What follows belongs to an exercise in optimizing a design on an open flow for small area, a short achievable clock period and few clock cycles; a production flow would make more cautious choices. Where RTL was checked, it was by simulation tests only, not by an equivalence proof against the original. Some runs may be left out. An edit can pass the tests and still lose a function that they never use. For runs 2 to 5, only the layout was checked, not whether the RTL still works.

Fig. 1: run 1, placement by cell class
Drawn at 2 px/um.
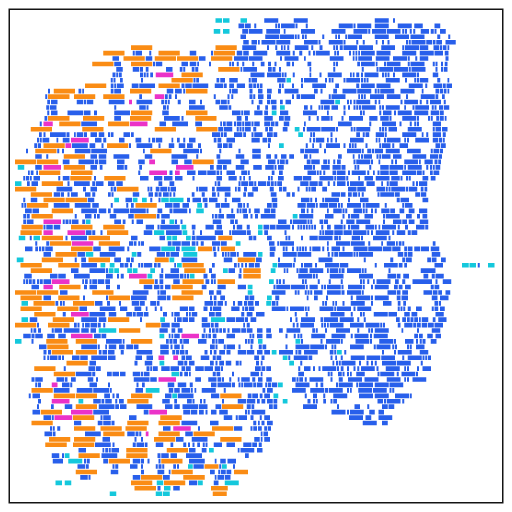
Fig. 2: run 1, the clock network
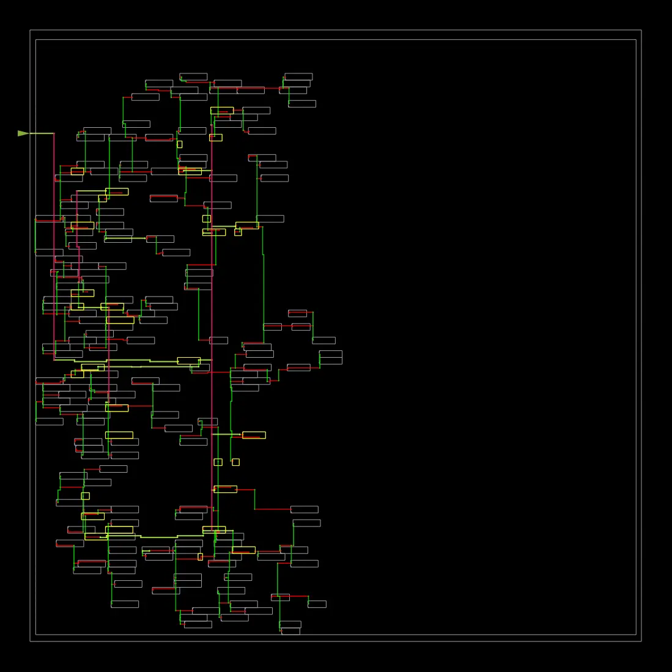
Fig. 3: run 1, routed metal per tile
Drawn at 1.5 px/um. 25 x 25 tiles, from black (low) to pale yellow (high), scaled to the fullest tile. Values are wire area over tile area, all layers added.
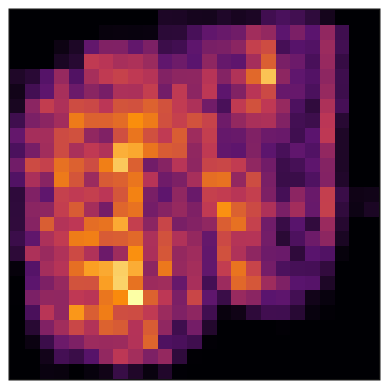
## flow/run.sh

```bash
#!/bin/bash
# synth_recipe.tcl (not shown) runs the flow's synth.tcl, then flattens the netlist and writes it again
# the make line also repeats each setting of config.mk as NAME=value (left out here)
make -C /OpenROAD-flow-scripts/flow DESIGN_CONFIG=/design/flow/config.mk WORK_HOME=/design/flow/orfs CLKGATE_MAP_FILE= SYNTH_SCRIPT=/design/flow/synth_recipe.tcl finish
```

## flow/config.mk

```make
export PLATFORM = sky130hd
export DESIGN_NAME = geofence
export DESIGN_NICKNAME = geofence
export VERILOG_FILES = /design/flow/design.v
export SDC_FILE = /design/flow/constraint.sdc
export NUM_CORES = 4
export LEC_CHECK = 0
export CAP_MARGIN = 20
export CORE_MARGIN = 2
export CORE_UTILIZATION = 40
export PLACE_DENSITY = 0.6
export SLEW_MARGIN = 20
```

## flow/constraint.sdc

```tcl
create_clock -name core_clock -period 12.0 [get_ports {clk}]
set_input_delay 2.4000 -clock core_clock [delete_from_list [all_inputs] [get_ports {clk}]]
set_output_delay 2.4000 -clock core_clock [all_outputs]
set_load 0.01 [all_outputs]
```

## flow/design.v

```verilog
module geofence( clk,reset,X,Y,valid,is_inside);
input clk;
input reset;  
input [9:0] X; 
input [9:0] Y;
output reg valid;  
output reg is_inside;  
parameter [2:0] IDLE = 3'd0,Geofence = 3'd1,Sort = 3'd2,Cal_IsInside = 3'd3,Delay1clk = 3'd4;
reg [2:0] state,next_state;
reg [9:0] object_X,object_Y;
reg [9:0] geofence_X[0:5],geofence_Y[0:5];
reg [2:0] geofence_counter,Cal_IsInside_counter;  
reg [1:0] inner_counter,outer_counter;  
wire [2:0] counter_A,counter_B,counter_cal_A,counter_cal_B;  
reg signed [10:0] vectorA_x,vectorB_x,vectorA_y,vectorB_y;
wire signed [20:0] AxBy,BxAy;
assign AxBy = vectorA_x*vectorB_y;
assign BxAy = vectorB_x*vectorA_y;
assign counter_A = inner_counter + 3'd1;  
assign counter_B = inner_counter + 3'd2;  
assign counter_cal_A = Cal_IsInside_counter; 
assign counter_cal_B = (Cal_IsInside_counter == 3'd5)? 3'd0 : Cal_IsInside_counter + 3'd1;
always @(posedge clk or posedge reset) begin
    if(reset) state <= IDLE;
    else state <= next_state;
end
always @(*) begin
    case(state)
        IDLE : next_state = Geofence;
        Geofence : next_state = (geofence_counter == 3'd6)? Sort : Geofence;
        Sort : next_state = (outer_counter == 2'd3)? Cal_IsInside : Sort;   
        Cal_IsInside : next_state = (Cal_IsInside_counter == 3'd6)? Delay1clk : Cal_IsInside;
        Delay1clk : next_state = IDLE;
        default : next_state = IDLE;
    endcase
end
always @(posedge clk) begin
    if(state == IDLE) {object_X,object_Y} <= {X,Y};
    else;
end
always @(posedge clk) begin
    if(state == Geofence) geofence_counter <= geofence_counter + 3'd1;
    else geofence_counter <= 3'd0;  
end
always @(posedge clk) begin
    if(state == Geofence) {geofence_X[geofence_counter],geofence_Y[geofence_counter]} <= {X,Y};
    else if(state == Sort) begin
        if(AxBy > BxAy) begin  
            geofence_X[counter_A] <= geofence_X[counter_B];
            geofence_Y[counter_A] <= geofence_Y[counter_B];
            geofence_X[counter_B] <= geofence_X[counter_A];
            geofence_Y[counter_B] <= geofence_Y[counter_A];
        end
        else;
    end
    else;
end
always @(posedge clk) begin
    if(state == Sort) inner_counter <= (inner_counter == (2'd3 - outer_counter))? 2'd0 : inner_counter + 2'd1;
    else inner_counter <= 2'd0; 
end
always @(posedge clk) begin
    if(state == Sort) begin
        if(inner_counter == (2'd3 - outer_counter)) outer_counter <= outer_counter + 2'd1;
        else;
    end
    else outer_counter <= 2'd0;
end
always @(*) begin
    if(state == Sort) begin
        vectorA_x = geofence_X[0] - geofence_X[counter_A];
        vectorA_y = geofence_Y[0] - geofence_Y[counter_A];
        vectorB_x = geofence_X[0] - geofence_X[counter_B];
        vectorB_y = geofence_Y[0] - geofence_Y[counter_B];
    end
    else if(state == Cal_IsInside) begin
        vectorA_x = geofence_X[counter_cal_A] - object_X;
        vectorA_y = geofence_Y[counter_cal_A] - object_Y;
        vectorB_x = geofence_X[counter_cal_B] - geofence_X[counter_cal_A];
        vectorB_y = geofence_Y[counter_cal_B] - geofence_Y[counter_cal_A];
    end
    else {vectorA_x,vectorA_y,vectorB_x,vectorB_y} = 44'd0;
end
always @(posedge clk) begin
    if(state == Cal_IsInside) Cal_IsInside_counter <= Cal_IsInside_counter + 3'd1;
    else Cal_IsInside_counter <= 3'd0;
end
reg [5:0] match_array;
always @(posedge clk)begin
    if(state == Cal_IsInside) begin
        if(AxBy > BxAy) match_array[Cal_IsInside_counter] <= 1'b1; 
        else match_array[Cal_IsInside_counter] <= 1'b0;
    end
    else;
end
always @(posedge clk or posedge reset) begin
    if(reset) {valid,is_inside} <= 2'd0;
    else if(state == Cal_IsInside && Cal_IsInside_counter == 3'd6) begin
        valid <= 1'b1;
        if( match_array[0] == 1'd0 && match_array[1] == 1'd0 && match_array[2] == 1'd0 && match_array[3] == 1'd0 && match_array[4] == 1'd0 && match_array[5] == 1'd0 ) is_inside <= 1'd1;
		else if( match_array[0] == 1'd1 && match_array[1] == 1'd1 && match_array[2] == 1'd1 && match_array[3] == 1'd1 && match_array[4] == 1'd1 && match_array[5] == 1'd1 ) is_inside <= 1'd1;
		else is_inside <= 1'd0;
    end
    else {valid,is_inside} <= 2'd0;
end
endmodule
```

==> flow_summary.json, run 1 <==
{
  "outcome": "finished clean",
  "worstSkewPairLatency_ns": 0.45,
  "antenna_cells": 1,
  "grt_pass1_vias": 18600,
  "layout.nonclk_buf_frac": 0.0367,
  "rr_worst_depth": 38,
  "fillers": 5593,
  "slew_headroom": 0.240,
  "hold_end": "inner_counter[0]",
  "path_class": "reg2reg",
  "min_path_cells": 1,
  "period_share": 0.961,
  "cp-end-kind": "flip-flop",
  "yosys_register_bits": 160,
  "grt_pass1_wl_um": 110000,
  "port_buffers": 23,
  "grt_max_degree": 69,
  "critPathTopFamily": "adder cells",
  "ys.flop_type": "edfxtp_1",
  "met1_length_um": 31500,
  "syn-cell-area_sq_mm": 0.0234,
  "path_max_fanout": 27,
  "max_clock_freq_ghz": 0.0867,
  "routed_via_density": 5.64,
  "multi_input_area_share": 0.660,
  "met2_usage": 0.384,
  "ant_nets": 0,
  "synth.avg_cell_area_sq_um": 9.52,
  "min-delay-path-class": "reg2reg",
  "top_layer": "met4",
  "cpPeakStageDelay_ns": 0.60,
  "die_x_um": 246,
  "worst_slew_pin_slew_ns": 1.14,
  "async_flop_share": 0.0250,
  "clk_pin_slew_worst_paths_ns": 0.07,
  "period_minus_slack_ns": 11.53,
  "grt_use_met3": 0.0302,
  "worstPathRequired_ns": 12.20,
  "final_max_slew_viol_count": 0,
  "clockBufferDepth": 2,
  "nets": 2934,
  "drt-initial-drc-count": 1740,
  "cp_num_buf_inv": 7,
  "yosysSeqAreaShare": 0.200,
  "start_util": 0.405,
  "grt.total_usage": 0.238,
  "setup_viol": 0,
  "cts_tree": "built",
  "netlist_top_cells_count": "inv_1, fa_1, nand2_1, ha_1, nor2_1",
  "die_h_um": 246,
  "regToRegSetupSlack_ns": 0.47,
  "gr-max-usage-layer": "met2",
  "synth_edf_count": 146,
  "hold_viol": 0,
  "synth_top_area_frac": 0.200,
  "postCtsHoldBufs": 0,
  "cp_slowest_cell": "fa_1",
  "netlist_instances": 2460,
  "final-clk-cell-share": 0.0246,
  "synth_warnings": 1,
  "syn2layout_area_growth_pct": 9.48,
  "r2r_start": "inner_counter[0]",
  "place_congestion": 0.922,
  "dieArea_sq_mm": 0.0605,
  "crit_path_start_kind": "flip-flop",
  "inverters": 398,
  "drive_gt1_frac": 0.112,
  "r2r_end": "geofence_Y[4][2]",
  "non_clock_buffer_count": 99,
  "maxCapViolCount": 0,
  "comb.multi_input.count": 1799,
  "multi_input_area_sq_mm": 0.0169,
  "largestClassByArea": "multi-input gates",
  "met3_length_um": 5010,
  "synthTopCellsByArea": "fa_1, edfxtp_1, ha_1",
  "antenna_found_initial": 0,
  "synth_nets": 2919,
  "root_buffer": "clkbuf_16",
  "drc": 0,
  "yosysUniqueCellTypes": 75,
  "area.sequential_sq_mm": 0.00469,
  "htree_levels": 4,
  "row_count": 88,
  "ios": 24,
  "flops_and_latches": 160,
  "min_from": "outer_counter[0]",
  "drtPass1Iterations": 8,
  "taps": 765,
  "arrival_ns": 11.73,
  "use_met1": 0.335,
  "gr-total-overflow": 0,
  "fin_hold_ws_ns": 0.540,
  "synth_top_area_cell": "fa_1",
  "seqAreaFraction": 0.183,
  "coreArea_sq_mm": 0.0578,
  "synth_most_common_cell": "inv_1",
  "met2_length_um": 32900,
  "dp_hpwl_um": 55700
}
Testbench counts for the RTL of run 1, summed over its fixed seeds: cycles 208,000.
Notes on Fig. 1 above:
| colour | class | cells |
|---|---|---|
| blue | all other logic | 2197 |
| cyan | other buffers and delay cells | 99 |
| magenta | clock drivers and dummy loads | 32 |
| orange | flip-flops | 160 |

Notes on Fig. 2 above:
Clock Sink Count: 160
CTS buffer count: 17
CLK BUF: 21
clk_skew: 0.0128 ns

Notes on Fig. 3 above:
nearly empty tiles: 21%
mean over tiles: 0.19
fullest tile: 0.63
emptiest ninth of the die: lower right
tiles over half the peak: 23%
drt total wl: 71100 um
vias post-DR: 18300
WL/cell: 21.8 um

run 1: kinds of logic after synthesis:
family | share of synthesized area
adders and majority gates | 0.309
AOI/OAI and AO/OA | 0.125
muxes | 0.132
DFF | 0.200
xor gates and xnor gates | 0.0393
and+or+nand+nor | 0.111
buffers and inverters | 0.0836
run 1: per-stage QoR:
step,instance area [sq um],setup slack (ns),utilization,cells,setup TNS [ns]
finish,25600,0.466,0.443,3254,0
global route,25600,-0.0351,0.443,3253,-0.488
CTS,25400,0.0226,0.439,3238,0
detailed placement,24800,0.0393,0.428,3206,0
global placement,24700,0.156,0.428,3204,0
floorplan,23400,0.190,-,2460,0
run 1: timing repair:
action,CTS,global route
resized for setup,1,14
buffers inserted,0,14
gates cloned,0,1
endpoints found under the setup margin,49,240
pin swaps,0,3
run 1: cells in the final DEF (no fill, tap or decap), types with 8 or more instances in the layout:
cell,synthesis,final
a222oi_1,17,17
a221oi_1,19,18
clkdlybuf4s50_1,0,23
and3_1,19,19
a21oi_1,116,115
edfxtp_1,146,146
o21ai_0,107,107
o21a_1,13,13
a22o_1,11,11
buf_4,7,62
a22oi_1,14,13
xor2_1,36,36
mux4_2,60,60
nand3_1,28,28
and2_1,22,22
nor3_1,34,32
or3_1,11,11
fa_1,234,234
xnor2_1,69,68
ha_1,203,201
mux2i_1,86,85
clkbuf_16,0,18
nand2_1,224,223
o22ai_1,21,16
a21o_1,38,38
mux2_2,75,75
buf_12,0,8
nand2b_1,19,19
a21boi_0,14,14
inv_1,397,396
nor2b_1,25,25
o21bai_1,8,8
nor2_1,183,182
run 1: sequential cells by signal, indices dropped and copies added (netlist names), 3 cells and up, named ones only:
signal,cells
Cal_IsInside_counter,3
geofence_counter,3
object_Y,10
geofence_X,60
geofence_Y,60
object_X,10
run 1: worst max-delay path by stage:
| stage | slack (ns) | endpoint | from | cells after the start |
|---|---|---|---|---|
| 2_1_floorplan | 0.19 | geofence_X[0][0] | Cal_IsInside_counter[1] | 42 |
| 3_3_place_gp | 0.16 | geofence_Y[0][1] | Cal_IsInside_counter[1] | 39 |
| 3_5_place_dp | 0.04 | geofence_Y[0][3] | Cal_IsInside_counter[1] | 39 |
| 4_1_cts | 0.02 | geofence_Y[1][3] | Cal_IsInside_counter[0] | 38 |
| 5_1_grt | -0.04 | geofence_Y[0][2] | Cal_IsInside_counter[0] | 45 |
| 6_report | 0.47 | geofence_Y[4][2] | inner_counter[0] | 38 |
Fig. 4: run 1, I/O pins on the die edge
Drawn at 2 px/um. Pins as bars across the die edge, other pins in grey.
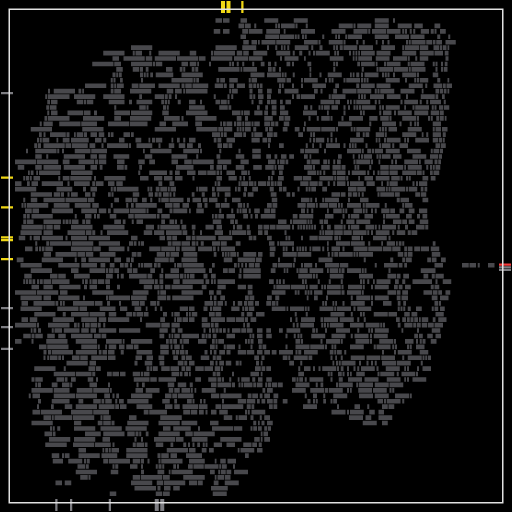

==> run 2: changes to the inputs <==
==> flow/design.v (replaced) <==
module geofence(clk, reset, X, Y, valid, is_inside);
input clk;
input reset;
input [9:0] X;
input [9:0] Y;
output reg valid;
output reg is_inside;
reg [3:0] phase;             
reg [9:0] px, py;            
reg signed [10:0] wx, wy;    
reg wz;                      
reg signed [10:0] lx, ly, rx, ry;
reg ins;
wire signed [10:0] dx = {1'b0, X} - {1'b0, px};
wire signed [10:0] dy = {1'b0, Y} - {1'b0, py};
wire signed [21:0] a1 = lx * wy;
wire signed [21:0] a2 = ly * wx;
wire signed [21:0] b1 = wx * ry;
wire signed [21:0] b2 = wy * rx;
wire an = a1 < a2;
wire az = a1 == a2;
wire ap = !an && !az;
wire bn = b1 < b2;
wire bz = b1 == b2;
wire bp = !bn && !bz;
wire opp = ((wx != 0) && (wx[10] ^ lx[10])) || ((wy != 0) && (wy[10] ^ ly[10]));
wire hit = wz || (an && (bn || bz)) || (az && bn) || (az && bz && opp);
always @(posedge clk or posedge reset) begin
    if (reset) phase <= 4'd0;
    else if (phase == 4'd8) phase <= 4'd0;
    else phase <= phase + 4'd1;
end
always @(posedge clk) begin
    if (phase == 4'd0) begin
        px <= X;
        py <= Y;
    end
    if (phase >= 4'd1 && phase <= 4'd6) begin
        wx <= dx;
        wy <= dy;
        wz <= (X == px) && (Y == py);
    end
    if (phase == 4'd2) begin
        lx <= wx; ly <= wy; rx <= wx; ry <= wy;
        ins <= wz;
    end else if (phase >= 4'd3 && phase <= 4'd7) begin
        if (hit) ins <= 1'b1;
        if (an && bp) begin lx <= wx; ly <= wy; end
        if (ap && bn) begin rx <= wx; ry <= wy; end
    end
end
always @(posedge clk or posedge reset) begin
    if (reset) begin
        valid <= 1'b0;
        is_inside <= 1'b0;
    end else begin
        valid <= phase == 4'd7;
        is_inside <= (phase == 4'd7) && (ins || hit);
    end
end
endmodule
Fig. 5: run 2, I/O pins on the die edge
Drawn at 2 px/um. Pins as bars across the die edge, other pins in grey.
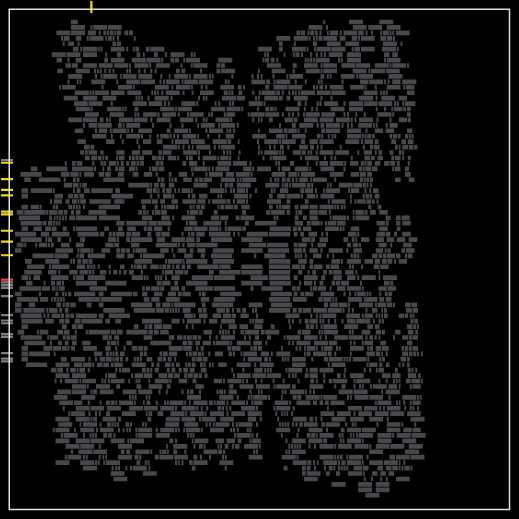
| colour | port | pins | direction | edge |
|---|---|---|---|---|
| yellow | X | 10 | input | 9 left, 1 top |
| red | is_inside | 1 | output | left |
all pins by edge: 23 left, 1 top
Die Wd: 249 um
Die H: 249 um

Fig. 6: run 2, sequential cells grouped by signal name
Drawn at 2 px/um.
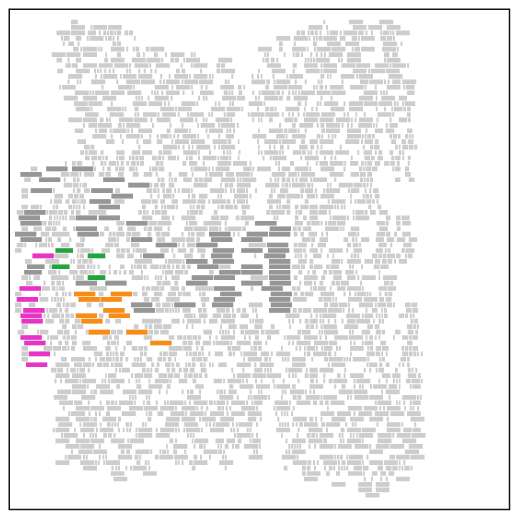
| colour | netlist name | flops |
|---|---|---|
| green | phase | 4 |
| magenta | py | 10 |
| orange | wy | 11 |
Reg area: 0.00279 sq mm
fraction of area in registers: 0.110
fin util: 0.428

==> run 2 against run 1 <==
  * Core utilization decreased by 1.5 points
  * Clock skew decreased by 0.0028 ns
  * Critical path type unchanged
==> flow_summary.json, run 2 <==
{
  "arrival_ns": 8.70,
  "wire_per_inst_um": 16.3,
  "routed_via_density": 4.88,
  "synth_top_area_frac": 0.390,
  "postCtsHoldBufs": 0,
  "synth_warnings": 1,
  "tns_ns": 0,
  "hold_end": "phase[0]",
  "netlist_top_cells_count": "inv_1, fa_1, nand2_1, ha_1, and2_1",
  "synth_most_common_cell": "inv_1",
  "setup_ws_ns": 3.28,
  "grt_pass1_wl_um": 92000,
  "grt.total_usage": 0.184,
  "layout_common_cells": "inv_1, fa_1, nand2_1",
  "rr_worst_depth": 24,
  "cts_num_sinks": 94,
  "pre_cts_ws_ns": 3.12,
  "cts_setup_buffers": 0,
  "synth.avg_cell_area_sq_um": 9.31,
  "design_area_sq_mm": 0.0254,
  "netlist_instances": 2589,
  "async_flop_share": 0.0638,
  "hold_viol": 0,
  "grt_pass1_vias": 17900,
  "path_max_fanout": 22,
  "yosys-mux-area-fraction": 0.000415,
  "place_congestion": 0.859,
  "drive_gt1_frac": 0.0231,
  "cpPeakStageDelay_ns": 0.97,
  "regToRegSetupSlack_ns": 3.28,
  "clockBufferDepth": 2,
  "placed_area_sq_mm": 0.0250,
  "min_path_cells": 1,
  "drt-initial-drc-count": 924,
  "cp_num_buf_inv": 3,
  "period_minus_slack_ns": 8.72,
  "gr-total-overflow": 0,
  "fin_cells": 3327,
  "nets": 3299,
  "yosys_register_bits": 94,
  "coreArea_sq_mm": 0.0592,
  "slew_headroom": 0.240,
  "numCtsBuffers": 9,
  "worstPathRequired_ns": 11.98,
  "startpoint": "wx[10]",
  "post_cts_resize_count": 0,
  "worst_slew_pin_slew_ns": 1.14,
  "cts_tree": "built",
  "rsz0062_at_grt": "no",
  "synthTopCellsByArea": "fa_1, ha_1, edfxtp_1",
  "path_class": "reg2reg",
  "dieArea_sq_mm": 0.0622,
  "htree_levels": 3,
  "syn2layout_area_growth_pct": 5.32,
  "min-delay-path-class": "reg2reg",
  "crit_path_start_kind": "flip-flop",
  "ios": 24,
  "dp_hpwl_um": 45100,
  "grt_max_degree": 26,
  "r2r_start": "wx[10]",
  "synth_top_area_cell": "fa_1",
  "yosysUniqueCellTypes": 72,
  "synth-compound-area-share": 0.0581,
  "cp_slowest_cell": "edfxtp_1",
  "dp_cells": 3307,
  "vias": 16300,
  "synth_xor_xnor_area_share": 0.0378,
  "drt_wl_total_um": 54200,
  "critPathTopFamily": "adder cells",
  "final_max_slew_viol_count": 0,
  "synth_fa_ha_area_frac": 0.524,
  "root_buffer": "clkbuf_16",
  "min_from": "phase[0]",
  "yosysSeqAreaShare": 0.116,
  "synth_edf_count": 88,
  "drtPass1Iterations": 5,
  "period_share": 0.726,
  "synth_top_family_by_area": "adder cells",
  "syn-cell-area_sq_mm": 0.0241,
  "synth-simple-area-share": 0.144,
  "ant_nets": 0,
  "antenna_cells": 0,
  "outcome": "finished clean",
  "clk_pin_slew_worst_paths_ns": 0.06,
  "skew_ns": 0.0101
}
run 2: changes by cell type in the layout (fill, tap and decap cells not counted), sizes merged, moves of 60 or more:
cell   previous run  this run
and2             22       216
mux2             78         0
nor2            183       102
o21ai           113        41
mux4             60         0
inv             401       668
fa              234       470
a21oi           117        51
mux2i            86         1
run 2: logic make-up after synthesis:
group	count (synthesis)
adder cells (fa/ha/maj)	727
flip-flops	94
AO/OA/AOI/OAI	204
multiplexers	1
XOR/XNOR	104
buffers and inverters	761
AND/OR/NAND/NOR	698
run 2: final cells by class:
| type | instances | area (sq um) |
|---|---|---|
| clock buffer | 13 | 250 |
| fill | 5818 | 33900 |
| sequential | 94 | 2790 |
| multi-input combinational | 1734 | 18400 |
| tap | 773 | 967 |
| inverter | 670 | 2510 |
| clock inverter | 2 | 8.76 |
| timing repair buffer | 41 | 408 |
run 2: worst max path at each step:
stage | to | slack (ns) | cells past startpoint
after global placement | rx[8] | 3.26 | 24
after detailed placement | rx[6] | 3.12 | 24
final | lx[4] | 3.28 | 24
after CTS | rx[4] | 3.09 | 24
after floorplan | rx[0] | 4.00 | 29
after global routing | lx[3] | 2.79 | 24
run 2: through the flow:
| step | hold slack, ns |
|---|---|
| finish | 0.535 |
| global route | 0.567 |
| CTS | 0.529 |
| detailed placement | 0.519 |
| global placement | 0.505 |
| floorplan | 0.444 |
run 2: routing by layer:
layer  share of wire  GRT usage  wire [um]
met1            0.44      0.236      23800
met2            0.51      0.330      27500
met3           0.029     0.0157       1570
met4           0.024     0.0528       1310
met5               0          0          0
Fig. 7: run 2, placement by cell class
Drawn at 2 px/um.
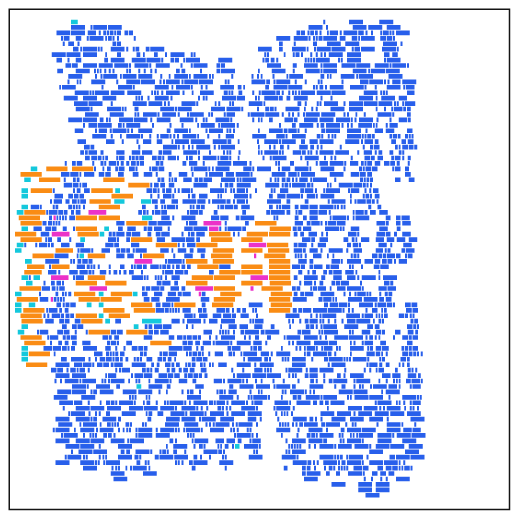

--- run 3 (changed files replaced; the others as in run 2) ---
==> flow/design.v <==
module geofence(clk, reset, X, Y, valid, is_inside);
input clk;
input reset;
input [9:0] X;
input [9:0] Y;
output reg valid;
output reg is_inside;
reg [3:0] phase;             
reg [9:0] px, py;            
reg sx, sy;                  
reg [9:0] mx, my;            
reg lsx, lsy, rsx, rsy;
reg [9:0] lmx, lmy, rmx, rmy;
reg ins;
wire [10:0] dx = {1'b0, X} - {1'b0, px};
wire [10:0] dy = {1'b0, Y} - {1'b0, py};
wire [9:0] ax = (dx[9:0] ^ {10{dx[10]}}) + {9'd0, dx[10]};
wire [9:0] ay = (dy[9:0] ^ {10{dy[10]}}) + {9'd0, dy[10]};
wire zx = mx == 10'd0, zy = my == 10'd0;
wire zlx = lmx == 10'd0, zly = lmy == 10'd0;
wire zrx = rmx == 10'd0, zry = rmy == 10'd0;
wire a_dn, a_dz;
xsgn ua(.a(lmx), .b(my), .c(lmy), .d(mx), .neg(a_dn), .zero(a_dz));
wire a_s1 = lsx ^ sy, a_s2 = lsy ^ sx;
wire a_nz = !(zlx || zy) || !(zly || zx);
wire an = (a_s1 == a_s2) ? (a_s1 ? !(a_dn || a_dz) : a_dn) : (a_s1 && a_nz);
wire az = (a_s1 == a_s2) ? a_dz : !a_nz;
wire ap = !an && !az;
wire b_dn, b_dz;
xsgn ub(.a(mx), .b(rmy), .c(my), .d(rmx), .neg(b_dn), .zero(b_dz));
wire b_s1 = sx ^ rsy, b_s2 = sy ^ rsx;
wire b_nz = !(zx || zry) || !(zy || zrx);
wire bn = (b_s1 == b_s2) ? (b_s1 ? !(b_dn || b_dz) : b_dn) : (b_s1 && b_nz);
wire bz = (b_s1 == b_s2) ? b_dz : !b_nz;
wire bp = !bn && !bz;
wire opp = (!zx && (sx ^ lsx)) || (!zy && (sy ^ lsy));
wire hit = (zx && zy) || (an && (bn || bz)) || (az && bn) || (az && bz && opp);
always @(posedge clk or posedge reset) begin
    if (reset) phase <= 4'd0;
    else if (phase == 4'd8) phase <= 4'd0;
    else phase <= phase + 4'd1;
end
always @(posedge clk) begin
    if (phase == 4'd0) begin
        px <= X;
        py <= Y;
    end
    if (phase >= 4'd1 && phase <= 4'd6) begin
        sx <= dx[10]; mx <= ax;
        sy <= dy[10]; my <= ay;
    end
    if (phase == 4'd2) begin
        lsx <= sx; lmx <= mx; lsy <= sy; lmy <= my;
        rsx <= sx; rmx <= mx; rsy <= sy; rmy <= my;
        ins <= zx && zy;
    end else if (phase >= 4'd3 && phase <= 4'd7) begin
        if (hit) ins <= 1'b1;
        if (an && bp) begin lsx <= sx; lmx <= mx; lsy <= sy; lmy <= my; end
        if (ap && bn) begin rsx <= sx; rmx <= mx; rsy <= sy; rmy <= my; end
    end
end
always @(posedge clk or posedge reset) begin
    if (reset) begin
        valid <= 1'b0;
        is_inside <= 1'b0;
    end else begin
        valid <= phase == 4'd7;
        is_inside <= (phase == 4'd7) && (ins || hit);
    end
end
endmodule
module xsgn(input [9:0] a, input [9:0] b, input [9:0] c, input [9:0] d, output neg, output zero);
wire t1 = (a[0] & b[9]) ^ ~(c[0] & d[9]) ^ (a[1] & b[8]);
wire t2 = ((a[0] & b[9]) & ~(c[0] & d[9])) | ((a[0] & b[9]) & (a[1] & b[8])) | (~(c[0] & d[9]) & (a[1] & b[8]));
wire t3 = (a[1] & b[9]) ^ ~(c[1] & d[9]);
wire t4 = (a[1] & b[9]) & ~(c[1] & d[9]);
wire t5 = (a[0] & b[6]) ^ ~(c[0] & d[6]) ^ (a[1] & b[5]);
wire t6 = ((a[0] & b[6]) & ~(c[0] & d[6])) | ((a[0] & b[6]) & (a[1] & b[5])) | (~(c[0] & d[6]) & (a[1] & b[5]));
wire t7 = (a[0] & b[7]) ^ ~(c[0] & d[7]) ^ (a[1] & b[6]);
wire t8 = ((a[0] & b[7]) & ~(c[0] & d[7])) | ((a[0] & b[7]) & (a[1] & b[6])) | (~(c[0] & d[7]) & (a[1] & b[6]));
wire t9 = ~(c[1] & d[6]) ^ (a[2] & b[5]) ^ ~(c[2] & d[5]);
wire t10 = (~(c[1] & d[6]) & (a[2] & b[5])) | (~(c[1] & d[6]) & ~(c[2] & d[5])) | ((a[2] & b[5]) & ~(c[2] & d[5]));
wire t11 = (a[3] & b[4]) ^ ~(c[3] & d[4]);
wire t12 = (a[3] & b[4]) & ~(c[3] & d[4]);
wire t13 = (a[0] & b[8]) ^ ~(c[0] & d[8]) ^ (a[1] & b[7]);
wire t14 = ((a[0] & b[8]) & ~(c[0] & d[8])) | ((a[0] & b[8]) & (a[1] & b[7])) | (~(c[0] & d[8]) & (a[1] & b[7]));
wire t15 = ~(c[1] & d[7]) ^ (a[2] & b[6]) ^ ~(c[2] & d[6]);
wire t16 = (~(c[1] & d[7]) & (a[2] & b[6])) | (~(c[1] & d[7]) & ~(c[2] & d[6])) | ((a[2] & b[6]) & ~(c[2] & d[6]));
wire t17 = (a[3] & b[5]) ^ ~(c[3] & d[5]) ^ (a[4] & b[4]);
wire t18 = ((a[3] & b[5]) & ~(c[3] & d[5])) | ((a[3] & b[5]) & (a[4] & b[4])) | (~(c[3] & d[5]) & (a[4] & b[4]));
wire t19 = ~(c[4] & d[4]) ^ (a[5] & b[3]) ^ ~(c[5] & d[3]);
wire t20 = (~(c[4] & d[4]) & (a[5] & b[3])) | (~(c[4] & d[4]) & ~(c[5] & d[3])) | ((a[5] & b[3]) & ~(c[5] & d[3]));
wire t21 = (a[6] & b[2]) ^ ~(c[6] & d[2]);
wire t22 = (a[6] & b[2]) & ~(c[6] & d[2]);
wire t23 = ~(c[1] & d[8]) ^ (a[2] & b[7]) ^ ~(c[2] & d[7]);
wire t24 = (~(c[1] & d[8]) & (a[2] & b[7])) | (~(c[1] & d[8]) & ~(c[2] & d[7])) | ((a[2] & b[7]) & ~(c[2] & d[7]));
wire t25 = (a[3] & b[6]) ^ ~(c[3] & d[6]) ^ (a[4] & b[5]);
wire t26 = ((a[3] & b[6]) & ~(c[3] & d[6])) | ((a[3] & b[6]) & (a[4] & b[5])) | (~(c[3] & d[6]) & (a[4] & b[5]));
wire t27 = ~(c[4] & d[5]) ^ (a[5] & b[4]) ^ ~(c[5] & d[4]);
wire t28 = (~(c[4] & d[5]) & (a[5] & b[4])) | (~(c[4] & d[5]) & ~(c[5] & d[4])) | ((a[5] & b[4]) & ~(c[5] & d[4]));
wire t29 = (a[6] & b[3]) ^ ~(c[6] & d[3]) ^ (a[7] & b[2]);
wire t30 = ((a[6] & b[3]) & ~(c[6] & d[3])) | ((a[6] & b[3]) & (a[7] & b[2])) | (~(c[6] & d[3]) & (a[7] & b[2]));
wire t31 = ~(c[7] & d[2]) ^ (a[8] & b[1]) ^ ~(c[8] & d[1]);
wire t32 = (~(c[7] & d[2]) & (a[8] & b[1])) | (~(c[7] & d[2]) & ~(c[8] & d[1])) | ((a[8] & b[1]) & ~(c[8] & d[1]));
wire t33 = (a[9] & b[0]) ^ ~(c[9] & d[0]);
wire t34 = (a[9] & b[0]) & ~(c[9] & d[0]);
wire t35 = (a[2] & b[8]) ^ ~(c[2] & d[8]) ^ (a[3] & b[7]);
wire t36 = ((a[2] & b[8]) & ~(c[2] & d[8])) | ((a[2] & b[8]) & (a[3] & b[7])) | (~(c[2] & d[8]) & (a[3] & b[7]));
wire t37 = ~(c[3] & d[7]) ^ (a[4] & b[6]) ^ ~(c[4] & d[6]);
wire t38 = (~(c[3] & d[7]) & (a[4] & b[6])) | (~(c[3] & d[7]) & ~(c[4] & d[6])) | ((a[4] & b[6]) & ~(c[4] & d[6]));
wire t39 = (a[5] & b[5]) ^ ~(c[5] & d[5]) ^ (a[6] & b[4]);
wire t40 = ((a[5] & b[5]) & ~(c[5] & d[5])) | ((a[5] & b[5]) & (a[6] & b[4])) | (~(c[5] & d[5]) & (a[6] & b[4]));
wire t41 = ~(c[6] & d[4]) ^ (a[7] & b[3]) ^ ~(c[7] & d[3]);
wire t42 = (~(c[6] & d[4]) & (a[7] & b[3])) | (~(c[6] & d[4]) & ~(c[7] & d[3])) | ((a[7] & b[3]) & ~(c[7] & d[3]));
wire t43 = (a[8] & b[2]) ^ ~(c[8] & d[2]) ^ (a[9] & b[1]);
wire t44 = ((a[8] & b[2]) & ~(c[8] & d[2])) | ((a[8] & b[2]) & (a[9] & b[1])) | (~(c[8] & d[2]) & (a[9] & b[1]));
wire t45 = ~(c[9] & d[1]) ^ 1'b1 ^ t2;
wire t46 = (~(c[9] & d[1]) & 1'b1) | (~(c[9] & d[1]) & t2) | (1'b1 & t2);
wire t47 = (a[2] & b[9]) ^ ~(c[2] & d[9]) ^ (a[3] & b[8]);
wire t48 = ((a[2] & b[9]) & ~(c[2] & d[9])) | ((a[2] & b[9]) & (a[3] & b[8])) | (~(c[2] & d[9]) & (a[3] & b[8]));
wire t49 = ~(c[3] & d[8]) ^ (a[4] & b[7]) ^ ~(c[4] & d[7]);
wire t50 = (~(c[3] & d[8]) & (a[4] & b[7])) | (~(c[3] & d[8]) & ~(c[4] & d[7])) | ((a[4] & b[7]) & ~(c[4] & d[7]));
wire t51 = (a[5] & b[6]) ^ ~(c[5] & d[6]) ^ (a[6] & b[5]);
wire t52 = ((a[5] & b[6]) & ~(c[5] & d[6])) | ((a[5] & b[6]) & (a[6] & b[5])) | (~(c[5] & d[6]) & (a[6] & b[5]));
wire t53 = ~(c[6] & d[5]) ^ (a[7] & b[4]) ^ ~(c[7] & d[4]);
wire t54 = (~(c[6] & d[5]) & (a[7] & b[4])) | (~(c[6] & d[5]) & ~(c[7] & d[4])) | ((a[7] & b[4]) & ~(c[7] & d[4]));
wire t55 = (a[8] & b[3]) ^ ~(c[8] & d[3]) ^ (a[9] & b[2]);
wire t56 = ((a[8] & b[3]) & ~(c[8] & d[3])) | ((a[8] & b[3]) & (a[9] & b[2])) | (~(c[8] & d[3]) & (a[9] & b[2]));
wire t57 = (a[3] & b[9]) ^ ~(c[3] & d[9]) ^ (a[4] & b[8]);
wire t58 = ((a[3] & b[9]) & ~(c[3] & d[9])) | ((a[3] & b[9]) & (a[4] & b[8])) | (~(c[3] & d[9]) & (a[4] & b[8]));
wire t59 = ~(c[4] & d[8]) ^ (a[5] & b[7]) ^ ~(c[5] & d[7]);
wire t60 = (~(c[4] & d[8]) & (a[5] & b[7])) | (~(c[4] & d[8]) & ~(c[5] & d[7])) | ((a[5] & b[7]) & ~(c[5] & d[7]));
wire t61 = (a[6] & b[6]) ^ ~(c[6] & d[6]) ^ (a[7] & b[5]);
wire t62 = ((a[6] & b[6]) & ~(c[6] & d[6])) | ((a[6] & b[6]) & (a[7] & b[5])) | (~(c[6] & d[6]) & (a[7] & b[5]));
wire t63 = (a[4] & b[9]) ^ ~(c[4] & d[9]) ^ (a[5] & b[8]);
wire t64 = ((a[4] & b[9]) & ~(c[4] & d[9])) | ((a[4] & b[9]) & (a[5] & b[8])) | (~(c[4] & d[9]) & (a[5] & b[8]));
wire t65 = (a[0] & b[4]) ^ ~(c[0] & d[4]) ^ (a[1] & b[3]);
wire t66 = ((a[0] & b[4]) & ~(c[0] & d[4])) | ((a[0] & b[4]) & (a[1] & b[3])) | (~(c[0] & d[4]) & (a[1] & b[3]));
wire t67 = (a[0] & b[5]) ^ ~(c[0] & d[5]) ^ (a[1] & b[4]);
wire t68 = ((a[0] & b[5]) & ~(c[0] & d[5])) | ((a[0] & b[5]) & (a[1] & b[4])) | (~(c[0] & d[5]) & (a[1] & b[4]));
wire t69 = ~(c[1] & d[4]) ^ (a[2] & b[3]) ^ ~(c[2] & d[3]);
wire t70 = (~(c[1] & d[4]) & (a[2] & b[3])) | (~(c[1] & d[4]) & ~(c[2] & d[3])) | ((a[2] & b[3]) & ~(c[2] & d[3]));
wire t71 = (a[3] & b[2]) ^ ~(c[3] & d[2]);
wire t72 = (a[3] & b[2]) & ~(c[3] & d[2]);
wire t73 = ~(c[1] & d[5]) ^ (a[2] & b[4]) ^ ~(c[2] & d[4]);
wire t74 = (~(c[1] & d[5]) & (a[2] & b[4])) | (~(c[1] & d[5]) & ~(c[2] & d[4])) | ((a[2] & b[4]) & ~(c[2] & d[4]));
wire t75 = (a[3] & b[3]) ^ ~(c[3] & d[3]) ^ (a[4] & b[2]);
wire t76 = ((a[3] & b[3]) & ~(c[3] & d[3])) | ((a[3] & b[3]) & (a[4] & b[2])) | (~(c[3] & d[3]) & (a[4] & b[2]));
wire t77 = ~(c[4] & d[2]) ^ (a[5] & b[1]) ^ ~(c[5] & d[1]);
wire t78 = (~(c[4] & d[2]) & (a[5] & b[1])) | (~(c[4] & d[2]) & ~(c[5] & d[1])) | ((a[5] & b[1]) & ~(c[5] & d[1]));
wire t79 = (a[6] & b[0]) ^ ~(c[6] & d[0]);
wire t80 = (a[6] & b[0]) & ~(c[6] & d[0]);
wire t81 = (a[4] & b[3]) ^ ~(c[4] & d[3]) ^ (a[5] & b[2]);
wire t82 = ((a[4] & b[3]) & ~(c[4] & d[3])) | ((a[4] & b[3]) & (a[5] & b[2])) | (~(c[4] & d[3]) & (a[5] & b[2]));
wire t83 = ~(c[5] & d[2]) ^ (a[6] & b[1]) ^ ~(c[6] & d[1]);
wire t84 = (~(c[5] & d[2]) & (a[6] & b[1])) | (~(c[5] & d[2]) & ~(c[6] & d[1])) | ((a[6] & b[1]) & ~(c[6] & d[1]));
wire t85 = (a[7] & b[0]) ^ ~(c[7] & d[0]) ^ 1'b1;
wire t86 = ((a[7] & b[0]) & ~(c[7] & d[0])) | ((a[7] & b[0]) & 1'b1) | (~(c[7] & d[0]) & 1'b1);
wire t87 = t6 ^ t7 ^ t9;
wire t88 = (t6 & t7) | (t6 & t9) | (t7 & t9);
wire t89 = (a[7] & b[1]) ^ ~(c[7] & d[1]) ^ (a[8] & b[0]);
wire t90 = ((a[7] & b[1]) & ~(c[7] & d[1])) | ((a[7] & b[1]) & (a[8] & b[0])) | (~(c[7] & d[1]) & (a[8] & b[0]));
wire t91 = ~(c[8] & d[0]) ^ 1'b1 ^ t8;
wire t92 = (~(c[8] & d[0]) & 1'b1) | (~(c[8] & d[0]) & t8) | (1'b1 & t8);
wire t93 = t10 ^ t12 ^ t13;
wire t94 = (t10 & t12) | (t10 & t13) | (t12 & t13);
wire t95 = t15 ^ t17 ^ t19;
wire t96 = (t15 & t17) | (t15 & t19) | (t17 & t19);
wire t97 = 1'b1 ^ t1 ^ t14;
wire t98 = (1'b1 & t1) | (1'b1 & t14) | (t1 & t14);
wire t99 = t16 ^ t18 ^ t20;
wire t100 = (t16 & t18) | (t16 & t20) | (t18 & t20);
wire t101 = t22 ^ t23 ^ t25;
wire t102 = (t22 & t23) | (t22 & t25) | (t23 & t25);
wire t103 = t27 ^ t29 ^ t31;
wire t104 = (t27 & t29) | (t27 & t31) | (t29 & t31);
wire t105 = t3 ^ t24 ^ t26;
wire t106 = (t3 & t24) | (t3 & t26) | (t24 & t26);
wire t107 = t28 ^ t30 ^ t32;
wire t108 = (t28 & t30) | (t28 & t32) | (t30 & t32);
wire t109 = t34 ^ t35 ^ t37;
wire t110 = (t34 & t35) | (t34 & t37) | (t35 & t37);
wire t111 = t39 ^ t41 ^ t43;
wire t112 = (t39 & t41) | (t39 & t43) | (t41 & t43);
wire t113 = ~(c[9] & d[2]) ^ t4 ^ t36;
wire t114 = (~(c[9] & d[2]) & t4) | (~(c[9] & d[2]) & t36) | (t4 & t36);
wire t115 = t38 ^ t40 ^ t42;
wire t116 = (t38 & t40) | (t38 & t42) | (t40 & t42);
wire t117 = t44 ^ t46 ^ t47;
wire t118 = (t44 & t46) | (t44 & t47) | (t46 & t47);
wire t119 = t49 ^ t51 ^ t53;
wire t120 = (t49 & t51) | (t49 & t53) | (t51 & t53);
wire t121 = ~(c[7] & d[5]) ^ (a[8] & b[4]) ^ ~(c[8] & d[4]);
wire t122 = (~(c[7] & d[5]) & (a[8] & b[4])) | (~(c[7] & d[5]) & ~(c[8] & d[4])) | ((a[8] & b[4]) & ~(c[8] & d[4]));
wire t123 = (a[9] & b[3]) ^ ~(c[9] & d[3]) ^ t48;
wire t124 = ((a[9] & b[3]) & ~(c[9] & d[3])) | ((a[9] & b[3]) & t48) | (~(c[9] & d[3]) & t48);
wire t125 = t50 ^ t52 ^ t54;
wire t126 = (t50 & t52) | (t50 & t54) | (t52 & t54);
wire t127 = t56 ^ t57 ^ t59;
wire t128 = (t56 & t57) | (t56 & t59) | (t57 & t59);
wire t129 = ~(c[5] & d[8]) ^ (a[6] & b[7]) ^ ~(c[6] & d[7]);
wire t130 = (~(c[5] & d[8]) & (a[6] & b[7])) | (~(c[5] & d[8]) & ~(c[6] & d[7])) | ((a[6] & b[7]) & ~(c[6] & d[7]));
wire t131 = (a[7] & b[6]) ^ ~(c[7] & d[6]) ^ (a[8] & b[5]);
wire t132 = ((a[7] & b[6]) & ~(c[7] & d[6])) | ((a[7] & b[6]) & (a[8] & b[5])) | (~(c[7] & d[6]) & (a[8] & b[5]));
wire t133 = ~(c[8] & d[5]) ^ (a[9] & b[4]) ^ ~(c[9] & d[4]);
wire t134 = (~(c[8] & d[5]) & (a[9] & b[4])) | (~(c[8] & d[5]) & ~(c[9] & d[4])) | ((a[9] & b[4]) & ~(c[9] & d[4]));
wire t135 = t58 ^ t60 ^ t62;
wire t136 = (t58 & t60) | (t58 & t62) | (t60 & t62);
wire t137 = (a[5] & b[9]) ^ ~(c[5] & d[9]) ^ (a[6] & b[8]);
wire t138 = ((a[5] & b[9]) & ~(c[5] & d[9])) | ((a[5] & b[9]) & (a[6] & b[8])) | (~(c[5] & d[9]) & (a[6] & b[8]));
wire t139 = ~(c[6] & d[8]) ^ (a[7] & b[7]) ^ ~(c[7] & d[7]);
wire t140 = (~(c[6] & d[8]) & (a[7] & b[7])) | (~(c[6] & d[8]) & ~(c[7] & d[7])) | ((a[7] & b[7]) & ~(c[7] & d[7]));
wire t141 = (a[8] & b[6]) ^ ~(c[8] & d[6]) ^ (a[9] & b[5]);
wire t142 = ((a[8] & b[6]) & ~(c[8] & d[6])) | ((a[8] & b[6]) & (a[9] & b[5])) | (~(c[8] & d[6]) & (a[9] & b[5]));
wire t143 = (a[6] & b[9]) ^ ~(c[6] & d[9]) ^ (a[7] & b[8]);
wire t144 = ((a[6] & b[9]) & ~(c[6] & d[9])) | ((a[6] & b[9]) & (a[7] & b[8])) | (~(c[6] & d[9]) & (a[7] & b[8]));
wire t145 = (a[0] & b[2]) ^ ~(c[0] & d[2]);
wire t146 = (a[0] & b[2]) & ~(c[0] & d[2]);
wire t147 = (a[0] & b[3]) ^ ~(c[0] & d[3]) ^ (a[1] & b[2]);
wire t148 = ((a[0] & b[3]) & ~(c[0] & d[3])) | ((a[0] & b[3]) & (a[1] & b[2])) | (~(c[0] & d[3]) & (a[1] & b[2]));
wire t149 = ~(c[1] & d[2]) ^ (a[2] & b[1]) ^ ~(c[2] & d[1]);
wire t150 = (~(c[1] & d[2]) & (a[2] & b[1])) | (~(c[1] & d[2]) & ~(c[2] & d[1])) | ((a[2] & b[1]) & ~(c[2] & d[1]));
wire t151 = ~(c[1] & d[3]) ^ (a[2] & b[2]) ^ ~(c[2] & d[2]);
wire t152 = (~(c[1] & d[3]) & (a[2] & b[2])) | (~(c[1] & d[3]) & ~(c[2] & d[2])) | ((a[2] & b[2]) & ~(c[2] & d[2]));
wire t153 = (a[3] & b[1]) ^ ~(c[3] & d[1]) ^ (a[4] & b[0]);
wire t154 = ((a[3] & b[1]) & ~(c[3] & d[1])) | ((a[3] & b[1]) & (a[4] & b[0])) | (~(c[3] & d[1]) & (a[4] & b[0]));
wire t155 = ~(c[4] & d[0]) ^ 1'b1;
wire t156 = ~(c[4] & d[0]) & 1'b1;
wire t157 = (a[4] & b[1]) ^ ~(c[4] & d[1]) ^ (a[5] & b[0]);
wire t158 = ((a[4] & b[1]) & ~(c[4] & d[1])) | ((a[4] & b[1]) & (a[5] & b[0])) | (~(c[4] & d[1]) & (a[5] & b[0]));
wire t159 = ~(c[5] & d[0]) ^ 1'b1 ^ t66;
wire t160 = (~(c[5] & d[0]) & 1'b1) | (~(c[5] & d[0]) & t66) | (1'b1 & t66);
wire t161 = t67 ^ t69 ^ t71;
wire t162 = (t67 & t69) | (t67 & t71) | (t69 & t71);
wire t163 = 1'b1 ^ t5 ^ t68;
wire t164 = (1'b1 & t5) | (1'b1 & t68) | (t5 & t68);
wire t165 = t70 ^ t72 ^ t73;
wire t166 = (t70 & t72) | (t70 & t73) | (t72 & t73);
wire t167 = t75 ^ t77 ^ t79;
wire t168 = (t75 & t77) | (t75 & t79) | (t77 & t79);
wire t169 = t11 ^ t74 ^ t76;
wire t170 = (t11 & t74) | (t11 & t76) | (t74 & t76);
wire t171 = t78 ^ t80 ^ t81;
wire t172 = (t78 & t80) | (t78 & t81) | (t80 & t81);
wire t173 = t83 ^ t85 ^ t87;
wire t174 = (t83 & t85) | (t83 & t87) | (t85 & t87);
wire t175 = t21 ^ t82 ^ t84;
wire t176 = (t21 & t82) | (t21 & t84) | (t82 & t84);
wire t177 = t86 ^ t88 ^ t89;
wire t178 = (t86 & t88) | (t86 & t89) | (t88 & t89);
wire t179 = t91 ^ t93 ^ t95;
wire t180 = (t91 & t93) | (t91 & t95) | (t93 & t95);
wire t181 = t33 ^ t90 ^ t92;
wire t182 = (t33 & t90) | (t33 & t92) | (t90 & t92);
wire t183 = t94 ^ t96 ^ t97;
wire t184 = (t94 & t96) | (t94 & t97) | (t96 & t97);
wire t185 = t99 ^ t101 ^ t103;
wire t186 = (t99 & t101) | (t99 & t103) | (t101 & t103);
wire t187 = t45 ^ t98 ^ t100;
wire t188 = (t45 & t98) | (t45 & t100) | (t98 & t100);
wire t189 = t102 ^ t104 ^ t105;
wire t190 = (t102 & t104) | (t102 & t105) | (t104 & t105);
wire t191 = t107 ^ t109 ^ t111;
wire t192 = (t107 & t109) | (t107 & t111) | (t109 & t111);
wire t193 = t55 ^ t106 ^ t108;
wire t194 = (t55 & t106) | (t55 & t108) | (t106 & t108);
wire t195 = t110 ^ t112 ^ t113;
wire t196 = (t110 & t112) | (t110 & t113) | (t112 & t113);
wire t197 = t115 ^ t117 ^ t119;
wire t198 = (t115 & t117) | (t115 & t119) | (t117 & t119);
wire t199 = t61 ^ t114 ^ t116;
wire t200 = (t61 & t114) | (t61 & t116) | (t114 & t116);
wire t201 = t118 ^ t120 ^ t121;
wire t202 = (t118 & t120) | (t118 & t121) | (t120 & t121);
wire t203 = t123 ^ t125 ^ t127;
wire t204 = (t123 & t125) | (t123 & t127) | (t125 & t127);
wire t205 = t63 ^ t122 ^ t124;
wire t206 = (t63 & t122) | (t63 & t124) | (t122 & t124);
wire t207 = t126 ^ t128 ^ t129;
wire t208 = (t126 & t128) | (t126 & t129) | (t128 & t129);
wire t209 = t131 ^ t133 ^ t135;
wire t210 = (t131 & t133) | (t131 & t135) | (t133 & t135);
wire t211 = ~(c[9] & d[5]) ^ t64 ^ t130;
wire t212 = (~(c[9] & d[5]) & t64) | (~(c[9] & d[5]) & t130) | (t64 & t130);
wire t213 = t132 ^ t134 ^ t136;
wire t214 = (t132 & t134) | (t132 & t136) | (t134 & t136);
wire t215 = t137 ^ t139 ^ t141;
wire t216 = (t137 & t139) | (t137 & t141) | (t139 & t141);
wire t217 = ~(c[7] & d[8]) ^ (a[8] & b[7]) ^ ~(c[8] & d[7]);
wire t218 = (~(c[7] & d[8]) & (a[8] & b[7])) | (~(c[7] & d[8]) & ~(c[8] & d[7])) | ((a[8] & b[7]) & ~(c[8] & d[7]));
wire t219 = (a[9] & b[6]) ^ ~(c[9] & d[6]) ^ t138;
wire t220 = ((a[9] & b[6]) & ~(c[9] & d[6])) | ((a[9] & b[6]) & t138) | (~(c[9] & d[6]) & t138);
wire t221 = t140 ^ t142 ^ t143;
wire t222 = (t140 & t142) | (t140 & t143) | (t142 & t143);
wire t223 = (a[7] & b[9]) ^ ~(c[7] & d[9]) ^ (a[8] & b[8]);
wire t224 = ((a[7] & b[9]) & ~(c[7] & d[9])) | ((a[7] & b[9]) & (a[8] & b[8])) | (~(c[7] & d[9]) & (a[8] & b[8]));
wire t225 = ~(c[8] & d[8]) ^ (a[9] & b[7]) ^ ~(c[9] & d[7]);
wire t226 = (~(c[8] & d[8]) & (a[9] & b[7])) | (~(c[8] & d[8]) & ~(c[9] & d[7])) | ((a[9] & b[7]) & ~(c[9] & d[7]));
wire t227 = (a[0] & b[1]) ^ ~(c[0] & d[1]);
wire t228 = (a[0] & b[1]) & ~(c[0] & d[1]);
wire t229 = (a[1] & b[1]) ^ ~(c[1] & d[1]) ^ (a[2] & b[0]);
wire t230 = ((a[1] & b[1]) & ~(c[1] & d[1])) | ((a[1] & b[1]) & (a[2] & b[0])) | (~(c[1] & d[1]) & (a[2] & b[0]));
wire t231 = ~(c[2] & d[0]) ^ 1'b1;
wire t232 = ~(c[2] & d[0]) & 1'b1;
wire t233 = (a[3] & b[0]) ^ ~(c[3] & d[0]) ^ 1'b1;
wire t234 = ((a[3] & b[0]) & ~(c[3] & d[0])) | ((a[3] & b[0]) & 1'b1) | (~(c[3] & d[0]) & 1'b1);
wire t235 = t146 ^ t147 ^ t149;
wire t236 = (t146 & t147) | (t146 & t149) | (t147 & t149);
wire t237 = t65 ^ t148 ^ t150;
wire t238 = (t65 & t148) | (t65 & t150) | (t148 & t150);
wire t239 = t151 ^ t153 ^ t155;
wire t240 = (t151 & t153) | (t151 & t155) | (t153 & t155);
wire t241 = t152 ^ t154 ^ t156;
wire t242 = (t152 & t154) | (t152 & t156) | (t154 & t156);
wire t243 = t157 ^ t159 ^ t161;
wire t244 = (t157 & t159) | (t157 & t161) | (t159 & t161);
wire t245 = t158 ^ t160 ^ t162;
wire t246 = (t158 & t160) | (t158 & t162) | (t160 & t162);
wire t247 = t163 ^ t165 ^ t167;
wire t248 = (t163 & t165) | (t163 & t167) | (t165 & t167);
wire t249 = t164 ^ t166 ^ t168;
wire t250 = (t164 & t166) | (t164 & t168) | (t166 & t168);
wire t251 = t169 ^ t171 ^ t173;
wire t252 = (t169 & t171) | (t169 & t173) | (t171 & t173);
wire t253 = t170 ^ t172 ^ t174;
wire t254 = (t170 & t172) | (t170 & t174) | (t172 & t174);
wire t255 = t175 ^ t177 ^ t179;
wire t256 = (t175 & t177) | (t175 & t179) | (t177 & t179);
wire t257 = t176 ^ t178 ^ t180;
wire t258 = (t176 & t178) | (t176 & t180) | (t178 & t180);
wire t259 = t181 ^ t183 ^ t185;
wire t260 = (t181 & t183) | (t181 & t185) | (t183 & t185);
wire t261 = t182 ^ t184 ^ t186;
wire t262 = (t182 & t184) | (t182 & t186) | (t184 & t186);
wire t263 = t187 ^ t189 ^ t191;
wire t264 = (t187 & t189) | (t187 & t191) | (t189 & t191);
wire t265 = t188 ^ t190 ^ t192;
wire t266 = (t188 & t190) | (t188 & t192) | (t190 & t192);
wire t267 = t193 ^ t195 ^ t197;
wire t268 = (t193 & t195) | (t193 & t197) | (t195 & t197);
wire t269 = t194 ^ t196 ^ t198;
wire t270 = (t194 & t196) | (t194 & t198) | (t196 & t198);
wire t271 = t199 ^ t201 ^ t203;
wire t272 = (t199 & t201) | (t199 & t203) | (t201 & t203);
wire t273 = t200 ^ t202 ^ t204;
wire t274 = (t200 & t202) | (t200 & t204) | (t202 & t204);
wire t275 = t205 ^ t207 ^ t209;
wire t276 = (t205 & t207) | (t205 & t209) | (t207 & t209);
wire t277 = t206 ^ t208 ^ t210;
wire t278 = (t206 & t208) | (t206 & t210) | (t208 & t210);
wire t279 = t211 ^ t213 ^ t215;
wire t280 = (t211 & t213) | (t211 & t215) | (t213 & t215);
wire t281 = t212 ^ t214 ^ t216;
wire t282 = (t212 & t214) | (t212 & t216) | (t214 & t216);
wire t283 = t217 ^ t219 ^ t221;
wire t284 = (t217 & t219) | (t217 & t221) | (t219 & t221);
wire t285 = t144 ^ t218 ^ t220;
wire t286 = (t144 & t218) | (t144 & t220) | (t218 & t220);
wire t287 = t222 ^ t223 ^ t225;
wire t288 = (t222 & t223) | (t222 & t225) | (t223 & t225);
wire t289 = (a[8] & b[9]) ^ ~(c[8] & d[9]) ^ (a[9] & b[8]);
wire t290 = ((a[8] & b[9]) & ~(c[8] & d[9])) | ((a[8] & b[9]) & (a[9] & b[8])) | (~(c[8] & d[9]) & (a[9] & b[8]));
wire t291 = ~(c[9] & d[8]) ^ t224 ^ t226;
wire t292 = (~(c[9] & d[8]) & t224) | (~(c[9] & d[8]) & t226) | (t224 & t226);
wire t293 = (a[1] & b[0]) ^ ~(c[1] & d[0]);
wire t294 = (a[1] & b[0]) & ~(c[1] & d[0]);
wire t295 = t145 ^ t228 ^ t229;
wire t296 = (t145 & t228) | (t145 & t229) | (t228 & t229);
wire t297 = t230 ^ t232 ^ t233;
wire t298 = (t230 & t232) | (t230 & t233) | (t232 & t233);
wire t299 = t234 ^ t236 ^ t237;
wire t300 = (t234 & t236) | (t234 & t237) | (t236 & t237);
wire t301 = t238 ^ t240 ^ t241;
wire t302 = (t238 & t240) | (t238 & t241) | (t240 & t241);
wire t303 = t242 ^ t244 ^ t245;
wire t304 = (t242 & t244) | (t242 & t245) | (t244 & t245);
wire t305 = t246 ^ t248 ^ t249;
wire t306 = (t246 & t248) | (t246 & t249) | (t248 & t249);
wire t307 = t250 ^ t252 ^ t253;
wire t308 = (t250 & t252) | (t250 & t253) | (t252 & t253);
wire t309 = t254 ^ t256 ^ t257;
wire t310 = (t254 & t256) | (t254 & t257) | (t256 & t257);
wire t311 = t258 ^ t260 ^ t261;
wire t312 = (t258 & t260) | (t258 & t261) | (t260 & t261);
wire t313 = t262 ^ t264 ^ t265;
wire t314 = (t262 & t264) | (t262 & t265) | (t264 & t265);
wire t315 = t266 ^ t268 ^ t269;
wire t316 = (t266 & t268) | (t266 & t269) | (t268 & t269);
wire t317 = t270 ^ t272 ^ t273;
wire t318 = (t270 & t272) | (t270 & t273) | (t272 & t273);
wire t319 = t274 ^ t276 ^ t277;
wire t320 = (t274 & t276) | (t274 & t277) | (t276 & t277);
wire t321 = t278 ^ t280 ^ t281;
wire t322 = (t278 & t280) | (t278 & t281) | (t280 & t281);
wire t323 = t282 ^ t284 ^ t285;
wire t324 = (t282 & t284) | (t282 & t285) | (t284 & t285);
wire t325 = t286 ^ t288 ^ t289;
wire t326 = (t286 & t288) | (t286 & t289) | (t288 & t289);
wire t327 = (a[9] & b[9]) ^ ~(c[9] & d[9]) ^ t290;
wire t328 = ((a[9] & b[9]) & ~(c[9] & d[9])) | ((a[9] & b[9]) & t290) | (~(c[9] & d[9]) & t290);
wire t329 = (a[0] & b[0]) ^ ~(c[0] & d[0]);
wire t330 = (a[0] & b[0]) & ~(c[0] & d[0]);
wire t331 = 1'b1 ^ t227 ^ t293;
wire t332 = (1'b1 & t227) | (1'b1 & t293) | (t227 & t293);
wire t333 = t231 ^ t294 ^ t295;
wire t334 = (t231 & t294) | (t231 & t295) | (t294 & t295);
wire t335 = t235 ^ t296 ^ t297;
wire t336 = (t235 & t296) | (t235 & t297) | (t296 & t297);
wire t337 = t239 ^ t298 ^ t299;
wire t338 = (t239 & t298) | (t239 & t299) | (t298 & t299);
wire t339 = t243 ^ t300 ^ t301;
wire t340 = (t243 & t300) | (t243 & t301) | (t300 & t301);
wire t341 = t247 ^ t302 ^ t303;
wire t342 = (t247 & t302) | (t247 & t303) | (t302 & t303);
wire t343 = t251 ^ t304 ^ t305;
wire t344 = (t251 & t304) | (t251 & t305) | (t304 & t305);
wire t345 = t255 ^ t306 ^ t307;
wire t346 = (t255 & t306) | (t255 & t307) | (t306 & t307);
wire t347 = t259 ^ t308 ^ t309;
wire t348 = (t259 & t308) | (t259 & t309) | (t308 & t309);
wire t349 = t263 ^ t310 ^ t311;
wire t350 = (t263 & t310) | (t263 & t311) | (t310 & t311);
wire t351 = t267 ^ t312 ^ t313;
wire t352 = (t267 & t312) | (t267 & t313) | (t312 & t313);
wire t353 = t271 ^ t314 ^ t315;
wire t354 = (t271 & t314) | (t271 & t315) | (t314 & t315);
wire t355 = t275 ^ t316 ^ t317;
wire t356 = (t275 & t316) | (t275 & t317) | (t316 & t317);
wire t357 = t279 ^ t318 ^ t319;
wire t358 = (t279 & t318) | (t279 & t319) | (t318 & t319);
wire t359 = t283 ^ t320 ^ t321;
wire t360 = (t283 & t320) | (t283 & t321) | (t320 & t321);
wire t361 = t287 ^ t322 ^ t323;
wire t362 = (t287 & t322) | (t287 & t323) | (t322 & t323);
wire t363 = t291 ^ t324 ^ t325;
wire t364 = (t291 & t324) | (t291 & t325) | (t324 & t325);
wire t365 = t292 ^ t326 ^ t327;
wire t366 = (t292 & t326) | (t292 & t327) | (t326 & t327);
wire [20:0] x = {1'b1, t328, t364, t362, t360, t358, t356, t354, t352, t350, t348, t346, t344, t342, t340, t338, t336, t334, t332, t330, 1'b1};
wire [20:0] y = {1'b0, t366, t365, t363, t361, t359, t357, t355, t353, t351, t349, t347, t345, t343, t341, t339, t337, t335, t333, t331, t329};
wire [20:0] s = x + y;
assign neg = s[20];
wire [20:0] cz = {x[19:0] | y[19:0], 1'b0};
assign zero = ~|(x ^ y ^ cz);
endmodule
Fig. 8: run 3, placement by cell class
Drawn at 2 px/um.
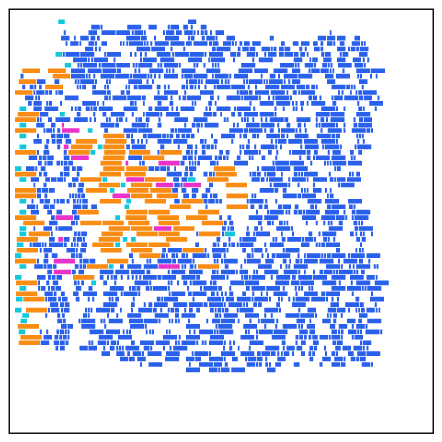
| colour | class | cells |
|---|---|---|
| blue | all other logic | 1631 |
| magenta | clock drivers and dummy loads | 16 |
| cyan | other buffers and delay cells | 40 |
| orange | flip-flops | 93 |

Fig. 9: run 3, the clock network
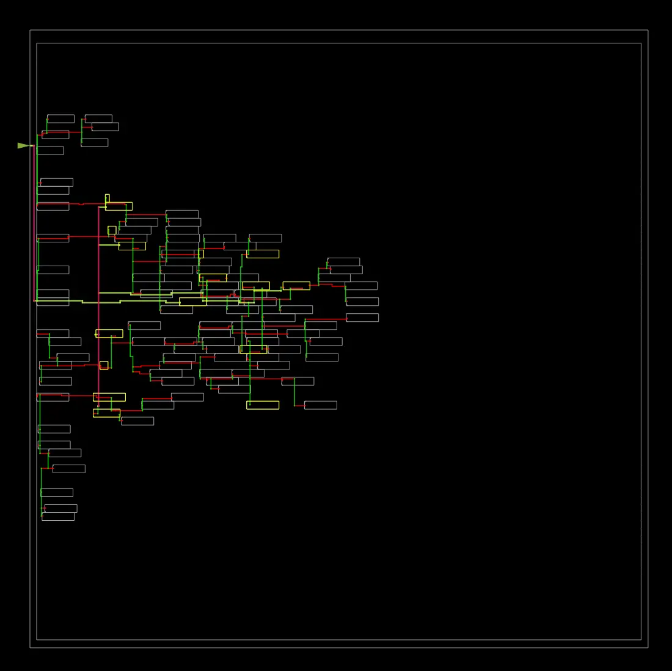
CTS buffer count: 9
clk_skew: 0.00814 ns
CLK BUF: 9
Clock Sink Count: 93
later-pin clock latency in the skew report: 0.34 ns

==> run 3 against run 2 <==
  * Synthesized cell count decreased by 30%
  * Cell area decreased by 28%
  * Clock skew decreased by 0.0019 ns
  * Global-route usage increased by 1.7 points
  * Critical path depth decreased by 6
  * Still clean on timing, DRC and antenna
  * Core utilization increased by 0.53 points
  * Die area decreased by 28%
==> flow_summary.json, run 3 <==
{
  "outcome": "finished clean",
  "htree_levels": 3,
  "met1_length_um": 18200,
  "grt_max_degree": 24,
  "period_share": 0.632,
  "top_layer": "met4",
  "utilization": 0.434,
  "clockBufferDepth": 2,
  "cts_tree": "built",
  "drt_wl_total_um": 41900,
  "worstPathRequired_ns": 11.96,
  "antenna_cells": 0,
  "syn2layout_area_growth_pct": 6.37,
  "synth_most_common_cell": "inv_1",
  "hold_end": "phase[0]",
  "row_count": 75,
  "placed_area_sq_mm": 0.0179,
  "final_max_slew_viol_count": 0,
  "async_flop_share": 0.0645,
  "drtPass1Iterations": 5,
  "start_util": 0.408,
  "maxCapViolCount": 0,
  "wire_per_inst_um": 18.0,
  "path_cells": "nand2_1 -> fa_1 -> inv_1 -> fa_1 -> fa_1 -> inv_1 -> fa_1 -> fa_1 -> fa_1 -> ha_1 -> a211oi_1 -> o21bai_1 -> a211oi_1 -> o221ai_1 -> or2_2 -> a22oi_1 -> nand4_1 -> nand2_1",
  "clk_pin_slew_worst_paths_ns": 0.07,
  "root_buffer": "clkbuf_16",
  "port_buffers": 23,
  "max_clock_freq_ghz": 0.132,
  "synth_warnings": 1,
  "antenna_found_initial": 1,
  "drt-initial-drc-count": 681,
  "grt_pass1_wl_um": 69300,
  "routed_via_density": 5.10,
  "drive_gt1_frac": 0.0270,
  "crit_path_start_kind": "flip-flop",
  "ios": 24,
  "grt_pass1_vias": 13200,
  "arrival_ns": 7.54,
  "netlist_top_cells_count": "inv_1, fa_1, nand2_1, and2_1, ha_1",
  "gr-total-overflow": 0,
  "syn-cell-area_sq_mm": 0.0172,
  "synth_top_area_frac": 0.382,
  "min_path_cells": 1,
  "post_cts_resize_count": 0,
  "r2r_start": "mx[3]",
  "tns_ns": 0,
  "min_from": "phase[0]",
  "slew_headroom": 0.265,
  "startpoint": "mx[3]",
  "dieArea_sq_mm": 0.0446,
  "rsz0062_at_grt": "no",
  "place_congestion": 0.863,
  "path_class": "reg2reg",
  "die_x_um": 211,
  "cp_slowest_cell": "edfxtp_1",
  "postCtsHoldBufs": 0,
  "nets": 2264,
  "synthTopCellsByArea": "fa_1, edfxtp_1, ha_1",
  "design_area_sq_mm": 0.0183,
  "period_minus_slack_ns": 7.59,
  "yosysSeqAreaShare": 0.161,
  "vias": 11800,
  "synth_nets": 2297,
  "regToRegSetupSlack_ns": 4.41,
  "drc": 0,
  "synth_top_area_cell": "fa_1",
  "yosysUniqueCellTypes": 54,
  "yosys_register_bits": 93,
  "final_common_cell": "inv_1",
  "path_max_fanout": 23,
  "met2_length_um": 20100,
  "r2r_end": "rmx[5]",
  "hold_viol": 0,
  "ys.flop_type": "edfxtp_1",
  "synth_edf_count": 87,
  "netlist_instances": 1808,
  "worst_slew_pin_slew_ns": 1.10,
  "layout_common_cells": "inv_1, fa_1, nand2_1",
  "grt.total_usage": 0.200,
  "coreArea_sq_mm": 0.0421,
  "met3_length_um": 2300,
  "synth.avg_cell_area_sq_um": 9.50,
  "dp_hpwl_um": 31900,
  "cp-end-kind": "flip-flop",
  "cts_setup_buffers": 0,
  "cpPeakStageDelay_ns": 1.08,
  "min-delay-path-class": "reg2reg",
  "fillers": 4053,
  "crit_top_cell": "fa_1",
  "setup_viol": 0,
  "die_h_um": 211,
  "rr_worst_depth": 18,
  "ant_nets": 0
}
run 3: cell count changes after synthesis, moves of 13 or more:
| cell | change |
|---|---|
| inv_1 | -241 |
| fa_1 | -142 |
| ha_1 | -118 |
| nor2_1 | -73 |
| xnor2_1 | -37 |
| nand2_1 | -32 |
| a21oi_1 | -23 |
| and2_1 | -21 |
| a21o_1 | -20 |
| o21ai_0 | -16 |
| nor4_1 | +14 |
| nand2b_1 | -13 |
run 3: cells by family (layout without fill, tap and decap cells):
logic type,Yosys count,in the layout,share of synthesized area
mux,4,4,0.00240
flops,93,93,0.161
buf+inv,511,483,0.112
compound gates,106,106,0.0412
simple gates,551,551,0.162
xor+xnor,76,76,0.0387
fa+ha+maj,467,467,0.483
run 3: cell type report:
cell class,instances,area (sq um),share of cell area
clock buffers,9,225,0.0123
clock inverters,7,114,0.00623
inverters,427,1600,0.0877
multi-input cells,1204,12500,0.685
flip-flops and latches,93,2760,0.151
well taps,539,674,0.0369
repair buffers,40,369,0.0202
run 3: metal layers:
metal,global-route usage,vias up
met4,0.0597,0
met1,0.271,6015
met5,0,-
met2,0.340,379
met3,0.0216,88
li1,-,5339
run 3: worst max-delay path: cells and delay by family (launching register included):
kind                       cells  cell delay (ns)
and+or+nand+nor                4             1.42
AOI/OAI and AO/OA              5             1.42
adders and majority gates      7             3.17
DFF                            1             1.08
buffers and inverters          2             0.10
run 3: worst max-delay path by stage:
| stage | to | depth (start not counted) |
|---|---|---|
| CTS | lmy[5] | 18 |
| finish | rmx[5] | 18 |
| detailed placement | lmx[7] | 18 |
| global placement | lmy[9] | 18 |
| floorplan | lmx[0] | 19 |
| global route | rmx[5] | 20 |
run 3: metrics by stage:
step           cells  setup WS, ns  hold WS [ns]
2_1_floorplan   1808          4.74         0.473
3_3_place_gp    2301          4.60         0.507
3_5_place_dp    2301          4.44         0.506
4_1_cts         2317          4.43         0.518
5_1_grt         2319          4.06         0.563
6_report        2319          4.41         0.520
Fig. 10: run 3, routed metal per tile
Drawn at 2 px/um. 21 x 21 tiles, from black (low) to pale yellow (high), scaled to the fullest tile. Values are wire area over tile area, all layers added.
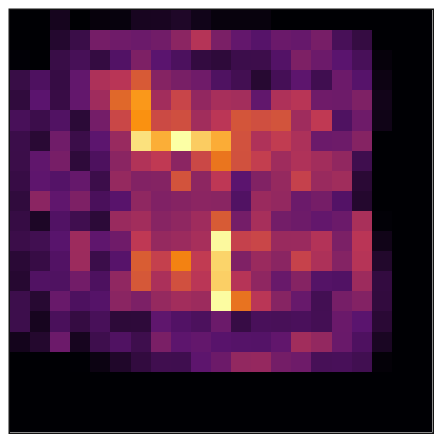

==> run 4: changes to the inputs <==
--- a/flow/config.mk
+++ b/flow/config.mk
@@ -11,2 +11,3 @@
 export PLACE_DENSITY = 0.6
+export SETUP_SLACK_MARGIN = 5
 export SLEW_MARGIN = 20
Fig. 11: run 4, routed metal per tile
Drawn at 2 px/um. 21 x 21 tiles, from black (low) to pale yellow (high), scaled to the fullest tile. Values are wire area over tile area, all layers added.
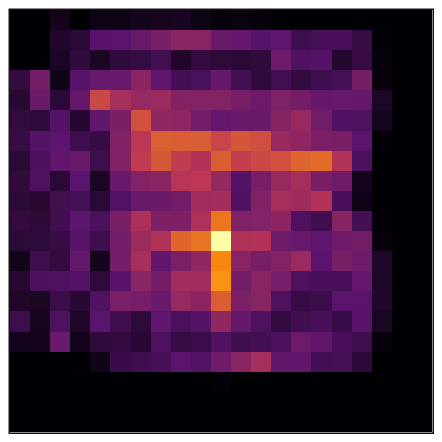
mean over tiles: 0.16
tiles over half the peak: 5.4%
densest ninth of the die: centre
nearly empty tiles: 29%
fullest tile: 0.81

Fig. 12: run 4, I/O pins on the die edge
Drawn at 2 px/um. Pins as bars across the die edge, other pins in grey.
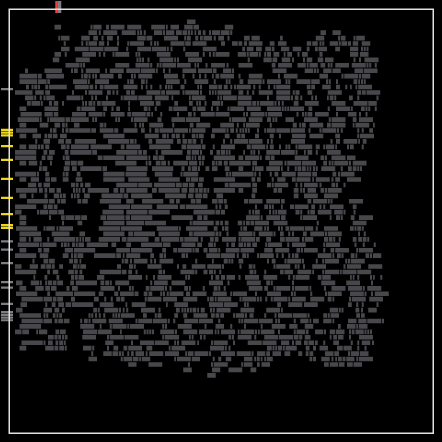
| colour | port | pins | direction | edge |
|---|---|---|---|---|
| yellow | X | 10 | input | left |
| red | is_inside | 1 | output | top |

==> run 4 against run 3 <==
  * Maximum frequency increased by 14%
  * Wire length is 2.9% higher
  * Core utilization grew 0.91 points
  * First-iteration DRC count increased by 12%
  * Setup slack better by 0.90 ns
  * Count of clock-buffer cells in the layout grew 1
==> flow_summary.json, run 4 <==
{
  "hold_viol": 0,
  "grt.total_usage": 0.206,
  "path_cells": "and2_1 -> fa_1 -> inv_1 -> fa_1 -> fa_1 -> inv_1 -> fa_1 -> fa_1 -> fa_1 -> ha_1 -> nand4_1 -> nor3_1 -> o41ai_2 -> nand3_1 -> nand3_1 -> o21ai_0 -> mux2i_1 -> o31ai_4 -> buf_12",
  "cp-end-kind": "flip-flop",
  "syn2layout_area_growth_pct": 8.60,
  "worstPathRequired_ns": 12.10,
  "coreArea_sq_mm": 0.0421,
  "outcome": "finished clean",
  "final_common_cell": "inv_1",
  "wire_per_inst_um": 18.2,
  "path_class": "reg2reg",
  "slew_headroom": 0.394,
  "ios": 24,
  "numCtsBuffers": 9,
  "yosys_register_bits": 93,
  "utilization": 0.443,
  "tns_ns": 0,
  "clk_pin_slew_worst_paths_ns": 0.06,
  "start_util": 0.408,
  "layout_common_cells": "inv_1, fa_1, nand2_1",
  "nets": 2313,
  "crit_path_start_kind": "flip-flop",
  "gr-total-overflow": 0,
  "worst_slew_pin_slew_ns": 0.909,
  "dp_hpwl_um": 31800,
  "synth_top_area_frac": 0.382,
  "fin_hold_ws_ns": 0.517,
  "ant_nets": 0,
  "root_buffer": "clkbuf_16",
  "maxCapViolCount": 0,
  "skew_ns": 0.0113,
  "yosysSeqAreaShare": 0.161,
  "htree_levels": 3,
  "antenna_cells": 0,
  "vias": 12100,
  "synth_edf_count": 87,
  "antenna_found_initial": 0,
  "cpPeakStageDelay_ns": 0.67,
  "die_x_um": 211,
  "final_max_slew_viol_count": 0,
  "synth_nets": 2297,
  "path_max_fanout": 11,
  "place_congestion": 0.857,
  "grt_max_degree": 24,
  "cp_slowest_cell": "edfxtp_1",
  "drt_wl_total_um": 43100,
  "multi_input_area_sq_mm": 0.0126,
  "setup_viol": 0,
  "netlist_instances": 1808,
  "design_area_sq_mm": 0.0187,
  "drt-initial-drc-count": 763,
  "row_count": 75,
  "netlist_top_cells_count": "inv_1, fa_1, nand2_1, and2_1, ha_1",
  "arrival_ns": 6.79,
  "synth.avg_cell_area_sq_um": 9.50,
  "drive_gt1_frac": 0.0542,
  "synth_warnings": 1,
  "rsz0062_at_grt": "no",
  "min-delay-path-class": "reg2reg",
  "period_share": 0.557,
  "drc": 0,
  "cts_tree": "built",
  "cts_num_sinks": 93,
  "syn-cell-area_sq_mm": 0.0172,
  "async_flop_share": 0.0645,
  "fillers": 3995,
  "ys.flop_type": "edfxtp_1",
  "worstSkewPairLatency_ns": 0.34,
  "area.sequential_sq_mm": 0.00276,
  "port_buffers": 23,
  "die_h_um": 211,
  "dieArea_sq_mm": 0.0446,
  "synth_top_area_cell": "fa_1",
  "max_clock_freq_ghz": 0.150,
  "yosysUniqueCellTypes": 54,
  "postCtsHoldBufs": 0,
  "drtPass1Iterations": 5,
  "placed_area_sq_mm": 0.0179,
  "grt_pass1_vias": 12900,
  "routed_via_density": 5.09,
  "clockBufferDepth": 2,
  "grt_pass1_wl_um": 70000,
  "synthTopCellsByArea": "fa_1, edfxtp_1, ha_1",
  "crit_top_cell": "fa_1",
  "period_minus_slack_ns": 6.68,
  "synth_most_common_cell": "inv_1"
}
## run 4: repair_timing
item	4_1_cts	5_1_grt
pin swaps	2	1
endpoints found under the hold margin	0	0
endpoints found under the setup margin	44	46
gates cloned	1	1
buffers inserted	9	39
gates resized for setup	3	4
## run 4: final timing paths
| path | cells past startpoint | startpoint | slack [ns] | end |
|---|---|---|---|---|
| setup / recovery | 19 | rmy[3] | 5.32 | lmx[8] |
| hold / removal | 1 | phase[0] | 0.52 | phase[0] |
| setup reg to reg | 19 | rmy[3] | 5.32 | lmx[8] |
| hold reg to reg | 1 | phase[0] | 0.52 | phase[0] |
| max in group asynchronous | 2 | reset | 9.54 | phase[1] |
| min in group asynchronous | 2 | reset | 2.27 | is_inside |
## run 4: cell families (layout without fill, tap and decap cells)
| group | Yosys count | after routing | synth area share |
|---|---|---|---|
| compound gates | 106 | 107 | 0.0412 |
| xor+xnor | 76 | 76 | 0.0387 |
| fa+ha+maj | 467 | 467 | 0.483 |
| buf+inv | 511 | 529 | 0.112 |
| flops | 93 | 93 | 0.161 |
| mux | 4 | 4 | 0.00240 |
| simple gates | 551 | 552 | 0.162 |
## run 4: cell type report
cell class,count,area share
sequential,93,0.148
timing repair buffer,87,0.0394
clock inverter,5,0.00409
inverter,427,0.0859
multi-input combinational,1206,0.674
tap,539,0.0361
clock buffer,10,0.0123
## run 4: per-stage QoR
step	std cells	setup WS (ns)
after floorplan	1808	5.41
after global placement	2302	4.67
after detailed placement	2302	4.52
after CTS	2327	5.04
after global routing	2367	5.06
final	2367	5.32
## run 4: critical path: cells and delay by family (launching register included)
kind	cells	cell delay, ns
buf+inv	3	0.29
flops	1	0.67
fa+ha+maj	7	3.21
compound gates	3	0.66
mux	1	0.60
simple gates	5	1.00
## run 4: metal layers
layer / vias to the layer above / GRT usage / wire [um]
met5: - / 0 / 0
met4: 0 / 0.0712 / 1130
met3: 69 / 0.0335 / 3110
met2: 418 / 0.348 / 21200
met1: 6127 / 0.269 / 17700
li1: 5440 / - / -
==> run 5: changes to the inputs <==
--- a/flow/config.mk
+++ b/flow/config.mk
@@ -7,2 +7,3 @@
 export LEC_CHECK = 0
+export ABC_CLOCK_PERIOD_IN_PS = 5000
 export CAP_MARGIN = 20
Fig. 13: run 5, the clock network
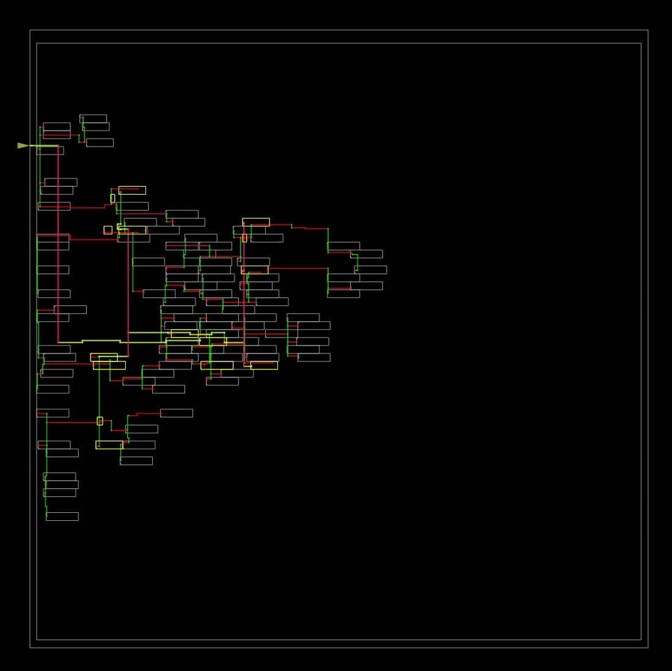
CLK BUF: 10

==> run 5 against run 4 <==
  * Cell count is the same
  * Highest routed layer unchanged
  * Setup slack is the same
  * Global-route usage is the same
  * Via count is the same
  * Critical path depth is the same
  * Area after synthesis is the same
  * Still clean on timing, DRC and antenna
  * Synthesized cell count is the same
==> flow_summary.json, run 5 <==
{
  "worst_slew_pin_slew_ns": 0.909,
  "postCtsHoldBufs": 0,
  "drt_wl_total_um": 43100,
  "period_minus_slack_ns": 6.68,
  "synth_top_family_by_area": "adder cells",
  "crit_top_cell": "fa_1",
  "root_buffer": "clkbuf_16",
  "wire_per_inst_um": 18.2,
  "dieArea_sq_mm": 0.0446,
  "final_common_cell": "inv_1",
  "synth_top_area_frac": 0.382,
  "synth-compound-area-share": 0.0412,
  "antenna_found_initial": 0,
  "crit_path_start_kind": "flip-flop",
  "rsz0062_at_grt": "no",
  "synth_fa_ha_area_frac": 0.483,
  "yosys-mux-area-fraction": 0.00240,
  "yosysSeqAreaShare": 0.161,
  "max_clock_freq_ghz": 0.150,
  "netlist_top_cells_count": "inv_1, fa_1, nand2_1, and2_1, ha_1",
  "worstSkewPairLatency_ns": 0.34,
  "synth_top_area_cell": "fa_1",
  "synth_most_common_cell": "inv_1",
  "vias": 12100,
  "synth_warnings": 1,
  "routed_via_density": 5.09,
  "grt_pass1_vias": 12900,
  "final_max_slew_viol_count": 0,
  "path_cells": "and2_1 -> fa_1 -> inv_1 -> fa_1 -> fa_1 -> inv_1 -> fa_1 -> fa_1 -> fa_1 -> ha_1 -> nand4_1 -> nor3_1 -> o41ai_2 -> nand3_1 -> nand3_1 -> o21ai_0 -> mux2i_1 -> o31ai_4 -> buf_12",
  "synth_xor_xnor_area_share": 0.0387,
  "drive_gt1_frac": 0.0542,
  "drt-initial-drc-count": 763,
  "arrival_ns": 6.79,
  "place_congestion": 0.857,
  "synth-simple-area-share": 0.162,
  "worstPathRequired_ns": 12.10,
  "maxCapViolCount": 0,
  "netlist_instances": 1808,
  "period_share": 0.557,
  "nets": 2313,
  "syn-cell-area_sq_mm": 0.0172,
  "gr-total-overflow": 0,
  "cp-end-kind": "flip-flop",
  "row_count": 75,
  "skew_ns": 0.0113,
  "ant_nets": 0,
  "drtPass1Iterations": 5,
  "ys.flop_type": "edfxtp_1",
  "dp_hpwl_um": 31800,
  "utilization": 0.443,
  "cts_num_sinks": 93,
  "syn2layout_area_growth_pct": 8.60,
  "clk_pin_slew_worst_paths_ns": 0.06,
  "coreArea_sq_mm": 0.0421,
  "grt_max_degree": 24,
  "cpPeakStageDelay_ns": 0.67,
  "antenna_cells": 0,
  "synthTopCellsByArea": "fa_1, edfxtp_1, ha_1",
  "path_class": "reg2reg",
  "tns_ns": 0,
  "synth.avg_cell_area_sq_um": 9.50,
  "fin_hold_ws_ns": 0.517,
  "layout_common_cells": "inv_1, fa_1, nand2_1",
  "cts_tree": "built",
  "slew_headroom": 0.394,
  "numCtsBuffers": 9,
  "path_max_fanout": 11,
  "grt_pass1_wl_um": 70000,
  "outcome": "finished clean",
  "hold_viol": 0,
  "start_util": 0.408,
  "synth_nets": 2297,
  "die_h_um": 211,
  "yosysUniqueCellTypes": 54,
  "async_flop_share": 0.0645,
  "drc": 0,
  "min-delay-path-class": "reg2reg",
  "grt.total_usage": 0.206,
  "setup_viol": 0,
  "cp_slowest_cell": "edfxtp_1",
  "fillers": 3995,
  "yosys_register_bits": 93,
  "clockBufferDepth": 2,
  "die_x_um": 211,
  "synth_edf_count": 87,
  "htree_levels": 3
}
Fig. 14: run 5, I/O nets highlighted
Drawn at 2 px/um.
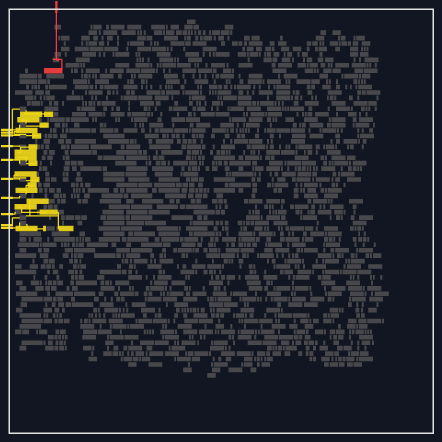
| colour | port | direction | end cells | buffers | wire |
|---|---|---|---|---|---|
| red | is_inside | output | 1 | 1 | 35.6 um |
| yellow | X | input | 21 | 10 | 229 um |
Ports: 24
Port-buffer cells: 23

run 5: cell counts after synthesis:
No cell type changed its count.
run 5: repair_timing:
item	in CTS	in global routing
resized for setup	3	4
pin swaps	2	1
cloned	1	1
setup endpoints to repair	44	46
hold endpoints to repair	0	0
buffers inserted	9	39
run 5: critical path, delay by kind of cell, from the launching register on:
kind | cells | cell delay, ns
AO/OA/AOI/OAI | 3 | 0.66
adder cells (fa/ha/maj) | 7 | 3.21
buffers and inverters | 3 | 0.29
flip-flops | 1 | 0.67
multiplexers | 1 | 0.60
AND/OR/NAND/NOR | 5 | 1.00
run 5: path summary, 6_finish.rpt:
kind,start,endpoint,slack (ns),depth (start not counted)
hold reg to reg,phase[0],phase[0],0.52,1
max in group asynchronous,reset,phase[1],9.54,2
hold / removal,phase[0],phase[0],0.52,1
setup reg to reg,rmy[3],lmx[8],5.32,19
min in group asynchronous,reset,is_inside,2.27,2
setup / recovery,rmy[3],lmx[8],5.32,19
run 5: stage by stage:
stage | cells | area, sq um | worst slack [ns]
6_report | 2367 | 18700 | 5.32
5_1_grt | 2367 | 18700 | 5.06
4_1_cts | 2327 | 18300 | 5.04
3_5_place_dp | 2302 | 17900 | 4.52
3_3_place_gp | 2302 | 17900 | 4.67
2_1_floorplan | 1808 | 17200 | 5.41
run 5: cell families after synthesis:
kind of cell | after synthesis
multiplexers | 4
XOR/XNOR | 76
buffers and inverters | 511
flip-flops | 93
AO/OA/AOI/OAI | 106
AND/OR/NAND/NOR | 551
adder cells (fa/ha/maj) | 467
run 5: layer usage:
layer,vias to the layer above,GRT usage,share of wire
met3,69,0.0335,0.072
li1,5440,-,-
met2,418,0.348,0.49
met4,0,0.0712,0.026
met5,-,0,0
met1,6127,0.269,0.41
run 5: layout make-up:
| cell class | count | area, sq um | share of cell area |
|---|---|---|---|
| Clock buffer | 10 | 229 | 0.0123 |
| Inverter | 427 | 1600 | 0.0859 |
| Multi-Input combinational cell | 1206 | 12600 | 0.674 |
| Tap cell | 539 | 674 | 0.0361 |
| Sequential cell | 93 | 2760 | 0.148 |
| Timing Repair Buffer | 87 | 734 | 0.0394 |
| Clock inverter | 5 | 76.3 | 0.00409 |
Fig. 15: run 5, placement by cell class
Drawn at 2 px/um.
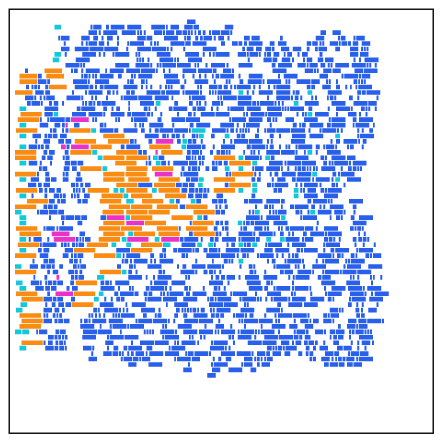

==> run 6: changes to the inputs <==
--- a/flow/design.v
+++ b/flow/design.v
@@ -40,2 +40,3 @@
     else if (phase == 4'd8) phase <= 4'd0;
+    else if (phase == 4'd6 && (ins || hit)) phase <= 4'd8;   
     else phase <= phase + 4'd1;
@@ -43,2 +44,6 @@
 always @(posedge clk) begin
+    sx <= dx[10]; mx <= ax;
+    sy <= dy[10]; my <= ay;
+end
+always @(posedge clk) begin
     if (phase == 4'd0) begin
@@ -47,6 +52,2 @@
     end
-    if (phase >= 4'd1 && phase <= 4'd6) begin
-        sx <= dx[10]; mx <= ax;
-        sy <= dy[10]; my <= ay;
-    end
     if (phase == 4'd2) begin
@@ -66,4 +67,4 @@
     end else begin
-        valid <= phase == 4'd7;
-        is_inside <= (phase == 4'd7) && (ins || hit);
+        valid <= (phase == 4'd7) || (phase == 4'd6 && (ins || hit));
+        is_inside <= (phase == 4'd6 || phase == 4'd7) && (ins || hit);
     end
--- a/flow/config.mk
+++ b/flow/config.mk
@@ -7,3 +7,2 @@
 export LEC_CHECK = 0
-export ABC_CLOCK_PERIOD_IN_PS = 5000
 export CAP_MARGIN = 20
Fig. 16: run 6, placement by cell class
Drawn at 2 px/um.
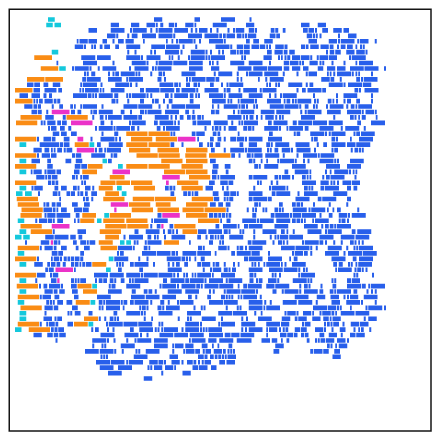
| colour | class | cells |
|---|---|---|
| orange | flip-flops | 93 |
| magenta | clock drivers and dummy loads | 16 |
| cyan | other buffers and delay cells | 37 |
| blue | all other logic | 1626 |

Fig. 17: run 6, routing congestion
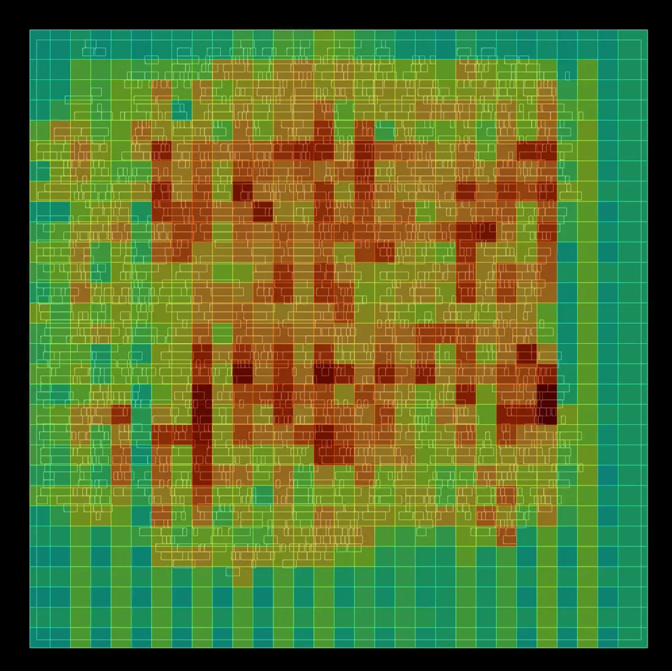
WL/cell: 17.9 um
GR Util met2: 0.333
gr busiest metal: met2
GR Layer Usage met3: 0.0277
grt met1 use: 0.269

==> run 6 against run 5 <==
  * Still clean
  * Core utilization fell by 1.3 points
  * Sequential cell count did not move
==> flow_summary.json, run 6 <==
{
  "synthTopCellsByArea": "fa_1, edfxtp_1, ha_1",
  "cp_slowest_cell": "o31ai_4",
  "outcome": "finished clean",
  "netlist_top_cells_count": "inv_1, fa_1, nand2_1, and2_1, ha_1",
  "start_util": 0.405,
  "min-delay-path-class": "reg2reg",
  "max_clock_freq_ghz": 0.144,
  "synth_top_area_frac": 0.386,
  "cts_num_sinks": 93,
  "tns_ns": 0,
  "path_max_fanout": 22,
  "coreArea_sq_mm": 0.0419,
  "top_layer": "met4",
  "routed_via_density": 5.05,
  "cp_num_buf_inv": 4,
  "grt_max_degree": 24,
  "dieArea_sq_mm": 0.0441,
  "final_max_slew_viol_count": 0,
  "arrival_ns": 6.92,
  "syn2layout_area_growth_pct": 5.98,
  "crit_top_cell": "fa_1",
  "synth_edf_count": 65,
  "grt_pass1_vias": 12700,
  "pre_cts_ws_ns": 4.69,
  "worstPathRequired_ns": 11.96,
  "final_common_cell": "inv_1",
  "setup_ws_ns": 5.04,
  "gr-total-overflow": 0,
  "min_from": "phase[0]",
  "skew_ns": 0.00992,
  "row_count": 75,
  "antenna_found_initial": 0,
  "cp-end-kind": "flip-flop",
  "startpoint": "my[8]",
  "maxCapViolCount": 0,
  "numCtsBuffers": 9,
  "r2r_start": "my[8]",
  "vias": 11700,
  "layout_common_cells": "inv_1, fa_1, nand2_1",
  "place_congestion": 0.850,
  "synth_nets": 2288,
  "grt_pass1_wl_um": 67700,
  "area.sequential_sq_mm": 0.00255,
  "setup_viol": 0,
  "port_buffers": 23,
  "ios": 24,
  "multi_input_area_sq_mm": 0.0126,
  "clockBufferDepth": 2,
  "htree_levels": 3,
  "grt.total_usage": 0.198,
  "ant_nets": 0,
  "drive_gt1_frac": 0.0344,
  "cts_tree": "built",
  "worstSkewPairLatency_ns": 0.34,
  "drt_wl_total_um": 41300,
  "yosysUniqueCellTypes": 68,
  "fillers": 3992,
  "period_minus_slack_ns": 6.96,
  "postCtsHoldBufs": 0,
  "syn-cell-area_sq_mm": 0.0170,
  "netlist_instances": 1801,
  "drt-initial-drc-count": 763,
  "regToRegSetupSlack_ns": 5.04,
  "drtPass1Iterations": 5,
  "synth.avg_cell_area_sq_um": 9.44,
  "yosysSeqAreaShare": 0.150,
  "period_share": 0.580,
  "met1_length_um": 17600,
  "synth_warnings": 1,
  "nets": 2254,
  "met2_length_um": 20200,
  "critPathTopFamily": "adder cells",
  "cpPeakStageDelay_ns": 0.90,
  "path_cells": "buf_4 -> nand2_1 -> fa_1 -> inv_1 -> fa_1 -> inv_1 -> fa_1 -> inv_1 -> fa_1 -> fa_1 -> fa_1 -> ha_1 -> nand4_1 -> a211o_1 -> a31oi_1 -> o2111ai_1 -> a31oi_1 -> a21oi_2 -> o31ai_4",
  "die_x_um": 210,
  "rsz0062_at_grt": "yes",
  "hold_viol": 0,
  "antenna_cells": 0,
  "root_buffer": "clkbuf_16",
  "path_class": "reg2reg",
  "synth_top_area_cell": "fa_1",
  "drc": 0
}
Testbench counts for the RTL of run 6, summed over its fixed seeds: cycles 70,999.
-- run 6: logic make-up after synthesis --
logic type / after synthesis / share of synthesized area
xor gates and xnor gates: 80 / 0.0412
DFF: 93 / 0.150
AOI/OAI and AO/OA: 102 / 0.0454
adders and majority gates: 465 / 0.487
buffers and inverters: 506 / 0.112
and+or+nand+nor: 552 / 0.163
muxes: 3 / 0.00184
-- run 6: final timing paths --
kind,endpoint,cells after the start
min in group asynchronous,is_inside,2
hold reg to reg,phase[0],1
hold / removal,phase[0],1
max in group asynchronous,phase[1],2
setup reg to reg,lmx[8],19
setup / recovery,lmx[8],19
-- run 6: layout make-up --
type                            instances  share of cell area
Sequential cell                        93               0.142
Clock inverter                          5             0.00285
Clock buffer                           11              0.0129
Tap cell                              539              0.0374
Multi-Input combinational cell       1202               0.698
Inverter                              424              0.0884
Timing Repair Buffer                   37              0.0186
-- run 6: repair_timing --
item,4_1_cts,5_1_grt
gates resized for setup,7,4
buffers inserted,0,0
pin swaps,0,1
gates cloned,0,0
endpoints found under the setup margin,49,50
-- run 6: routing by layer --
metal / global-route usage / up-vias
met3: 0.0277 / 78
met2: 0.333 / 396
met1: 0.269 / 5917
met5: 0 / -
li1: - / 5277
met4: 0.0518 / 0
-- run 6: stage by stage --
step | hold WS [ns] | cell area (sq um) | std cells | utilization
5_1_grt | 0.559 | 18000 | 2311 | 0.429
3_3_place_gp | 0.513 | 17700 | 2295 | 0.422
4_1_cts | 0.519 | 18000 | 2311 | 0.429
2_1_floorplan | 0.466 | 17000 | 1801 | -
6_report | 0.518 | 18000 | 2311 | 0.429
3_5_place_dp | 0.508 | 17700 | 2295 | 0.422
Fig. 18: run 6, the clock network
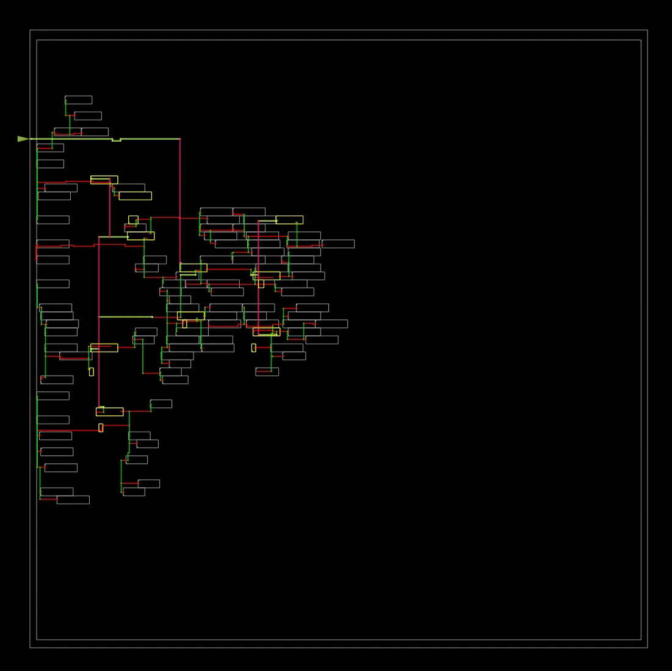

==> run 7: changes to the inputs <==
==> flow/flow/run.sh (new file) <==
#!/bin/bash
set -euo pipefail
bash standard.sh SETUP_SLACK_MARGIN=7 synth > synth.log 2>&1
bash standard.sh SETUP_SLACK_MARGIN=7 finish > layout.log 2>&1
==> flow/standard.sh (new file) <==
#!/bin/bash
# synth_recipe.tcl (not shown) runs the flow's synth.tcl, then flattens the netlist and writes it again
# the make line also repeats each setting of config.mk as NAME=value (left out here)
make -C /OpenROAD-flow-scripts/flow DESIGN_CONFIG=/design/flow/config.mk WORK_HOME=/design/flow/orfs CLKGATE_MAP_FILE= SYNTH_SCRIPT=/design/flow/synth_recipe.tcl "${@:-finish}"
--- a/flow/config.mk
+++ b/flow/config.mk
@@ -11,3 +11,2 @@
 export PLACE_DENSITY = 0.6
-export SETUP_SLACK_MARGIN = 5
 export SLEW_MARGIN = 20
removed: flow/run.sh
Fig. 19: run 7, the clock network
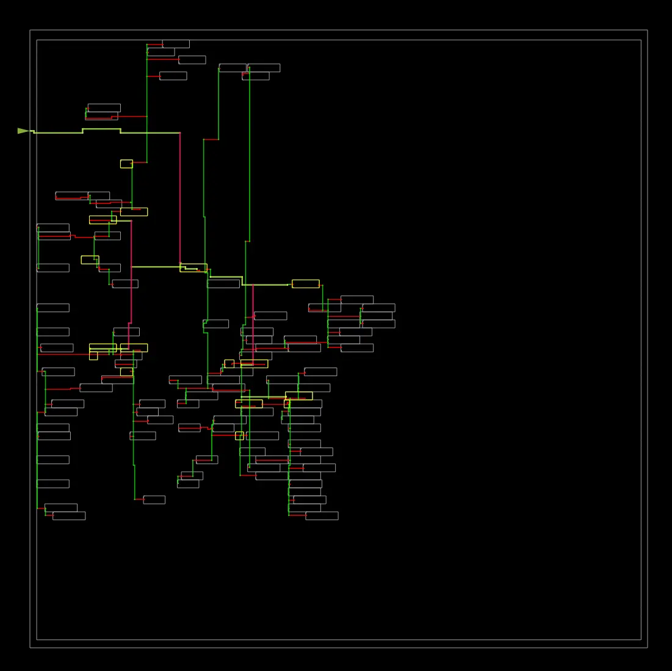
clk_skew: 0.0235 ns
CLK BUF: 9
later-pin clock latency in the skew report: 0.36 ns

==> run 7 against run 6 <==
  * Critical path type unchanged
  * Clock skew is 0.014 ns higher
  * First-iteration DRC count is 10% higher
  * Setup slack better by 0.76 ns
  * Synthesized cell count stayed put
  * Sequential share of layout area is 1.4 points lower
  * Still clean on timing, DRC and antenna
==> flow_summary.json, run 7 <==
{
  "grt.total_usage": 0.233,
  "root_buffer": "clkbuf_16",
  "final_common_cell": "inv_1",
  "period_share": 0.517,
  "final-clk-cell-share": 0.0146,
  "setup_viol": 0,
  "final_max_slew_viol_count": 0,
  "synth_top_area_frac": 0.386,
  "synth_edf_count": 65,
  "vias": 12800,
  "drt_wl_total_um": 49700,
  "ys.flop_type": "edfxtp_1",
  "grt_max_degree": 24,
  "placed_area_sq_mm": 0.0180,
  "multi_input_area_share": 0.655,
  "drc": 0,
  "dieArea_sq_mm": 0.0441,
  "outcome": "finished clean",
  "syn-cell-area_sq_mm": 0.0170,
  "synth_top_area_cell": "fa_1",
  "wire_per_inst_um": 20.2,
  "pre_cts_ws_ns": 4.80,
  "min_path_cells": 1,
  "hold_end": "phase[0]",
  "min-delay-path-class": "reg2reg",
  "syn2layout_area_growth_pct": 18.4,
  "synthTopCellsByArea": "fa_1, edfxtp_1, ha_1",
  "max_clock_freq_ghz": 0.161,
  "min_from": "phase[0]",
  "start_util": 0.405,
  "path_max_fanout": 11,
  "rr_worst_depth": 21,
  "maxCapViolCount": 0,
  "seqAreaFraction": 0.128,
  "grt_pass1_wl_um": 78700,
  "routed_via_density": 5.23,
  "r2r_end": "lmy[5]",
  "yosysSeqAreaShare": 0.150,
  "tns_ns": 0,
  "ios": 24,
  "port_buffers": 23,
  "synth_warnings": 1,
  "taps": 539,
  "rsz0062_at_grt": "yes",
  "netlist_instances": 1801,
  "coreArea_sq_mm": 0.0419,
  "inverters": 424,
  "r2r_start": "lmy[0]",
  "area.sequential_sq_mm": 0.00258,
  "utilization": 0.479,
  "path_class": "reg2reg",
  "fin_cells": 2455,
  "fillers": 3846,
  "hold_viol": 0,
  "row_count": 75,
  "cts_num_sinks": 93,
  "synth_nets": 2288,
  "arrival_ns": 6.27,
  "period_minus_slack_ns": 6.20,
  "drt-initial-drc-count": 843,
  "cp-end-kind": "flip-flop",
  "postCtsHoldBufs": 0,
  "largestClassByArea": "multi-input gates",
  "regToRegSetupSlack_ns": 5.80,
  "numCtsBuffers": 9,
  "htree_levels": 3,
  "worstPathRequired_ns": 12.06,
  "layout_common_cells": "inv_1, fa_1, nand2_1",
  "ant_nets": 0,
  "netlist_top_cells_count": "inv_1, fa_1, nand2_1, and2_1, ha_1",
  "dp_cells": 2296,
  "layout.nonclk_buf_frac": 0.0890,
  "nets": 2398,
  "design_area_sq_mm": 0.0201,
  "setup_ws_ns": 5.80,
  "place_congestion": 0.914,
  "antenna_cells": 0,
  "comb.multi_input.count": 1206,
  "drtPass1Iterations": 5,
  "multi_input_area_sq_mm": 0.0132,
  "grt_pass1_vias": 14000,
  "endpoint": "lmy[5]",
  "antenna_found_initial": 1,
  "yosysUniqueCellTypes": 68,
  "flops_and_latches": 93,
  "slew_headroom": 0.297,
  "cts_tree": "built",
  "clockBufferDepth": 2,
  "drive_gt1_frac": 0.173,
  "non_clock_buffer_count": 177,
  "async_flop_share": 0.0645,
  "gr-total-overflow": 0,
  "startpoint": "lmy[0]",
  "crit_path_start_kind": "flip-flop",
  "synth.avg_cell_area_sq_um": 9.44
}
Fig. 20: run 7, I/O pins on the die edge
Drawn at 2 px/um. Pins as bars across the die edge, other pins in grey.
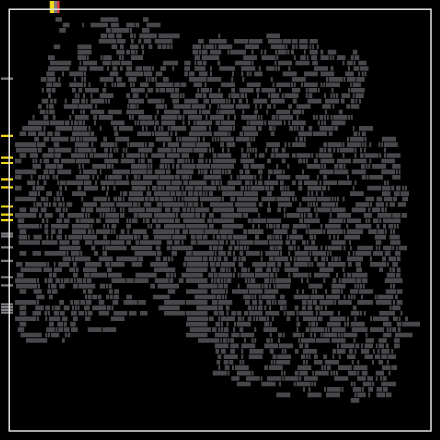
| colour | port | pins | direction | edge |
|---|---|---|---|---|
| red | is_inside | 1 | output | top |
| yellow | X | 10 | input | 8 left, 2 top |
all pins by edge: 19 left, 5 top
Die H: 210 um
Die Wd: 210 um

-- run 7: changes by cell type in the layout (fill, tap and decap cells not counted), moves of 14 or more --
cell | previous run | this run
fa_1 | 328 | 280
buf_4 | 14 | 112
fa_2 | 0 | 48
and2_1 | 194 | 178
ha_1 | 137 | 121
buf_6 | 0 | 21
and2_4 | 0 | 16
inv_2 | 1 | 15
inv_1 | 423 | 409
-- run 7: worst max-delay path, cell delays in order, from the launching register on --
cell,delay (ns)
edfxtp_1,0.53
and2_4,0.22
fa_1,0.51
inv_1,0.06
fa_1,0.49
inv_2,0.04
fa_2,0.53
inv_2,0.04
fa_2,0.35
fa_2,0.56
fa_2,0.46
ha_4,0.28
nand4_1,0.10
a211o_1,0.28
a31oi_4,0.20
o2111ai_2,0.18
a31oi_2,0.27
a21oi_4,0.06
buf_12,0.19
buf_4,0.14
o31ai_4,0.26
buf_12,0.17
-- run 7: repair_timing --
| item | 4_1_cts | 5_1_grt |
|---|---|---|
| resized for setup | 99 | 40 |
| setup endpoints to repair | 61 | 58 |
| cloned | 9 | 2 |
| pin swaps | 39 | 37 |
| hold endpoints to repair | 0 | 0 |
| setup buffers | 114 | 18 |
-- run 7: routing by layer --
layer / wire, um / vias to the layer above / GRT usage
met1: 19700 / 6491 / 0.304
met2: 23200 / 609 / 0.381
li1: - / 5586 / -
met5: 0 / - / 0
met4: 1980 / 0 / 0.0861
met3: 4890 / 144 / 0.0542
-- run 7: through the flow --
step / hold WS, ns
2_1_floorplan: 0.466
3_3_place_gp: 0.509
3_5_place_dp: 0.532
4_1_cts: 0.546
5_1_grt: 0.583
6_report: 0.542
-- run 7: logic make-up (layout without fill, tap and decap cells) --
group | after synthesis | count (layout) | share of synthesized area
simple gates | 552 | 555 | 0.163
buf+inv | 506 | 617 | 0.112
fa+ha+maj | 465 | 465 | 0.487
compound gates | 102 | 103 | 0.0454
flops | 93 | 93 | 0.150
xor+xnor | 80 | 80 | 0.0412
mux | 3 | 3 | 0.00184
Fig. 21: run 7, routing congestion
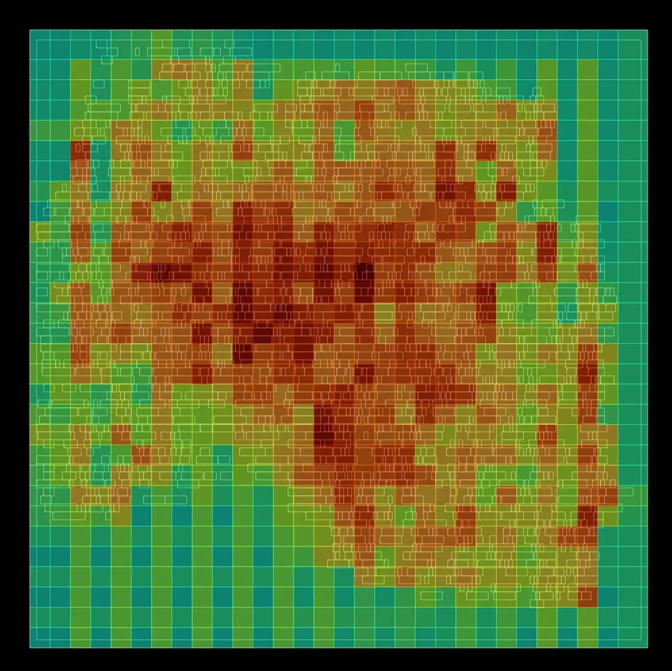

==> run 8: changes to the inputs <==
==> flow/flow/run.sh (replaced) <==
#!/bin/bash
# The standard layout, with one extra step between synthesis and floorplan:
# invopt.py removes the inverters that Yosys's full-adder extraction leaves between
# adders (see invopt.py). Each tool's output goes to a log of its own.
set -euo pipefail
R=orfs/results/$FLOW_PLATFORM/geofence/base
LIB=$FLOW_HOME/platforms/$FLOW_PLATFORM/lib/sky130_fd_sc_hd__tt_025C_1v80.lib
bash standard.sh synth > synth.log 2>&1
cp $R/1_2_yosys.v 1_2_yosys.synth.v
python3 flow/invopt.py $LIB 1_2_yosys.synth.v 1_2_yosys.invopt.v > invopt.log 2>&1
cp 1_2_yosys.invopt.v $R/1_2_yosys.v
bash standard.sh finish > layout.log 2>&1
==> flow/flow/invopt.py (new file) <==
#!/usr/bin/env python3
"""Polarity clean-up of a mapped sky130hd netlist (Yosys write_verilog output).

Yosys's extract_fa maps many full adders in inverted form (inverted inputs and outputs),
which leaves inverters between adders. A full adder is self-dual: FA(~a,~b,~c) gives
(~sum, ~cout). This script removes every inverter, then picks for each full adder whether
to use it inverted, and for some single-output gates whether to swap them for their
complement (and2 <-> nand2, ...), so that as few inverters as possible are needed; it
then adds one inverter per signal whose complement is still needed. The function of the
netlist and its registers are unchanged.

usage: invopt.py lib in.v out.v"""
import re, sys, random

lib_path, src, dst = sys.argv[1:4]
P = "sky130_fd_sc_hd__"

# cell areas and pin directions from the liberty file
areas, pins, cur, curpin = {}, {}, None, None
for line in open(lib_path):
    m = re.match(r'\s*cell \("(\w+)"\)', line)
    if m:
        cur = m.group(1); pins[cur] = {}; continue
    m = re.match(r'\s*area\s*:\s*([0-9.]+)', line)
    if m and cur and cur not in areas:
        areas[cur] = float(m.group(1))
    m = re.match(r'\s*pin \("(\w+)"\)', line)
    if m and cur:
        curpin = m.group(1); continue
    m = re.match(r'\s*direction\s*:\s*"?(\w+)"?', line)
    if m and cur and curpin:
        pins[cur][curpin] = m.group(1); curpin = None

PAIRS = [("and2", "nand2"), ("or2", "nor2"), ("xor2", "xnor2"), ("and3", "nand3"),
         ("or3", "nor3"), ("and4", "nand4"), ("or4", "nor4"), ("a21o", "a21oi"),
         ("o21a", "o21ai"), ("a22o", "a22oi"), ("o22a", "o22ai"), ("a211o", "a211oi"),
         ("o211a", "o211ai"), ("a31o", "a31oi"), ("o31a", "o31ai"), ("xor3", "xnor3"),
         ("buf", "inv"), ("clkbuf", "inv"), ("a221o", "a221oi"), ("o221a", "o221ai"),
         ("a41o", "a41oi"), ("o41a", "o41ai"), ("a32o", "a32oi"), ("o32a", "o32ai"),
         ("mux2", "mux2i")]
COMP = {}
for a, b in PAIRS:
    x, y = P + a + "_1", P + b + "_1"
    if x in pins and y in pins:
        ix = sorted(p for p, d in pins[x].items() if d == "input")
        iy = sorted(p for p, d in pins[y].items() if d == "input")
        ox = [p for p, d in pins[x].items() if d == "output"]
        oy = [p for p, d in pins[y].items() if d == "output"]
        if ix == iy and len(ox) == 1 and len(oy) == 1:
            if a != "clkbuf":
                COMP[y] = (x, oy[0], ox[0])
            COMP[x] = (y, ox[0], oy[0])
INV = re.compile(P + r"(inv|clkinv)_\d+$")
FA = P + "fa_1"
HA = P + "ha_1"

text = open(src).read()
mod = re.search(r"module\s+(\w+)\s*\((.*?)\);(.*)endmodule", text, re.S)
body = mod.group(3)
outputs = set()
for m in re.finditer(r"^\s*output\s+(\[[^\]]*\]\s*)?(\w+)\s*;", body, re.M):
    outputs.add(m.group(2))
inputs = set()
for m in re.finditer(r"^\s*input\s+(\[[^\]]*\]\s*)?(\w+)\s*;", body, re.M):
    inputs.add(m.group(2))

cell_re = re.compile(r"^\s*(" + P + r"\w+)\s+(\S+)\s*\((.*?)\);", re.M | re.S)
pin_re = re.compile(r"\.(\w+)\(\s*(.*?)\s*\)\s*(?:,|$)", re.S)
cells = []
for m in cell_re.finditer(body):
    t, name, conns = m.group(1), m.group(2), m.group(3)
    pc = [(p, n.strip()) for p, n in pin_re.findall(conns)]
    cells.append([t, name, pc])
if re.search(r"^\s*assign\s", body, re.M):
    sys.exit("netlist has assign statements")
other = cell_re.sub("", body)

def is_out(t, p):
    return pins[t].get(p) == "output"

# nets driven by inverters: net -> input net
inv_of = {}
for t, name, pc in cells:
    if INV.match(t):
        d = dict(pc); inv_of[d["Y"]] = d["A"]
def base(n):
    pol = 0
    while n in inv_of:
        n = inv_of[n]; pol ^= 1
    return n, pol

for o in outputs:
    if base(o)[1] or o in inv_of:
        sys.exit("output port driven by an inverter")

# variables: full adders (flip all pins) and complementable gates (flip the output)
var_of_cell = {}
driver_var = {}   # base net -> var index (its physical polarity)
nvar = 0
ctype = []
for i, (t, name, pc) in enumerate(cells):
    if INV.match(t):
        continue
    if t == FA or t in COMP or t == HA:
        var_of_cell[i] = nvar; ctype.append(t); nvar += 1
        if t != HA:
            for p, n in pc:
                if is_out(t, p):
                    driver_var[n] = var_of_cell[i]
val = [0] * nvar

# loads: (cell index, pin, base net, literal polarity, var of load or None)
loads = {}
for i, (t, name, pc) in enumerate(cells):
    if INV.match(t):
        continue
    for p, n in pc:
        if is_out(t, p):
            continue
        b, pol = base(n)
        v = var_of_cell[i] if t in (FA, HA) else None
        loads.setdefault(b, []).append((i, p, pol, v))
for o in outputs:
    loads.setdefault(o, []).append((None, o, 0, None))

sig_of_var = {}
for b in loads:
    if b in driver_var:
        sig_of_var.setdefault(driver_var[b], []).append(b)
for_var_loads = {}
for b, ls in loads.items():
    for (i, p, pol, v) in ls:
        if v is not None:
            for_var_loads.setdefault(v, set()).add(b)

inv_area = areas[P + "inv_1"]
def sig_cost(b):
    ph = val[driver_var[b]] if b in driver_var else 0
    need = False
    for (i, p, pol, v) in loads[b]:
        req = pol ^ (val[v] if v is not None else 0)
        if req != ph:
            need = True; break
    return inv_area if need else 0.0
def var_cost(v):
    t = ctype[v]
    if t == FA:
        return 0.0
    if t == HA:
        return (areas[P + "xor2_1"] + areas[P + "nor2_1"]) if val[v] else areas[t]
    return areas[COMP[t][0]] if val[v] else areas[t]
def touched(v):
    s = set(sig_of_var.get(v, [])) | for_var_loads.get(v, set())
    return s

total = sum(sig_cost(b) for b in loads) + sum(var_cost(v) for v in range(nvar))
start = total + inv_area * 0
orig = sum(areas[t] for t, n, pc in cells if INV.match(t) or t == FA or t in COMP)
order = list(range(nvar))
rng = random.Random(1)
def delta(v):
    ss = touched(v)
    before = sum(sig_cost(b) for b in ss) + var_cost(v)
    val[v] ^= 1
    after = sum(sig_cost(b) for b in ss) + var_cost(v)
    val[v] ^= 1
    return after - before
def descend():
    global total
    improved = True
    while improved:
        improved = False
        rng.shuffle(order)
        for v in order:
            d = delta(v)
            if d < -1e-9 or (d < 1e-9 and rng.random() < 0.3):
                val[v] ^= 1; total += d
                if d < -1e-9:
                    improved = True
descend()
best, best_val = total, list(val)
for it in range(300):
    for v in rng.sample(range(nvar), max(1, nvar // 30)):
        total += delta(v); val[v] ^= 1
    descend()
    if total < best - 1e-9:
        best, best_val = total, list(val)
    else:
        val[:] = best_val; total = best

# rewrite
def W(n):
    return n + " " if n.startswith("\\") else n
new_cells = []
inv_net = {}
k = 0
for b in sorted(loads):
    ph = val[driver_var[b]] if b in driver_var else 0
    for (i, p, pol, v) in loads[b]:
        req = pol ^ (val[v] if v is not None else 0)
        if req != ph and b not in inv_net:
            k += 1
            inv_net[b] = f"invopt_{k}"
            new_cells.append(f"  {P}inv_1 invopt_c{k} (\n    .A({W(b)}),\n    .Y({inv_net[b]})\n  );")
conn = {}
for b, ls in loads.items():
    ph = val[driver_var[b]] if b in driver_var else 0
    for (i, p, pol, v) in ls:
        req = pol ^ (val[v] if v is not None else 0)
        net = b if req == ph else inv_net[b]
        if i is None:
            if net != p:
                sys.exit("output port polarity")
            continue
        conn[(i, p)] = net
conn = {k: W(n) for k, n in conn.items()}
out_cells = []
for i, (t, name, pc) in enumerate(cells):
    if INV.match(t):
        continue
    if t == HA and val[var_of_cell[i]]:
        d = dict(pc)
        a, b = conn[(i, "A")], conn[(i, "B")]
        if "SUM" in d:
            out_cells.append(f"  {P}xor2_1 {name}_s (\n    .A({a}),\n    .B({b}),\n    .X({W(d['SUM'])})\n  );")
        if "COUT" in d:
            out_cells.append(f"  {P}nor2_1 {name}_c (\n    .A({a}),\n    .B({b}),\n    .Y({W(d['COUT'])})\n  );")
        continue
    nt = t
    opin = {}
    if i in var_of_cell and t != FA and val[var_of_cell[i]]:
        nt, po, pn = COMP[t]
        opin[po] = pn
    items = []
    for p, n in pc:
        if is_out(t, p):
            items.append(f"    .{opin.get(p, p)}({W(n)})")
        else:
            items.append(f"    .{p}({conn[(i, p)]})")
    out_cells.append(f"  {nt} {name} (\n" + ",\n".join(items) + "\n  );")
decl = "\n".join(f"  wire {inv_net[b]};" for b in sorted(inv_net, key=lambda b: inv_net[b]))
newbody = other.rstrip() + "\n" + decl + "\n" + "\n".join(out_cells + new_cells) + "\n"
out = text[:mod.start(3)] + newbody + text[mod.end(3):]
open(dst, "w").write(out)
ninv0 = sum(1 for t, n, pc in cells if INV.match(t))
nflip = sum(1 for v in range(nvar) if val[v] and ctype[v] in (FA, HA))
ncomp = sum(1 for v in range(nvar) if val[v] and ctype[v] != FA)
sys.stderr.write(f"invopt: inverters {ninv0} -> {k}, adders flipped {nflip}, gates swapped {ncomp}, "
                 f"area of touched cells {orig:.1f} -> {total:.1f}\n")
--- a/flow/config.mk
+++ b/flow/config.mk
@@ -9,4 +9,5 @@
 export CORE_MARGIN = 2
-export CORE_UTILIZATION = 40
-export PLACE_DENSITY = 0.6
+export CORE_UTILIZATION = 60
+export PLACE_DENSITY = 0.75
+export SETUP_SLACK_MARGIN = 5
 export SLEW_MARGIN = 20
Fig. 22: run 8, routing congestion
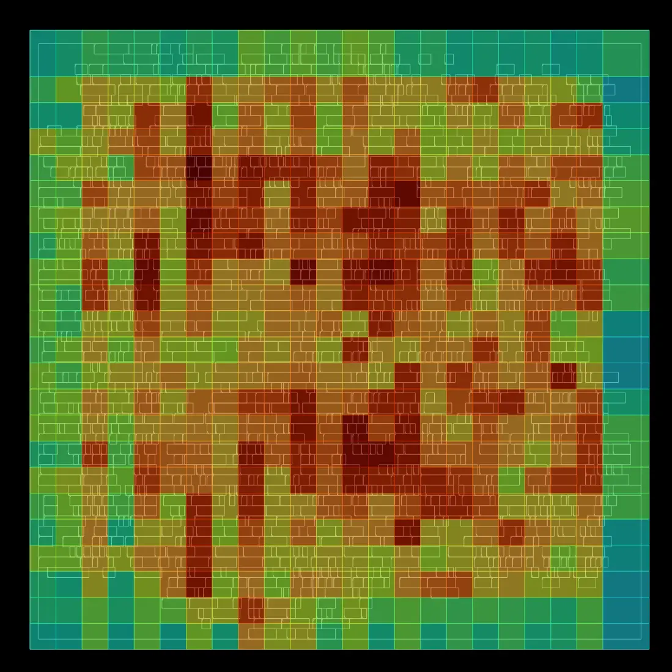
GR Layer Usage met3: 0.0452
grt met1 use: 0.396
Total Routing Usage GR: 0.302

Fig. 23: run 8, the clock network
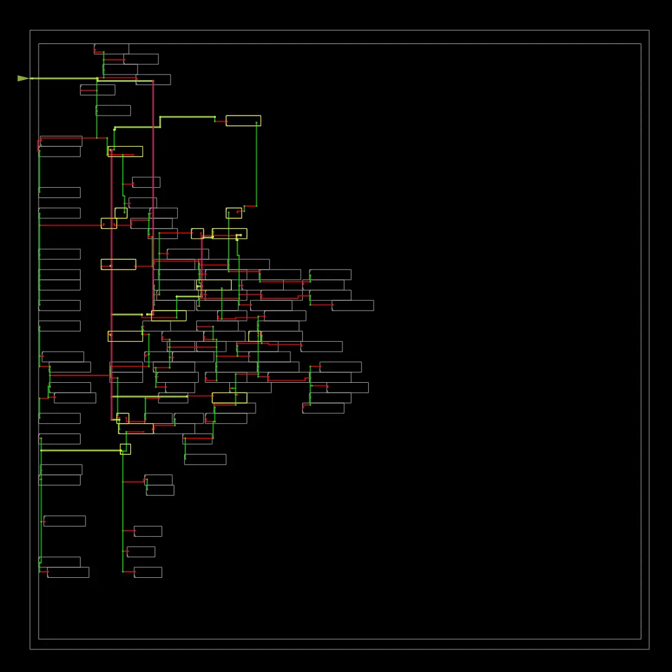
later-pin clock latency in the skew report: 0.35 ns
clk_skew: 0.00903 ns

==> run 8 against run 7 <==
  * Clock skew shrank 0.014 ns
  * Cell area shrank 20%
  * Register-to-register slack lost 0.58 ns
  * Critical path type unchanged
  * Largest cell class unchanged
==> flow_summary.json, run 8 <==
{
  "grt_pass1_vias": 12000,
  "coreArea_sq_mm": 0.0252,
  "rr_worst_depth": 18,
  "worstPathRequired_ns": 12.04,
  "maxCapViolCount": 0,
  "slew_headroom": 0.333,
  "period_share": 0.565,
  "drive_gt1_frac": 0.0468,
  "design_area_sq_mm": 0.0162,
  "port_buffers": 23,
  "drtPass1Iterations": 5,
  "period_minus_slack_ns": 6.79,
  "path_cells": "buf_4 -> and2_1 -> fa_1 -> fa_1 -> fa_1 -> fa_1 -> fa_1 -> fa_1 -> ha_1 -> xor2_1 -> nand4_1 -> nor3_1 -> nand4_1 -> a31oi_1 -> a2bb2oi_1 -> a21boi_4 -> nor2_1 -> o21ai_0",
  "cp_slowest_cell": "dfxtp_1",
  "die_h_um": 164,
  "layout_common_cells": "fa_1, nand2_1, and2_1",
  "antenna_found_initial": 0,
  "row_count": 58,
  "arrival_ns": 6.83,
  "drt-initial-drc-count": 861,
  "antenna_cells": 0,
  "rsz0062_at_grt": "yes",
  "syn-cell-area_sq_mm": 0.0154,
  "syn2layout_area_growth_pct": 5.09,
  "outcome": "finished clean",
  "gr-total-overflow": 0,
  "numCtsBuffers": 9,
  "ios": 24,
  "setup_ws_ns": 5.21,
  "vias": 10800,
  "grt_max_degree": 24,
  "fillers": 1963,
  "placed_area_sq_mm": 0.0158,
  "place_congestion": 0.939,
  "root_buffer": "clkbuf_16",
  "cpPeakStageDelay_ns": 0.59,
  "dieArea_sq_mm": 0.0269,
  "path_depth": 18,
  "tns_ns": 0,
  "path_max_fanout": 16,
  "nets": 1869,
  "min-delay-path-class": "reg2reg",
  "final_max_slew_viol_count": 0,
  "pre_cts_ws_ns": 4.87,
  "drc": 0,
  "min_path_cells": 2
}
==> run 8: area by class of cell <==
| class | instances | area, sq um | area share |
|---|---|---|---|
| multi-input combinational | 1232 | 12300 | 0.760 |
| inverter | 72 | 270 | 0.0167 |
| timing repair buffer | 39 | 350 | 0.0217 |
| clock inverter | 7 | 65.1 | 0.00403 |
| tap | 330 | 413 | 0.0256 |
| clock buffer | 9 | 225 | 0.0139 |
| sequential | 93 | 2560 | 0.158 |
==> run 8: final timing paths <==
path | from | endpoint | slack (ns)
hold / removal | px[0] | mx[0] | 0.55
hold reg to reg | px[0] | mx[0] | 0.55
setup reg to reg | mx[7] | ins | 5.21
min in group asynchronous | reset | valid | 2.26
setup / recovery | mx[7] | ins | 5.21
max in group asynchronous | reset | phase[1] | 9.55
==> run 8: worst reg2reg max path, cell delays in order, from the launching register on <==
cell,delay [ns]
dfxtp_1,0.59
buf_4,0.35
and2_1,0.19
fa_1,0.43
fa_1,0.52
fa_1,0.45
fa_1,0.41
fa_1,0.54
fa_1,0.44
ha_1,0.36
xor2_1,0.21
nand4_1,0.11
nor3_1,0.40
nand4_1,0.24
a31oi_1,0.27
a2bb2oi_1,0.34
a21boi_4,0.36
nor2_1,0.07
o21ai_0,0.20
==> run 8: through the flow <==
step,instances,utilization,hold slack (ns)
2_1_floorplan,1479,-,0.466
3_3_place_gp,1760,0.627,0.537
3_5_place_dp,1760,0.627,0.544
4_1_cts,1776,0.639,0.554
5_1_grt,1782,0.642,0.578
6_report,1782,0.642,0.547
==> run 8: metal layers <==
layer	vias to the layer above	part of all wire	global-route usage
met4	0	0.049	0.144
li1	4658	-	-
met1	5424	0.38	0.396
met3	141	0.078	0.0452
met2	538	0.49	0.499
met5	-	0	0
==> run 8: repair_timing <==
item | 4_1_cts | 5_1_grt
hold buffers | 0 | 0
pin swaps | 0 | 1
buffers inserted | 0 | 6
resized for setup | 7 | 7
endpoints found under the setup margin | 45 | 51

==> layout pictures side by side <==
Routing congestion.
panel A
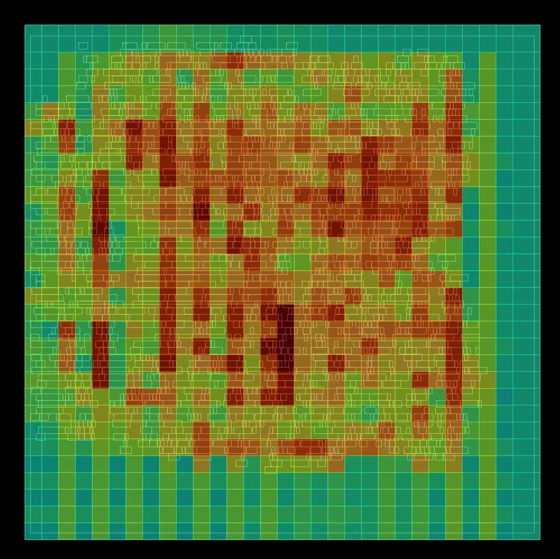
panel B
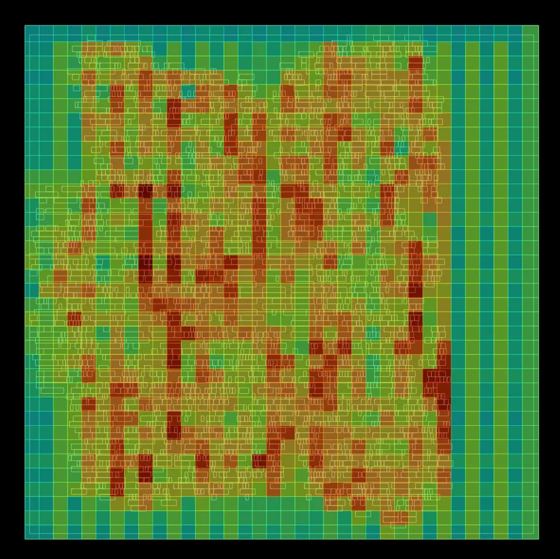
panel C
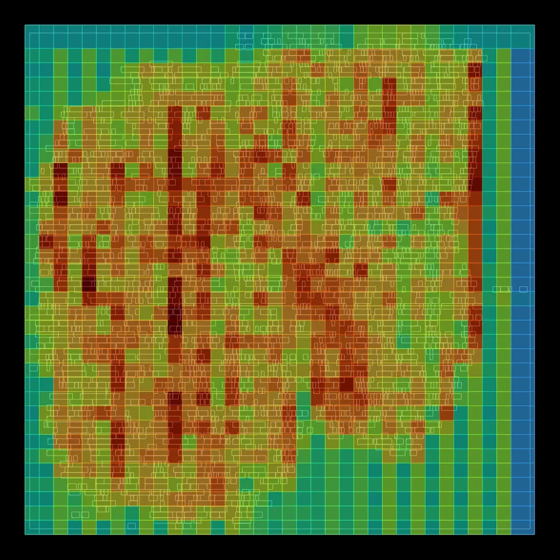
The one with the highest track usage is panel C.
panel A: run 4
panel B: run 2
panel C: run 1


## Gallery

I/O pins on the die edge.
image #1
Drawn at 3 px/um. Pins as bars across the die edge, other pins in grey.
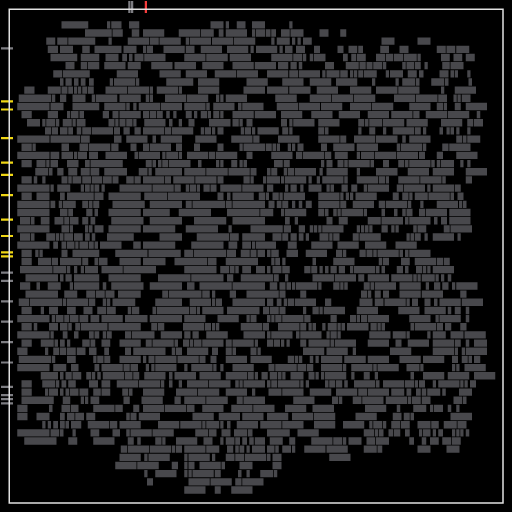
image #2
Drawn at 2 px/um. Pins as bars across the die edge, other pins in grey.
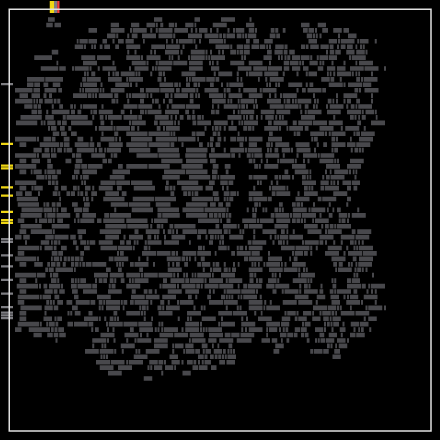
Image #2 comes from run 6.
Image #1 comes from run 8.
Of these, largest die: image #2

Key to image #2:
| colour | port | pins | direction | edge |
|---|---|---|---|---|
| yellow | X | 10 | input | 8 left, 2 top |
| red | is_inside | 1 | output | top |

[separate check: timing with driven ports]
Ports are ideal in the flow. The routed layouts listed here were re-timed in OpenROAD. Step 1 assumes that a clkbuf_16 drives the clock port and a buf_2 every other input. Step 2 also shifts input and output timing later by t, the mid clock arrival at the registers, as if the neighbouring blocks saw the same clock. a / b / c = ideal ports / drivers / drivers and shift; a / b = the first two.
run	shift t [ns]	slack for setup (ns)	worst setup path at the end	clock arrival spread, ns	cell pins on the clock port's net
run 1	0.497	0.466 / 0.466 / 0.466	register to register	0.013 / 0.013	1
run 2	0.380	3.284 / 3.284 / 3.284	register to register	0.010 / 0.010	1
run 3	0.370	4.414 / 4.414 / 4.414	register to register	0.008 / 0.008	1
run 4	0.378	5.318 / 5.318 / 5.318	register to register	0.011 / 0.011	1
run 5	0.378	5.318 / 5.318 / 5.318	register to register	0.011 / 0.011	1
run 6	0.380	5.036 / 5.036 / 5.036	register to register	0.011 / 0.011	1
run 7	0.388	5.797 / 5.797 / 5.797	register to register	0.023 / 0.024	1
run 8	0.385	5.214 / 5.214 / 5.214	register to register	0.009 / 0.009	1
After both steps setup and hold are still met in every run listed.
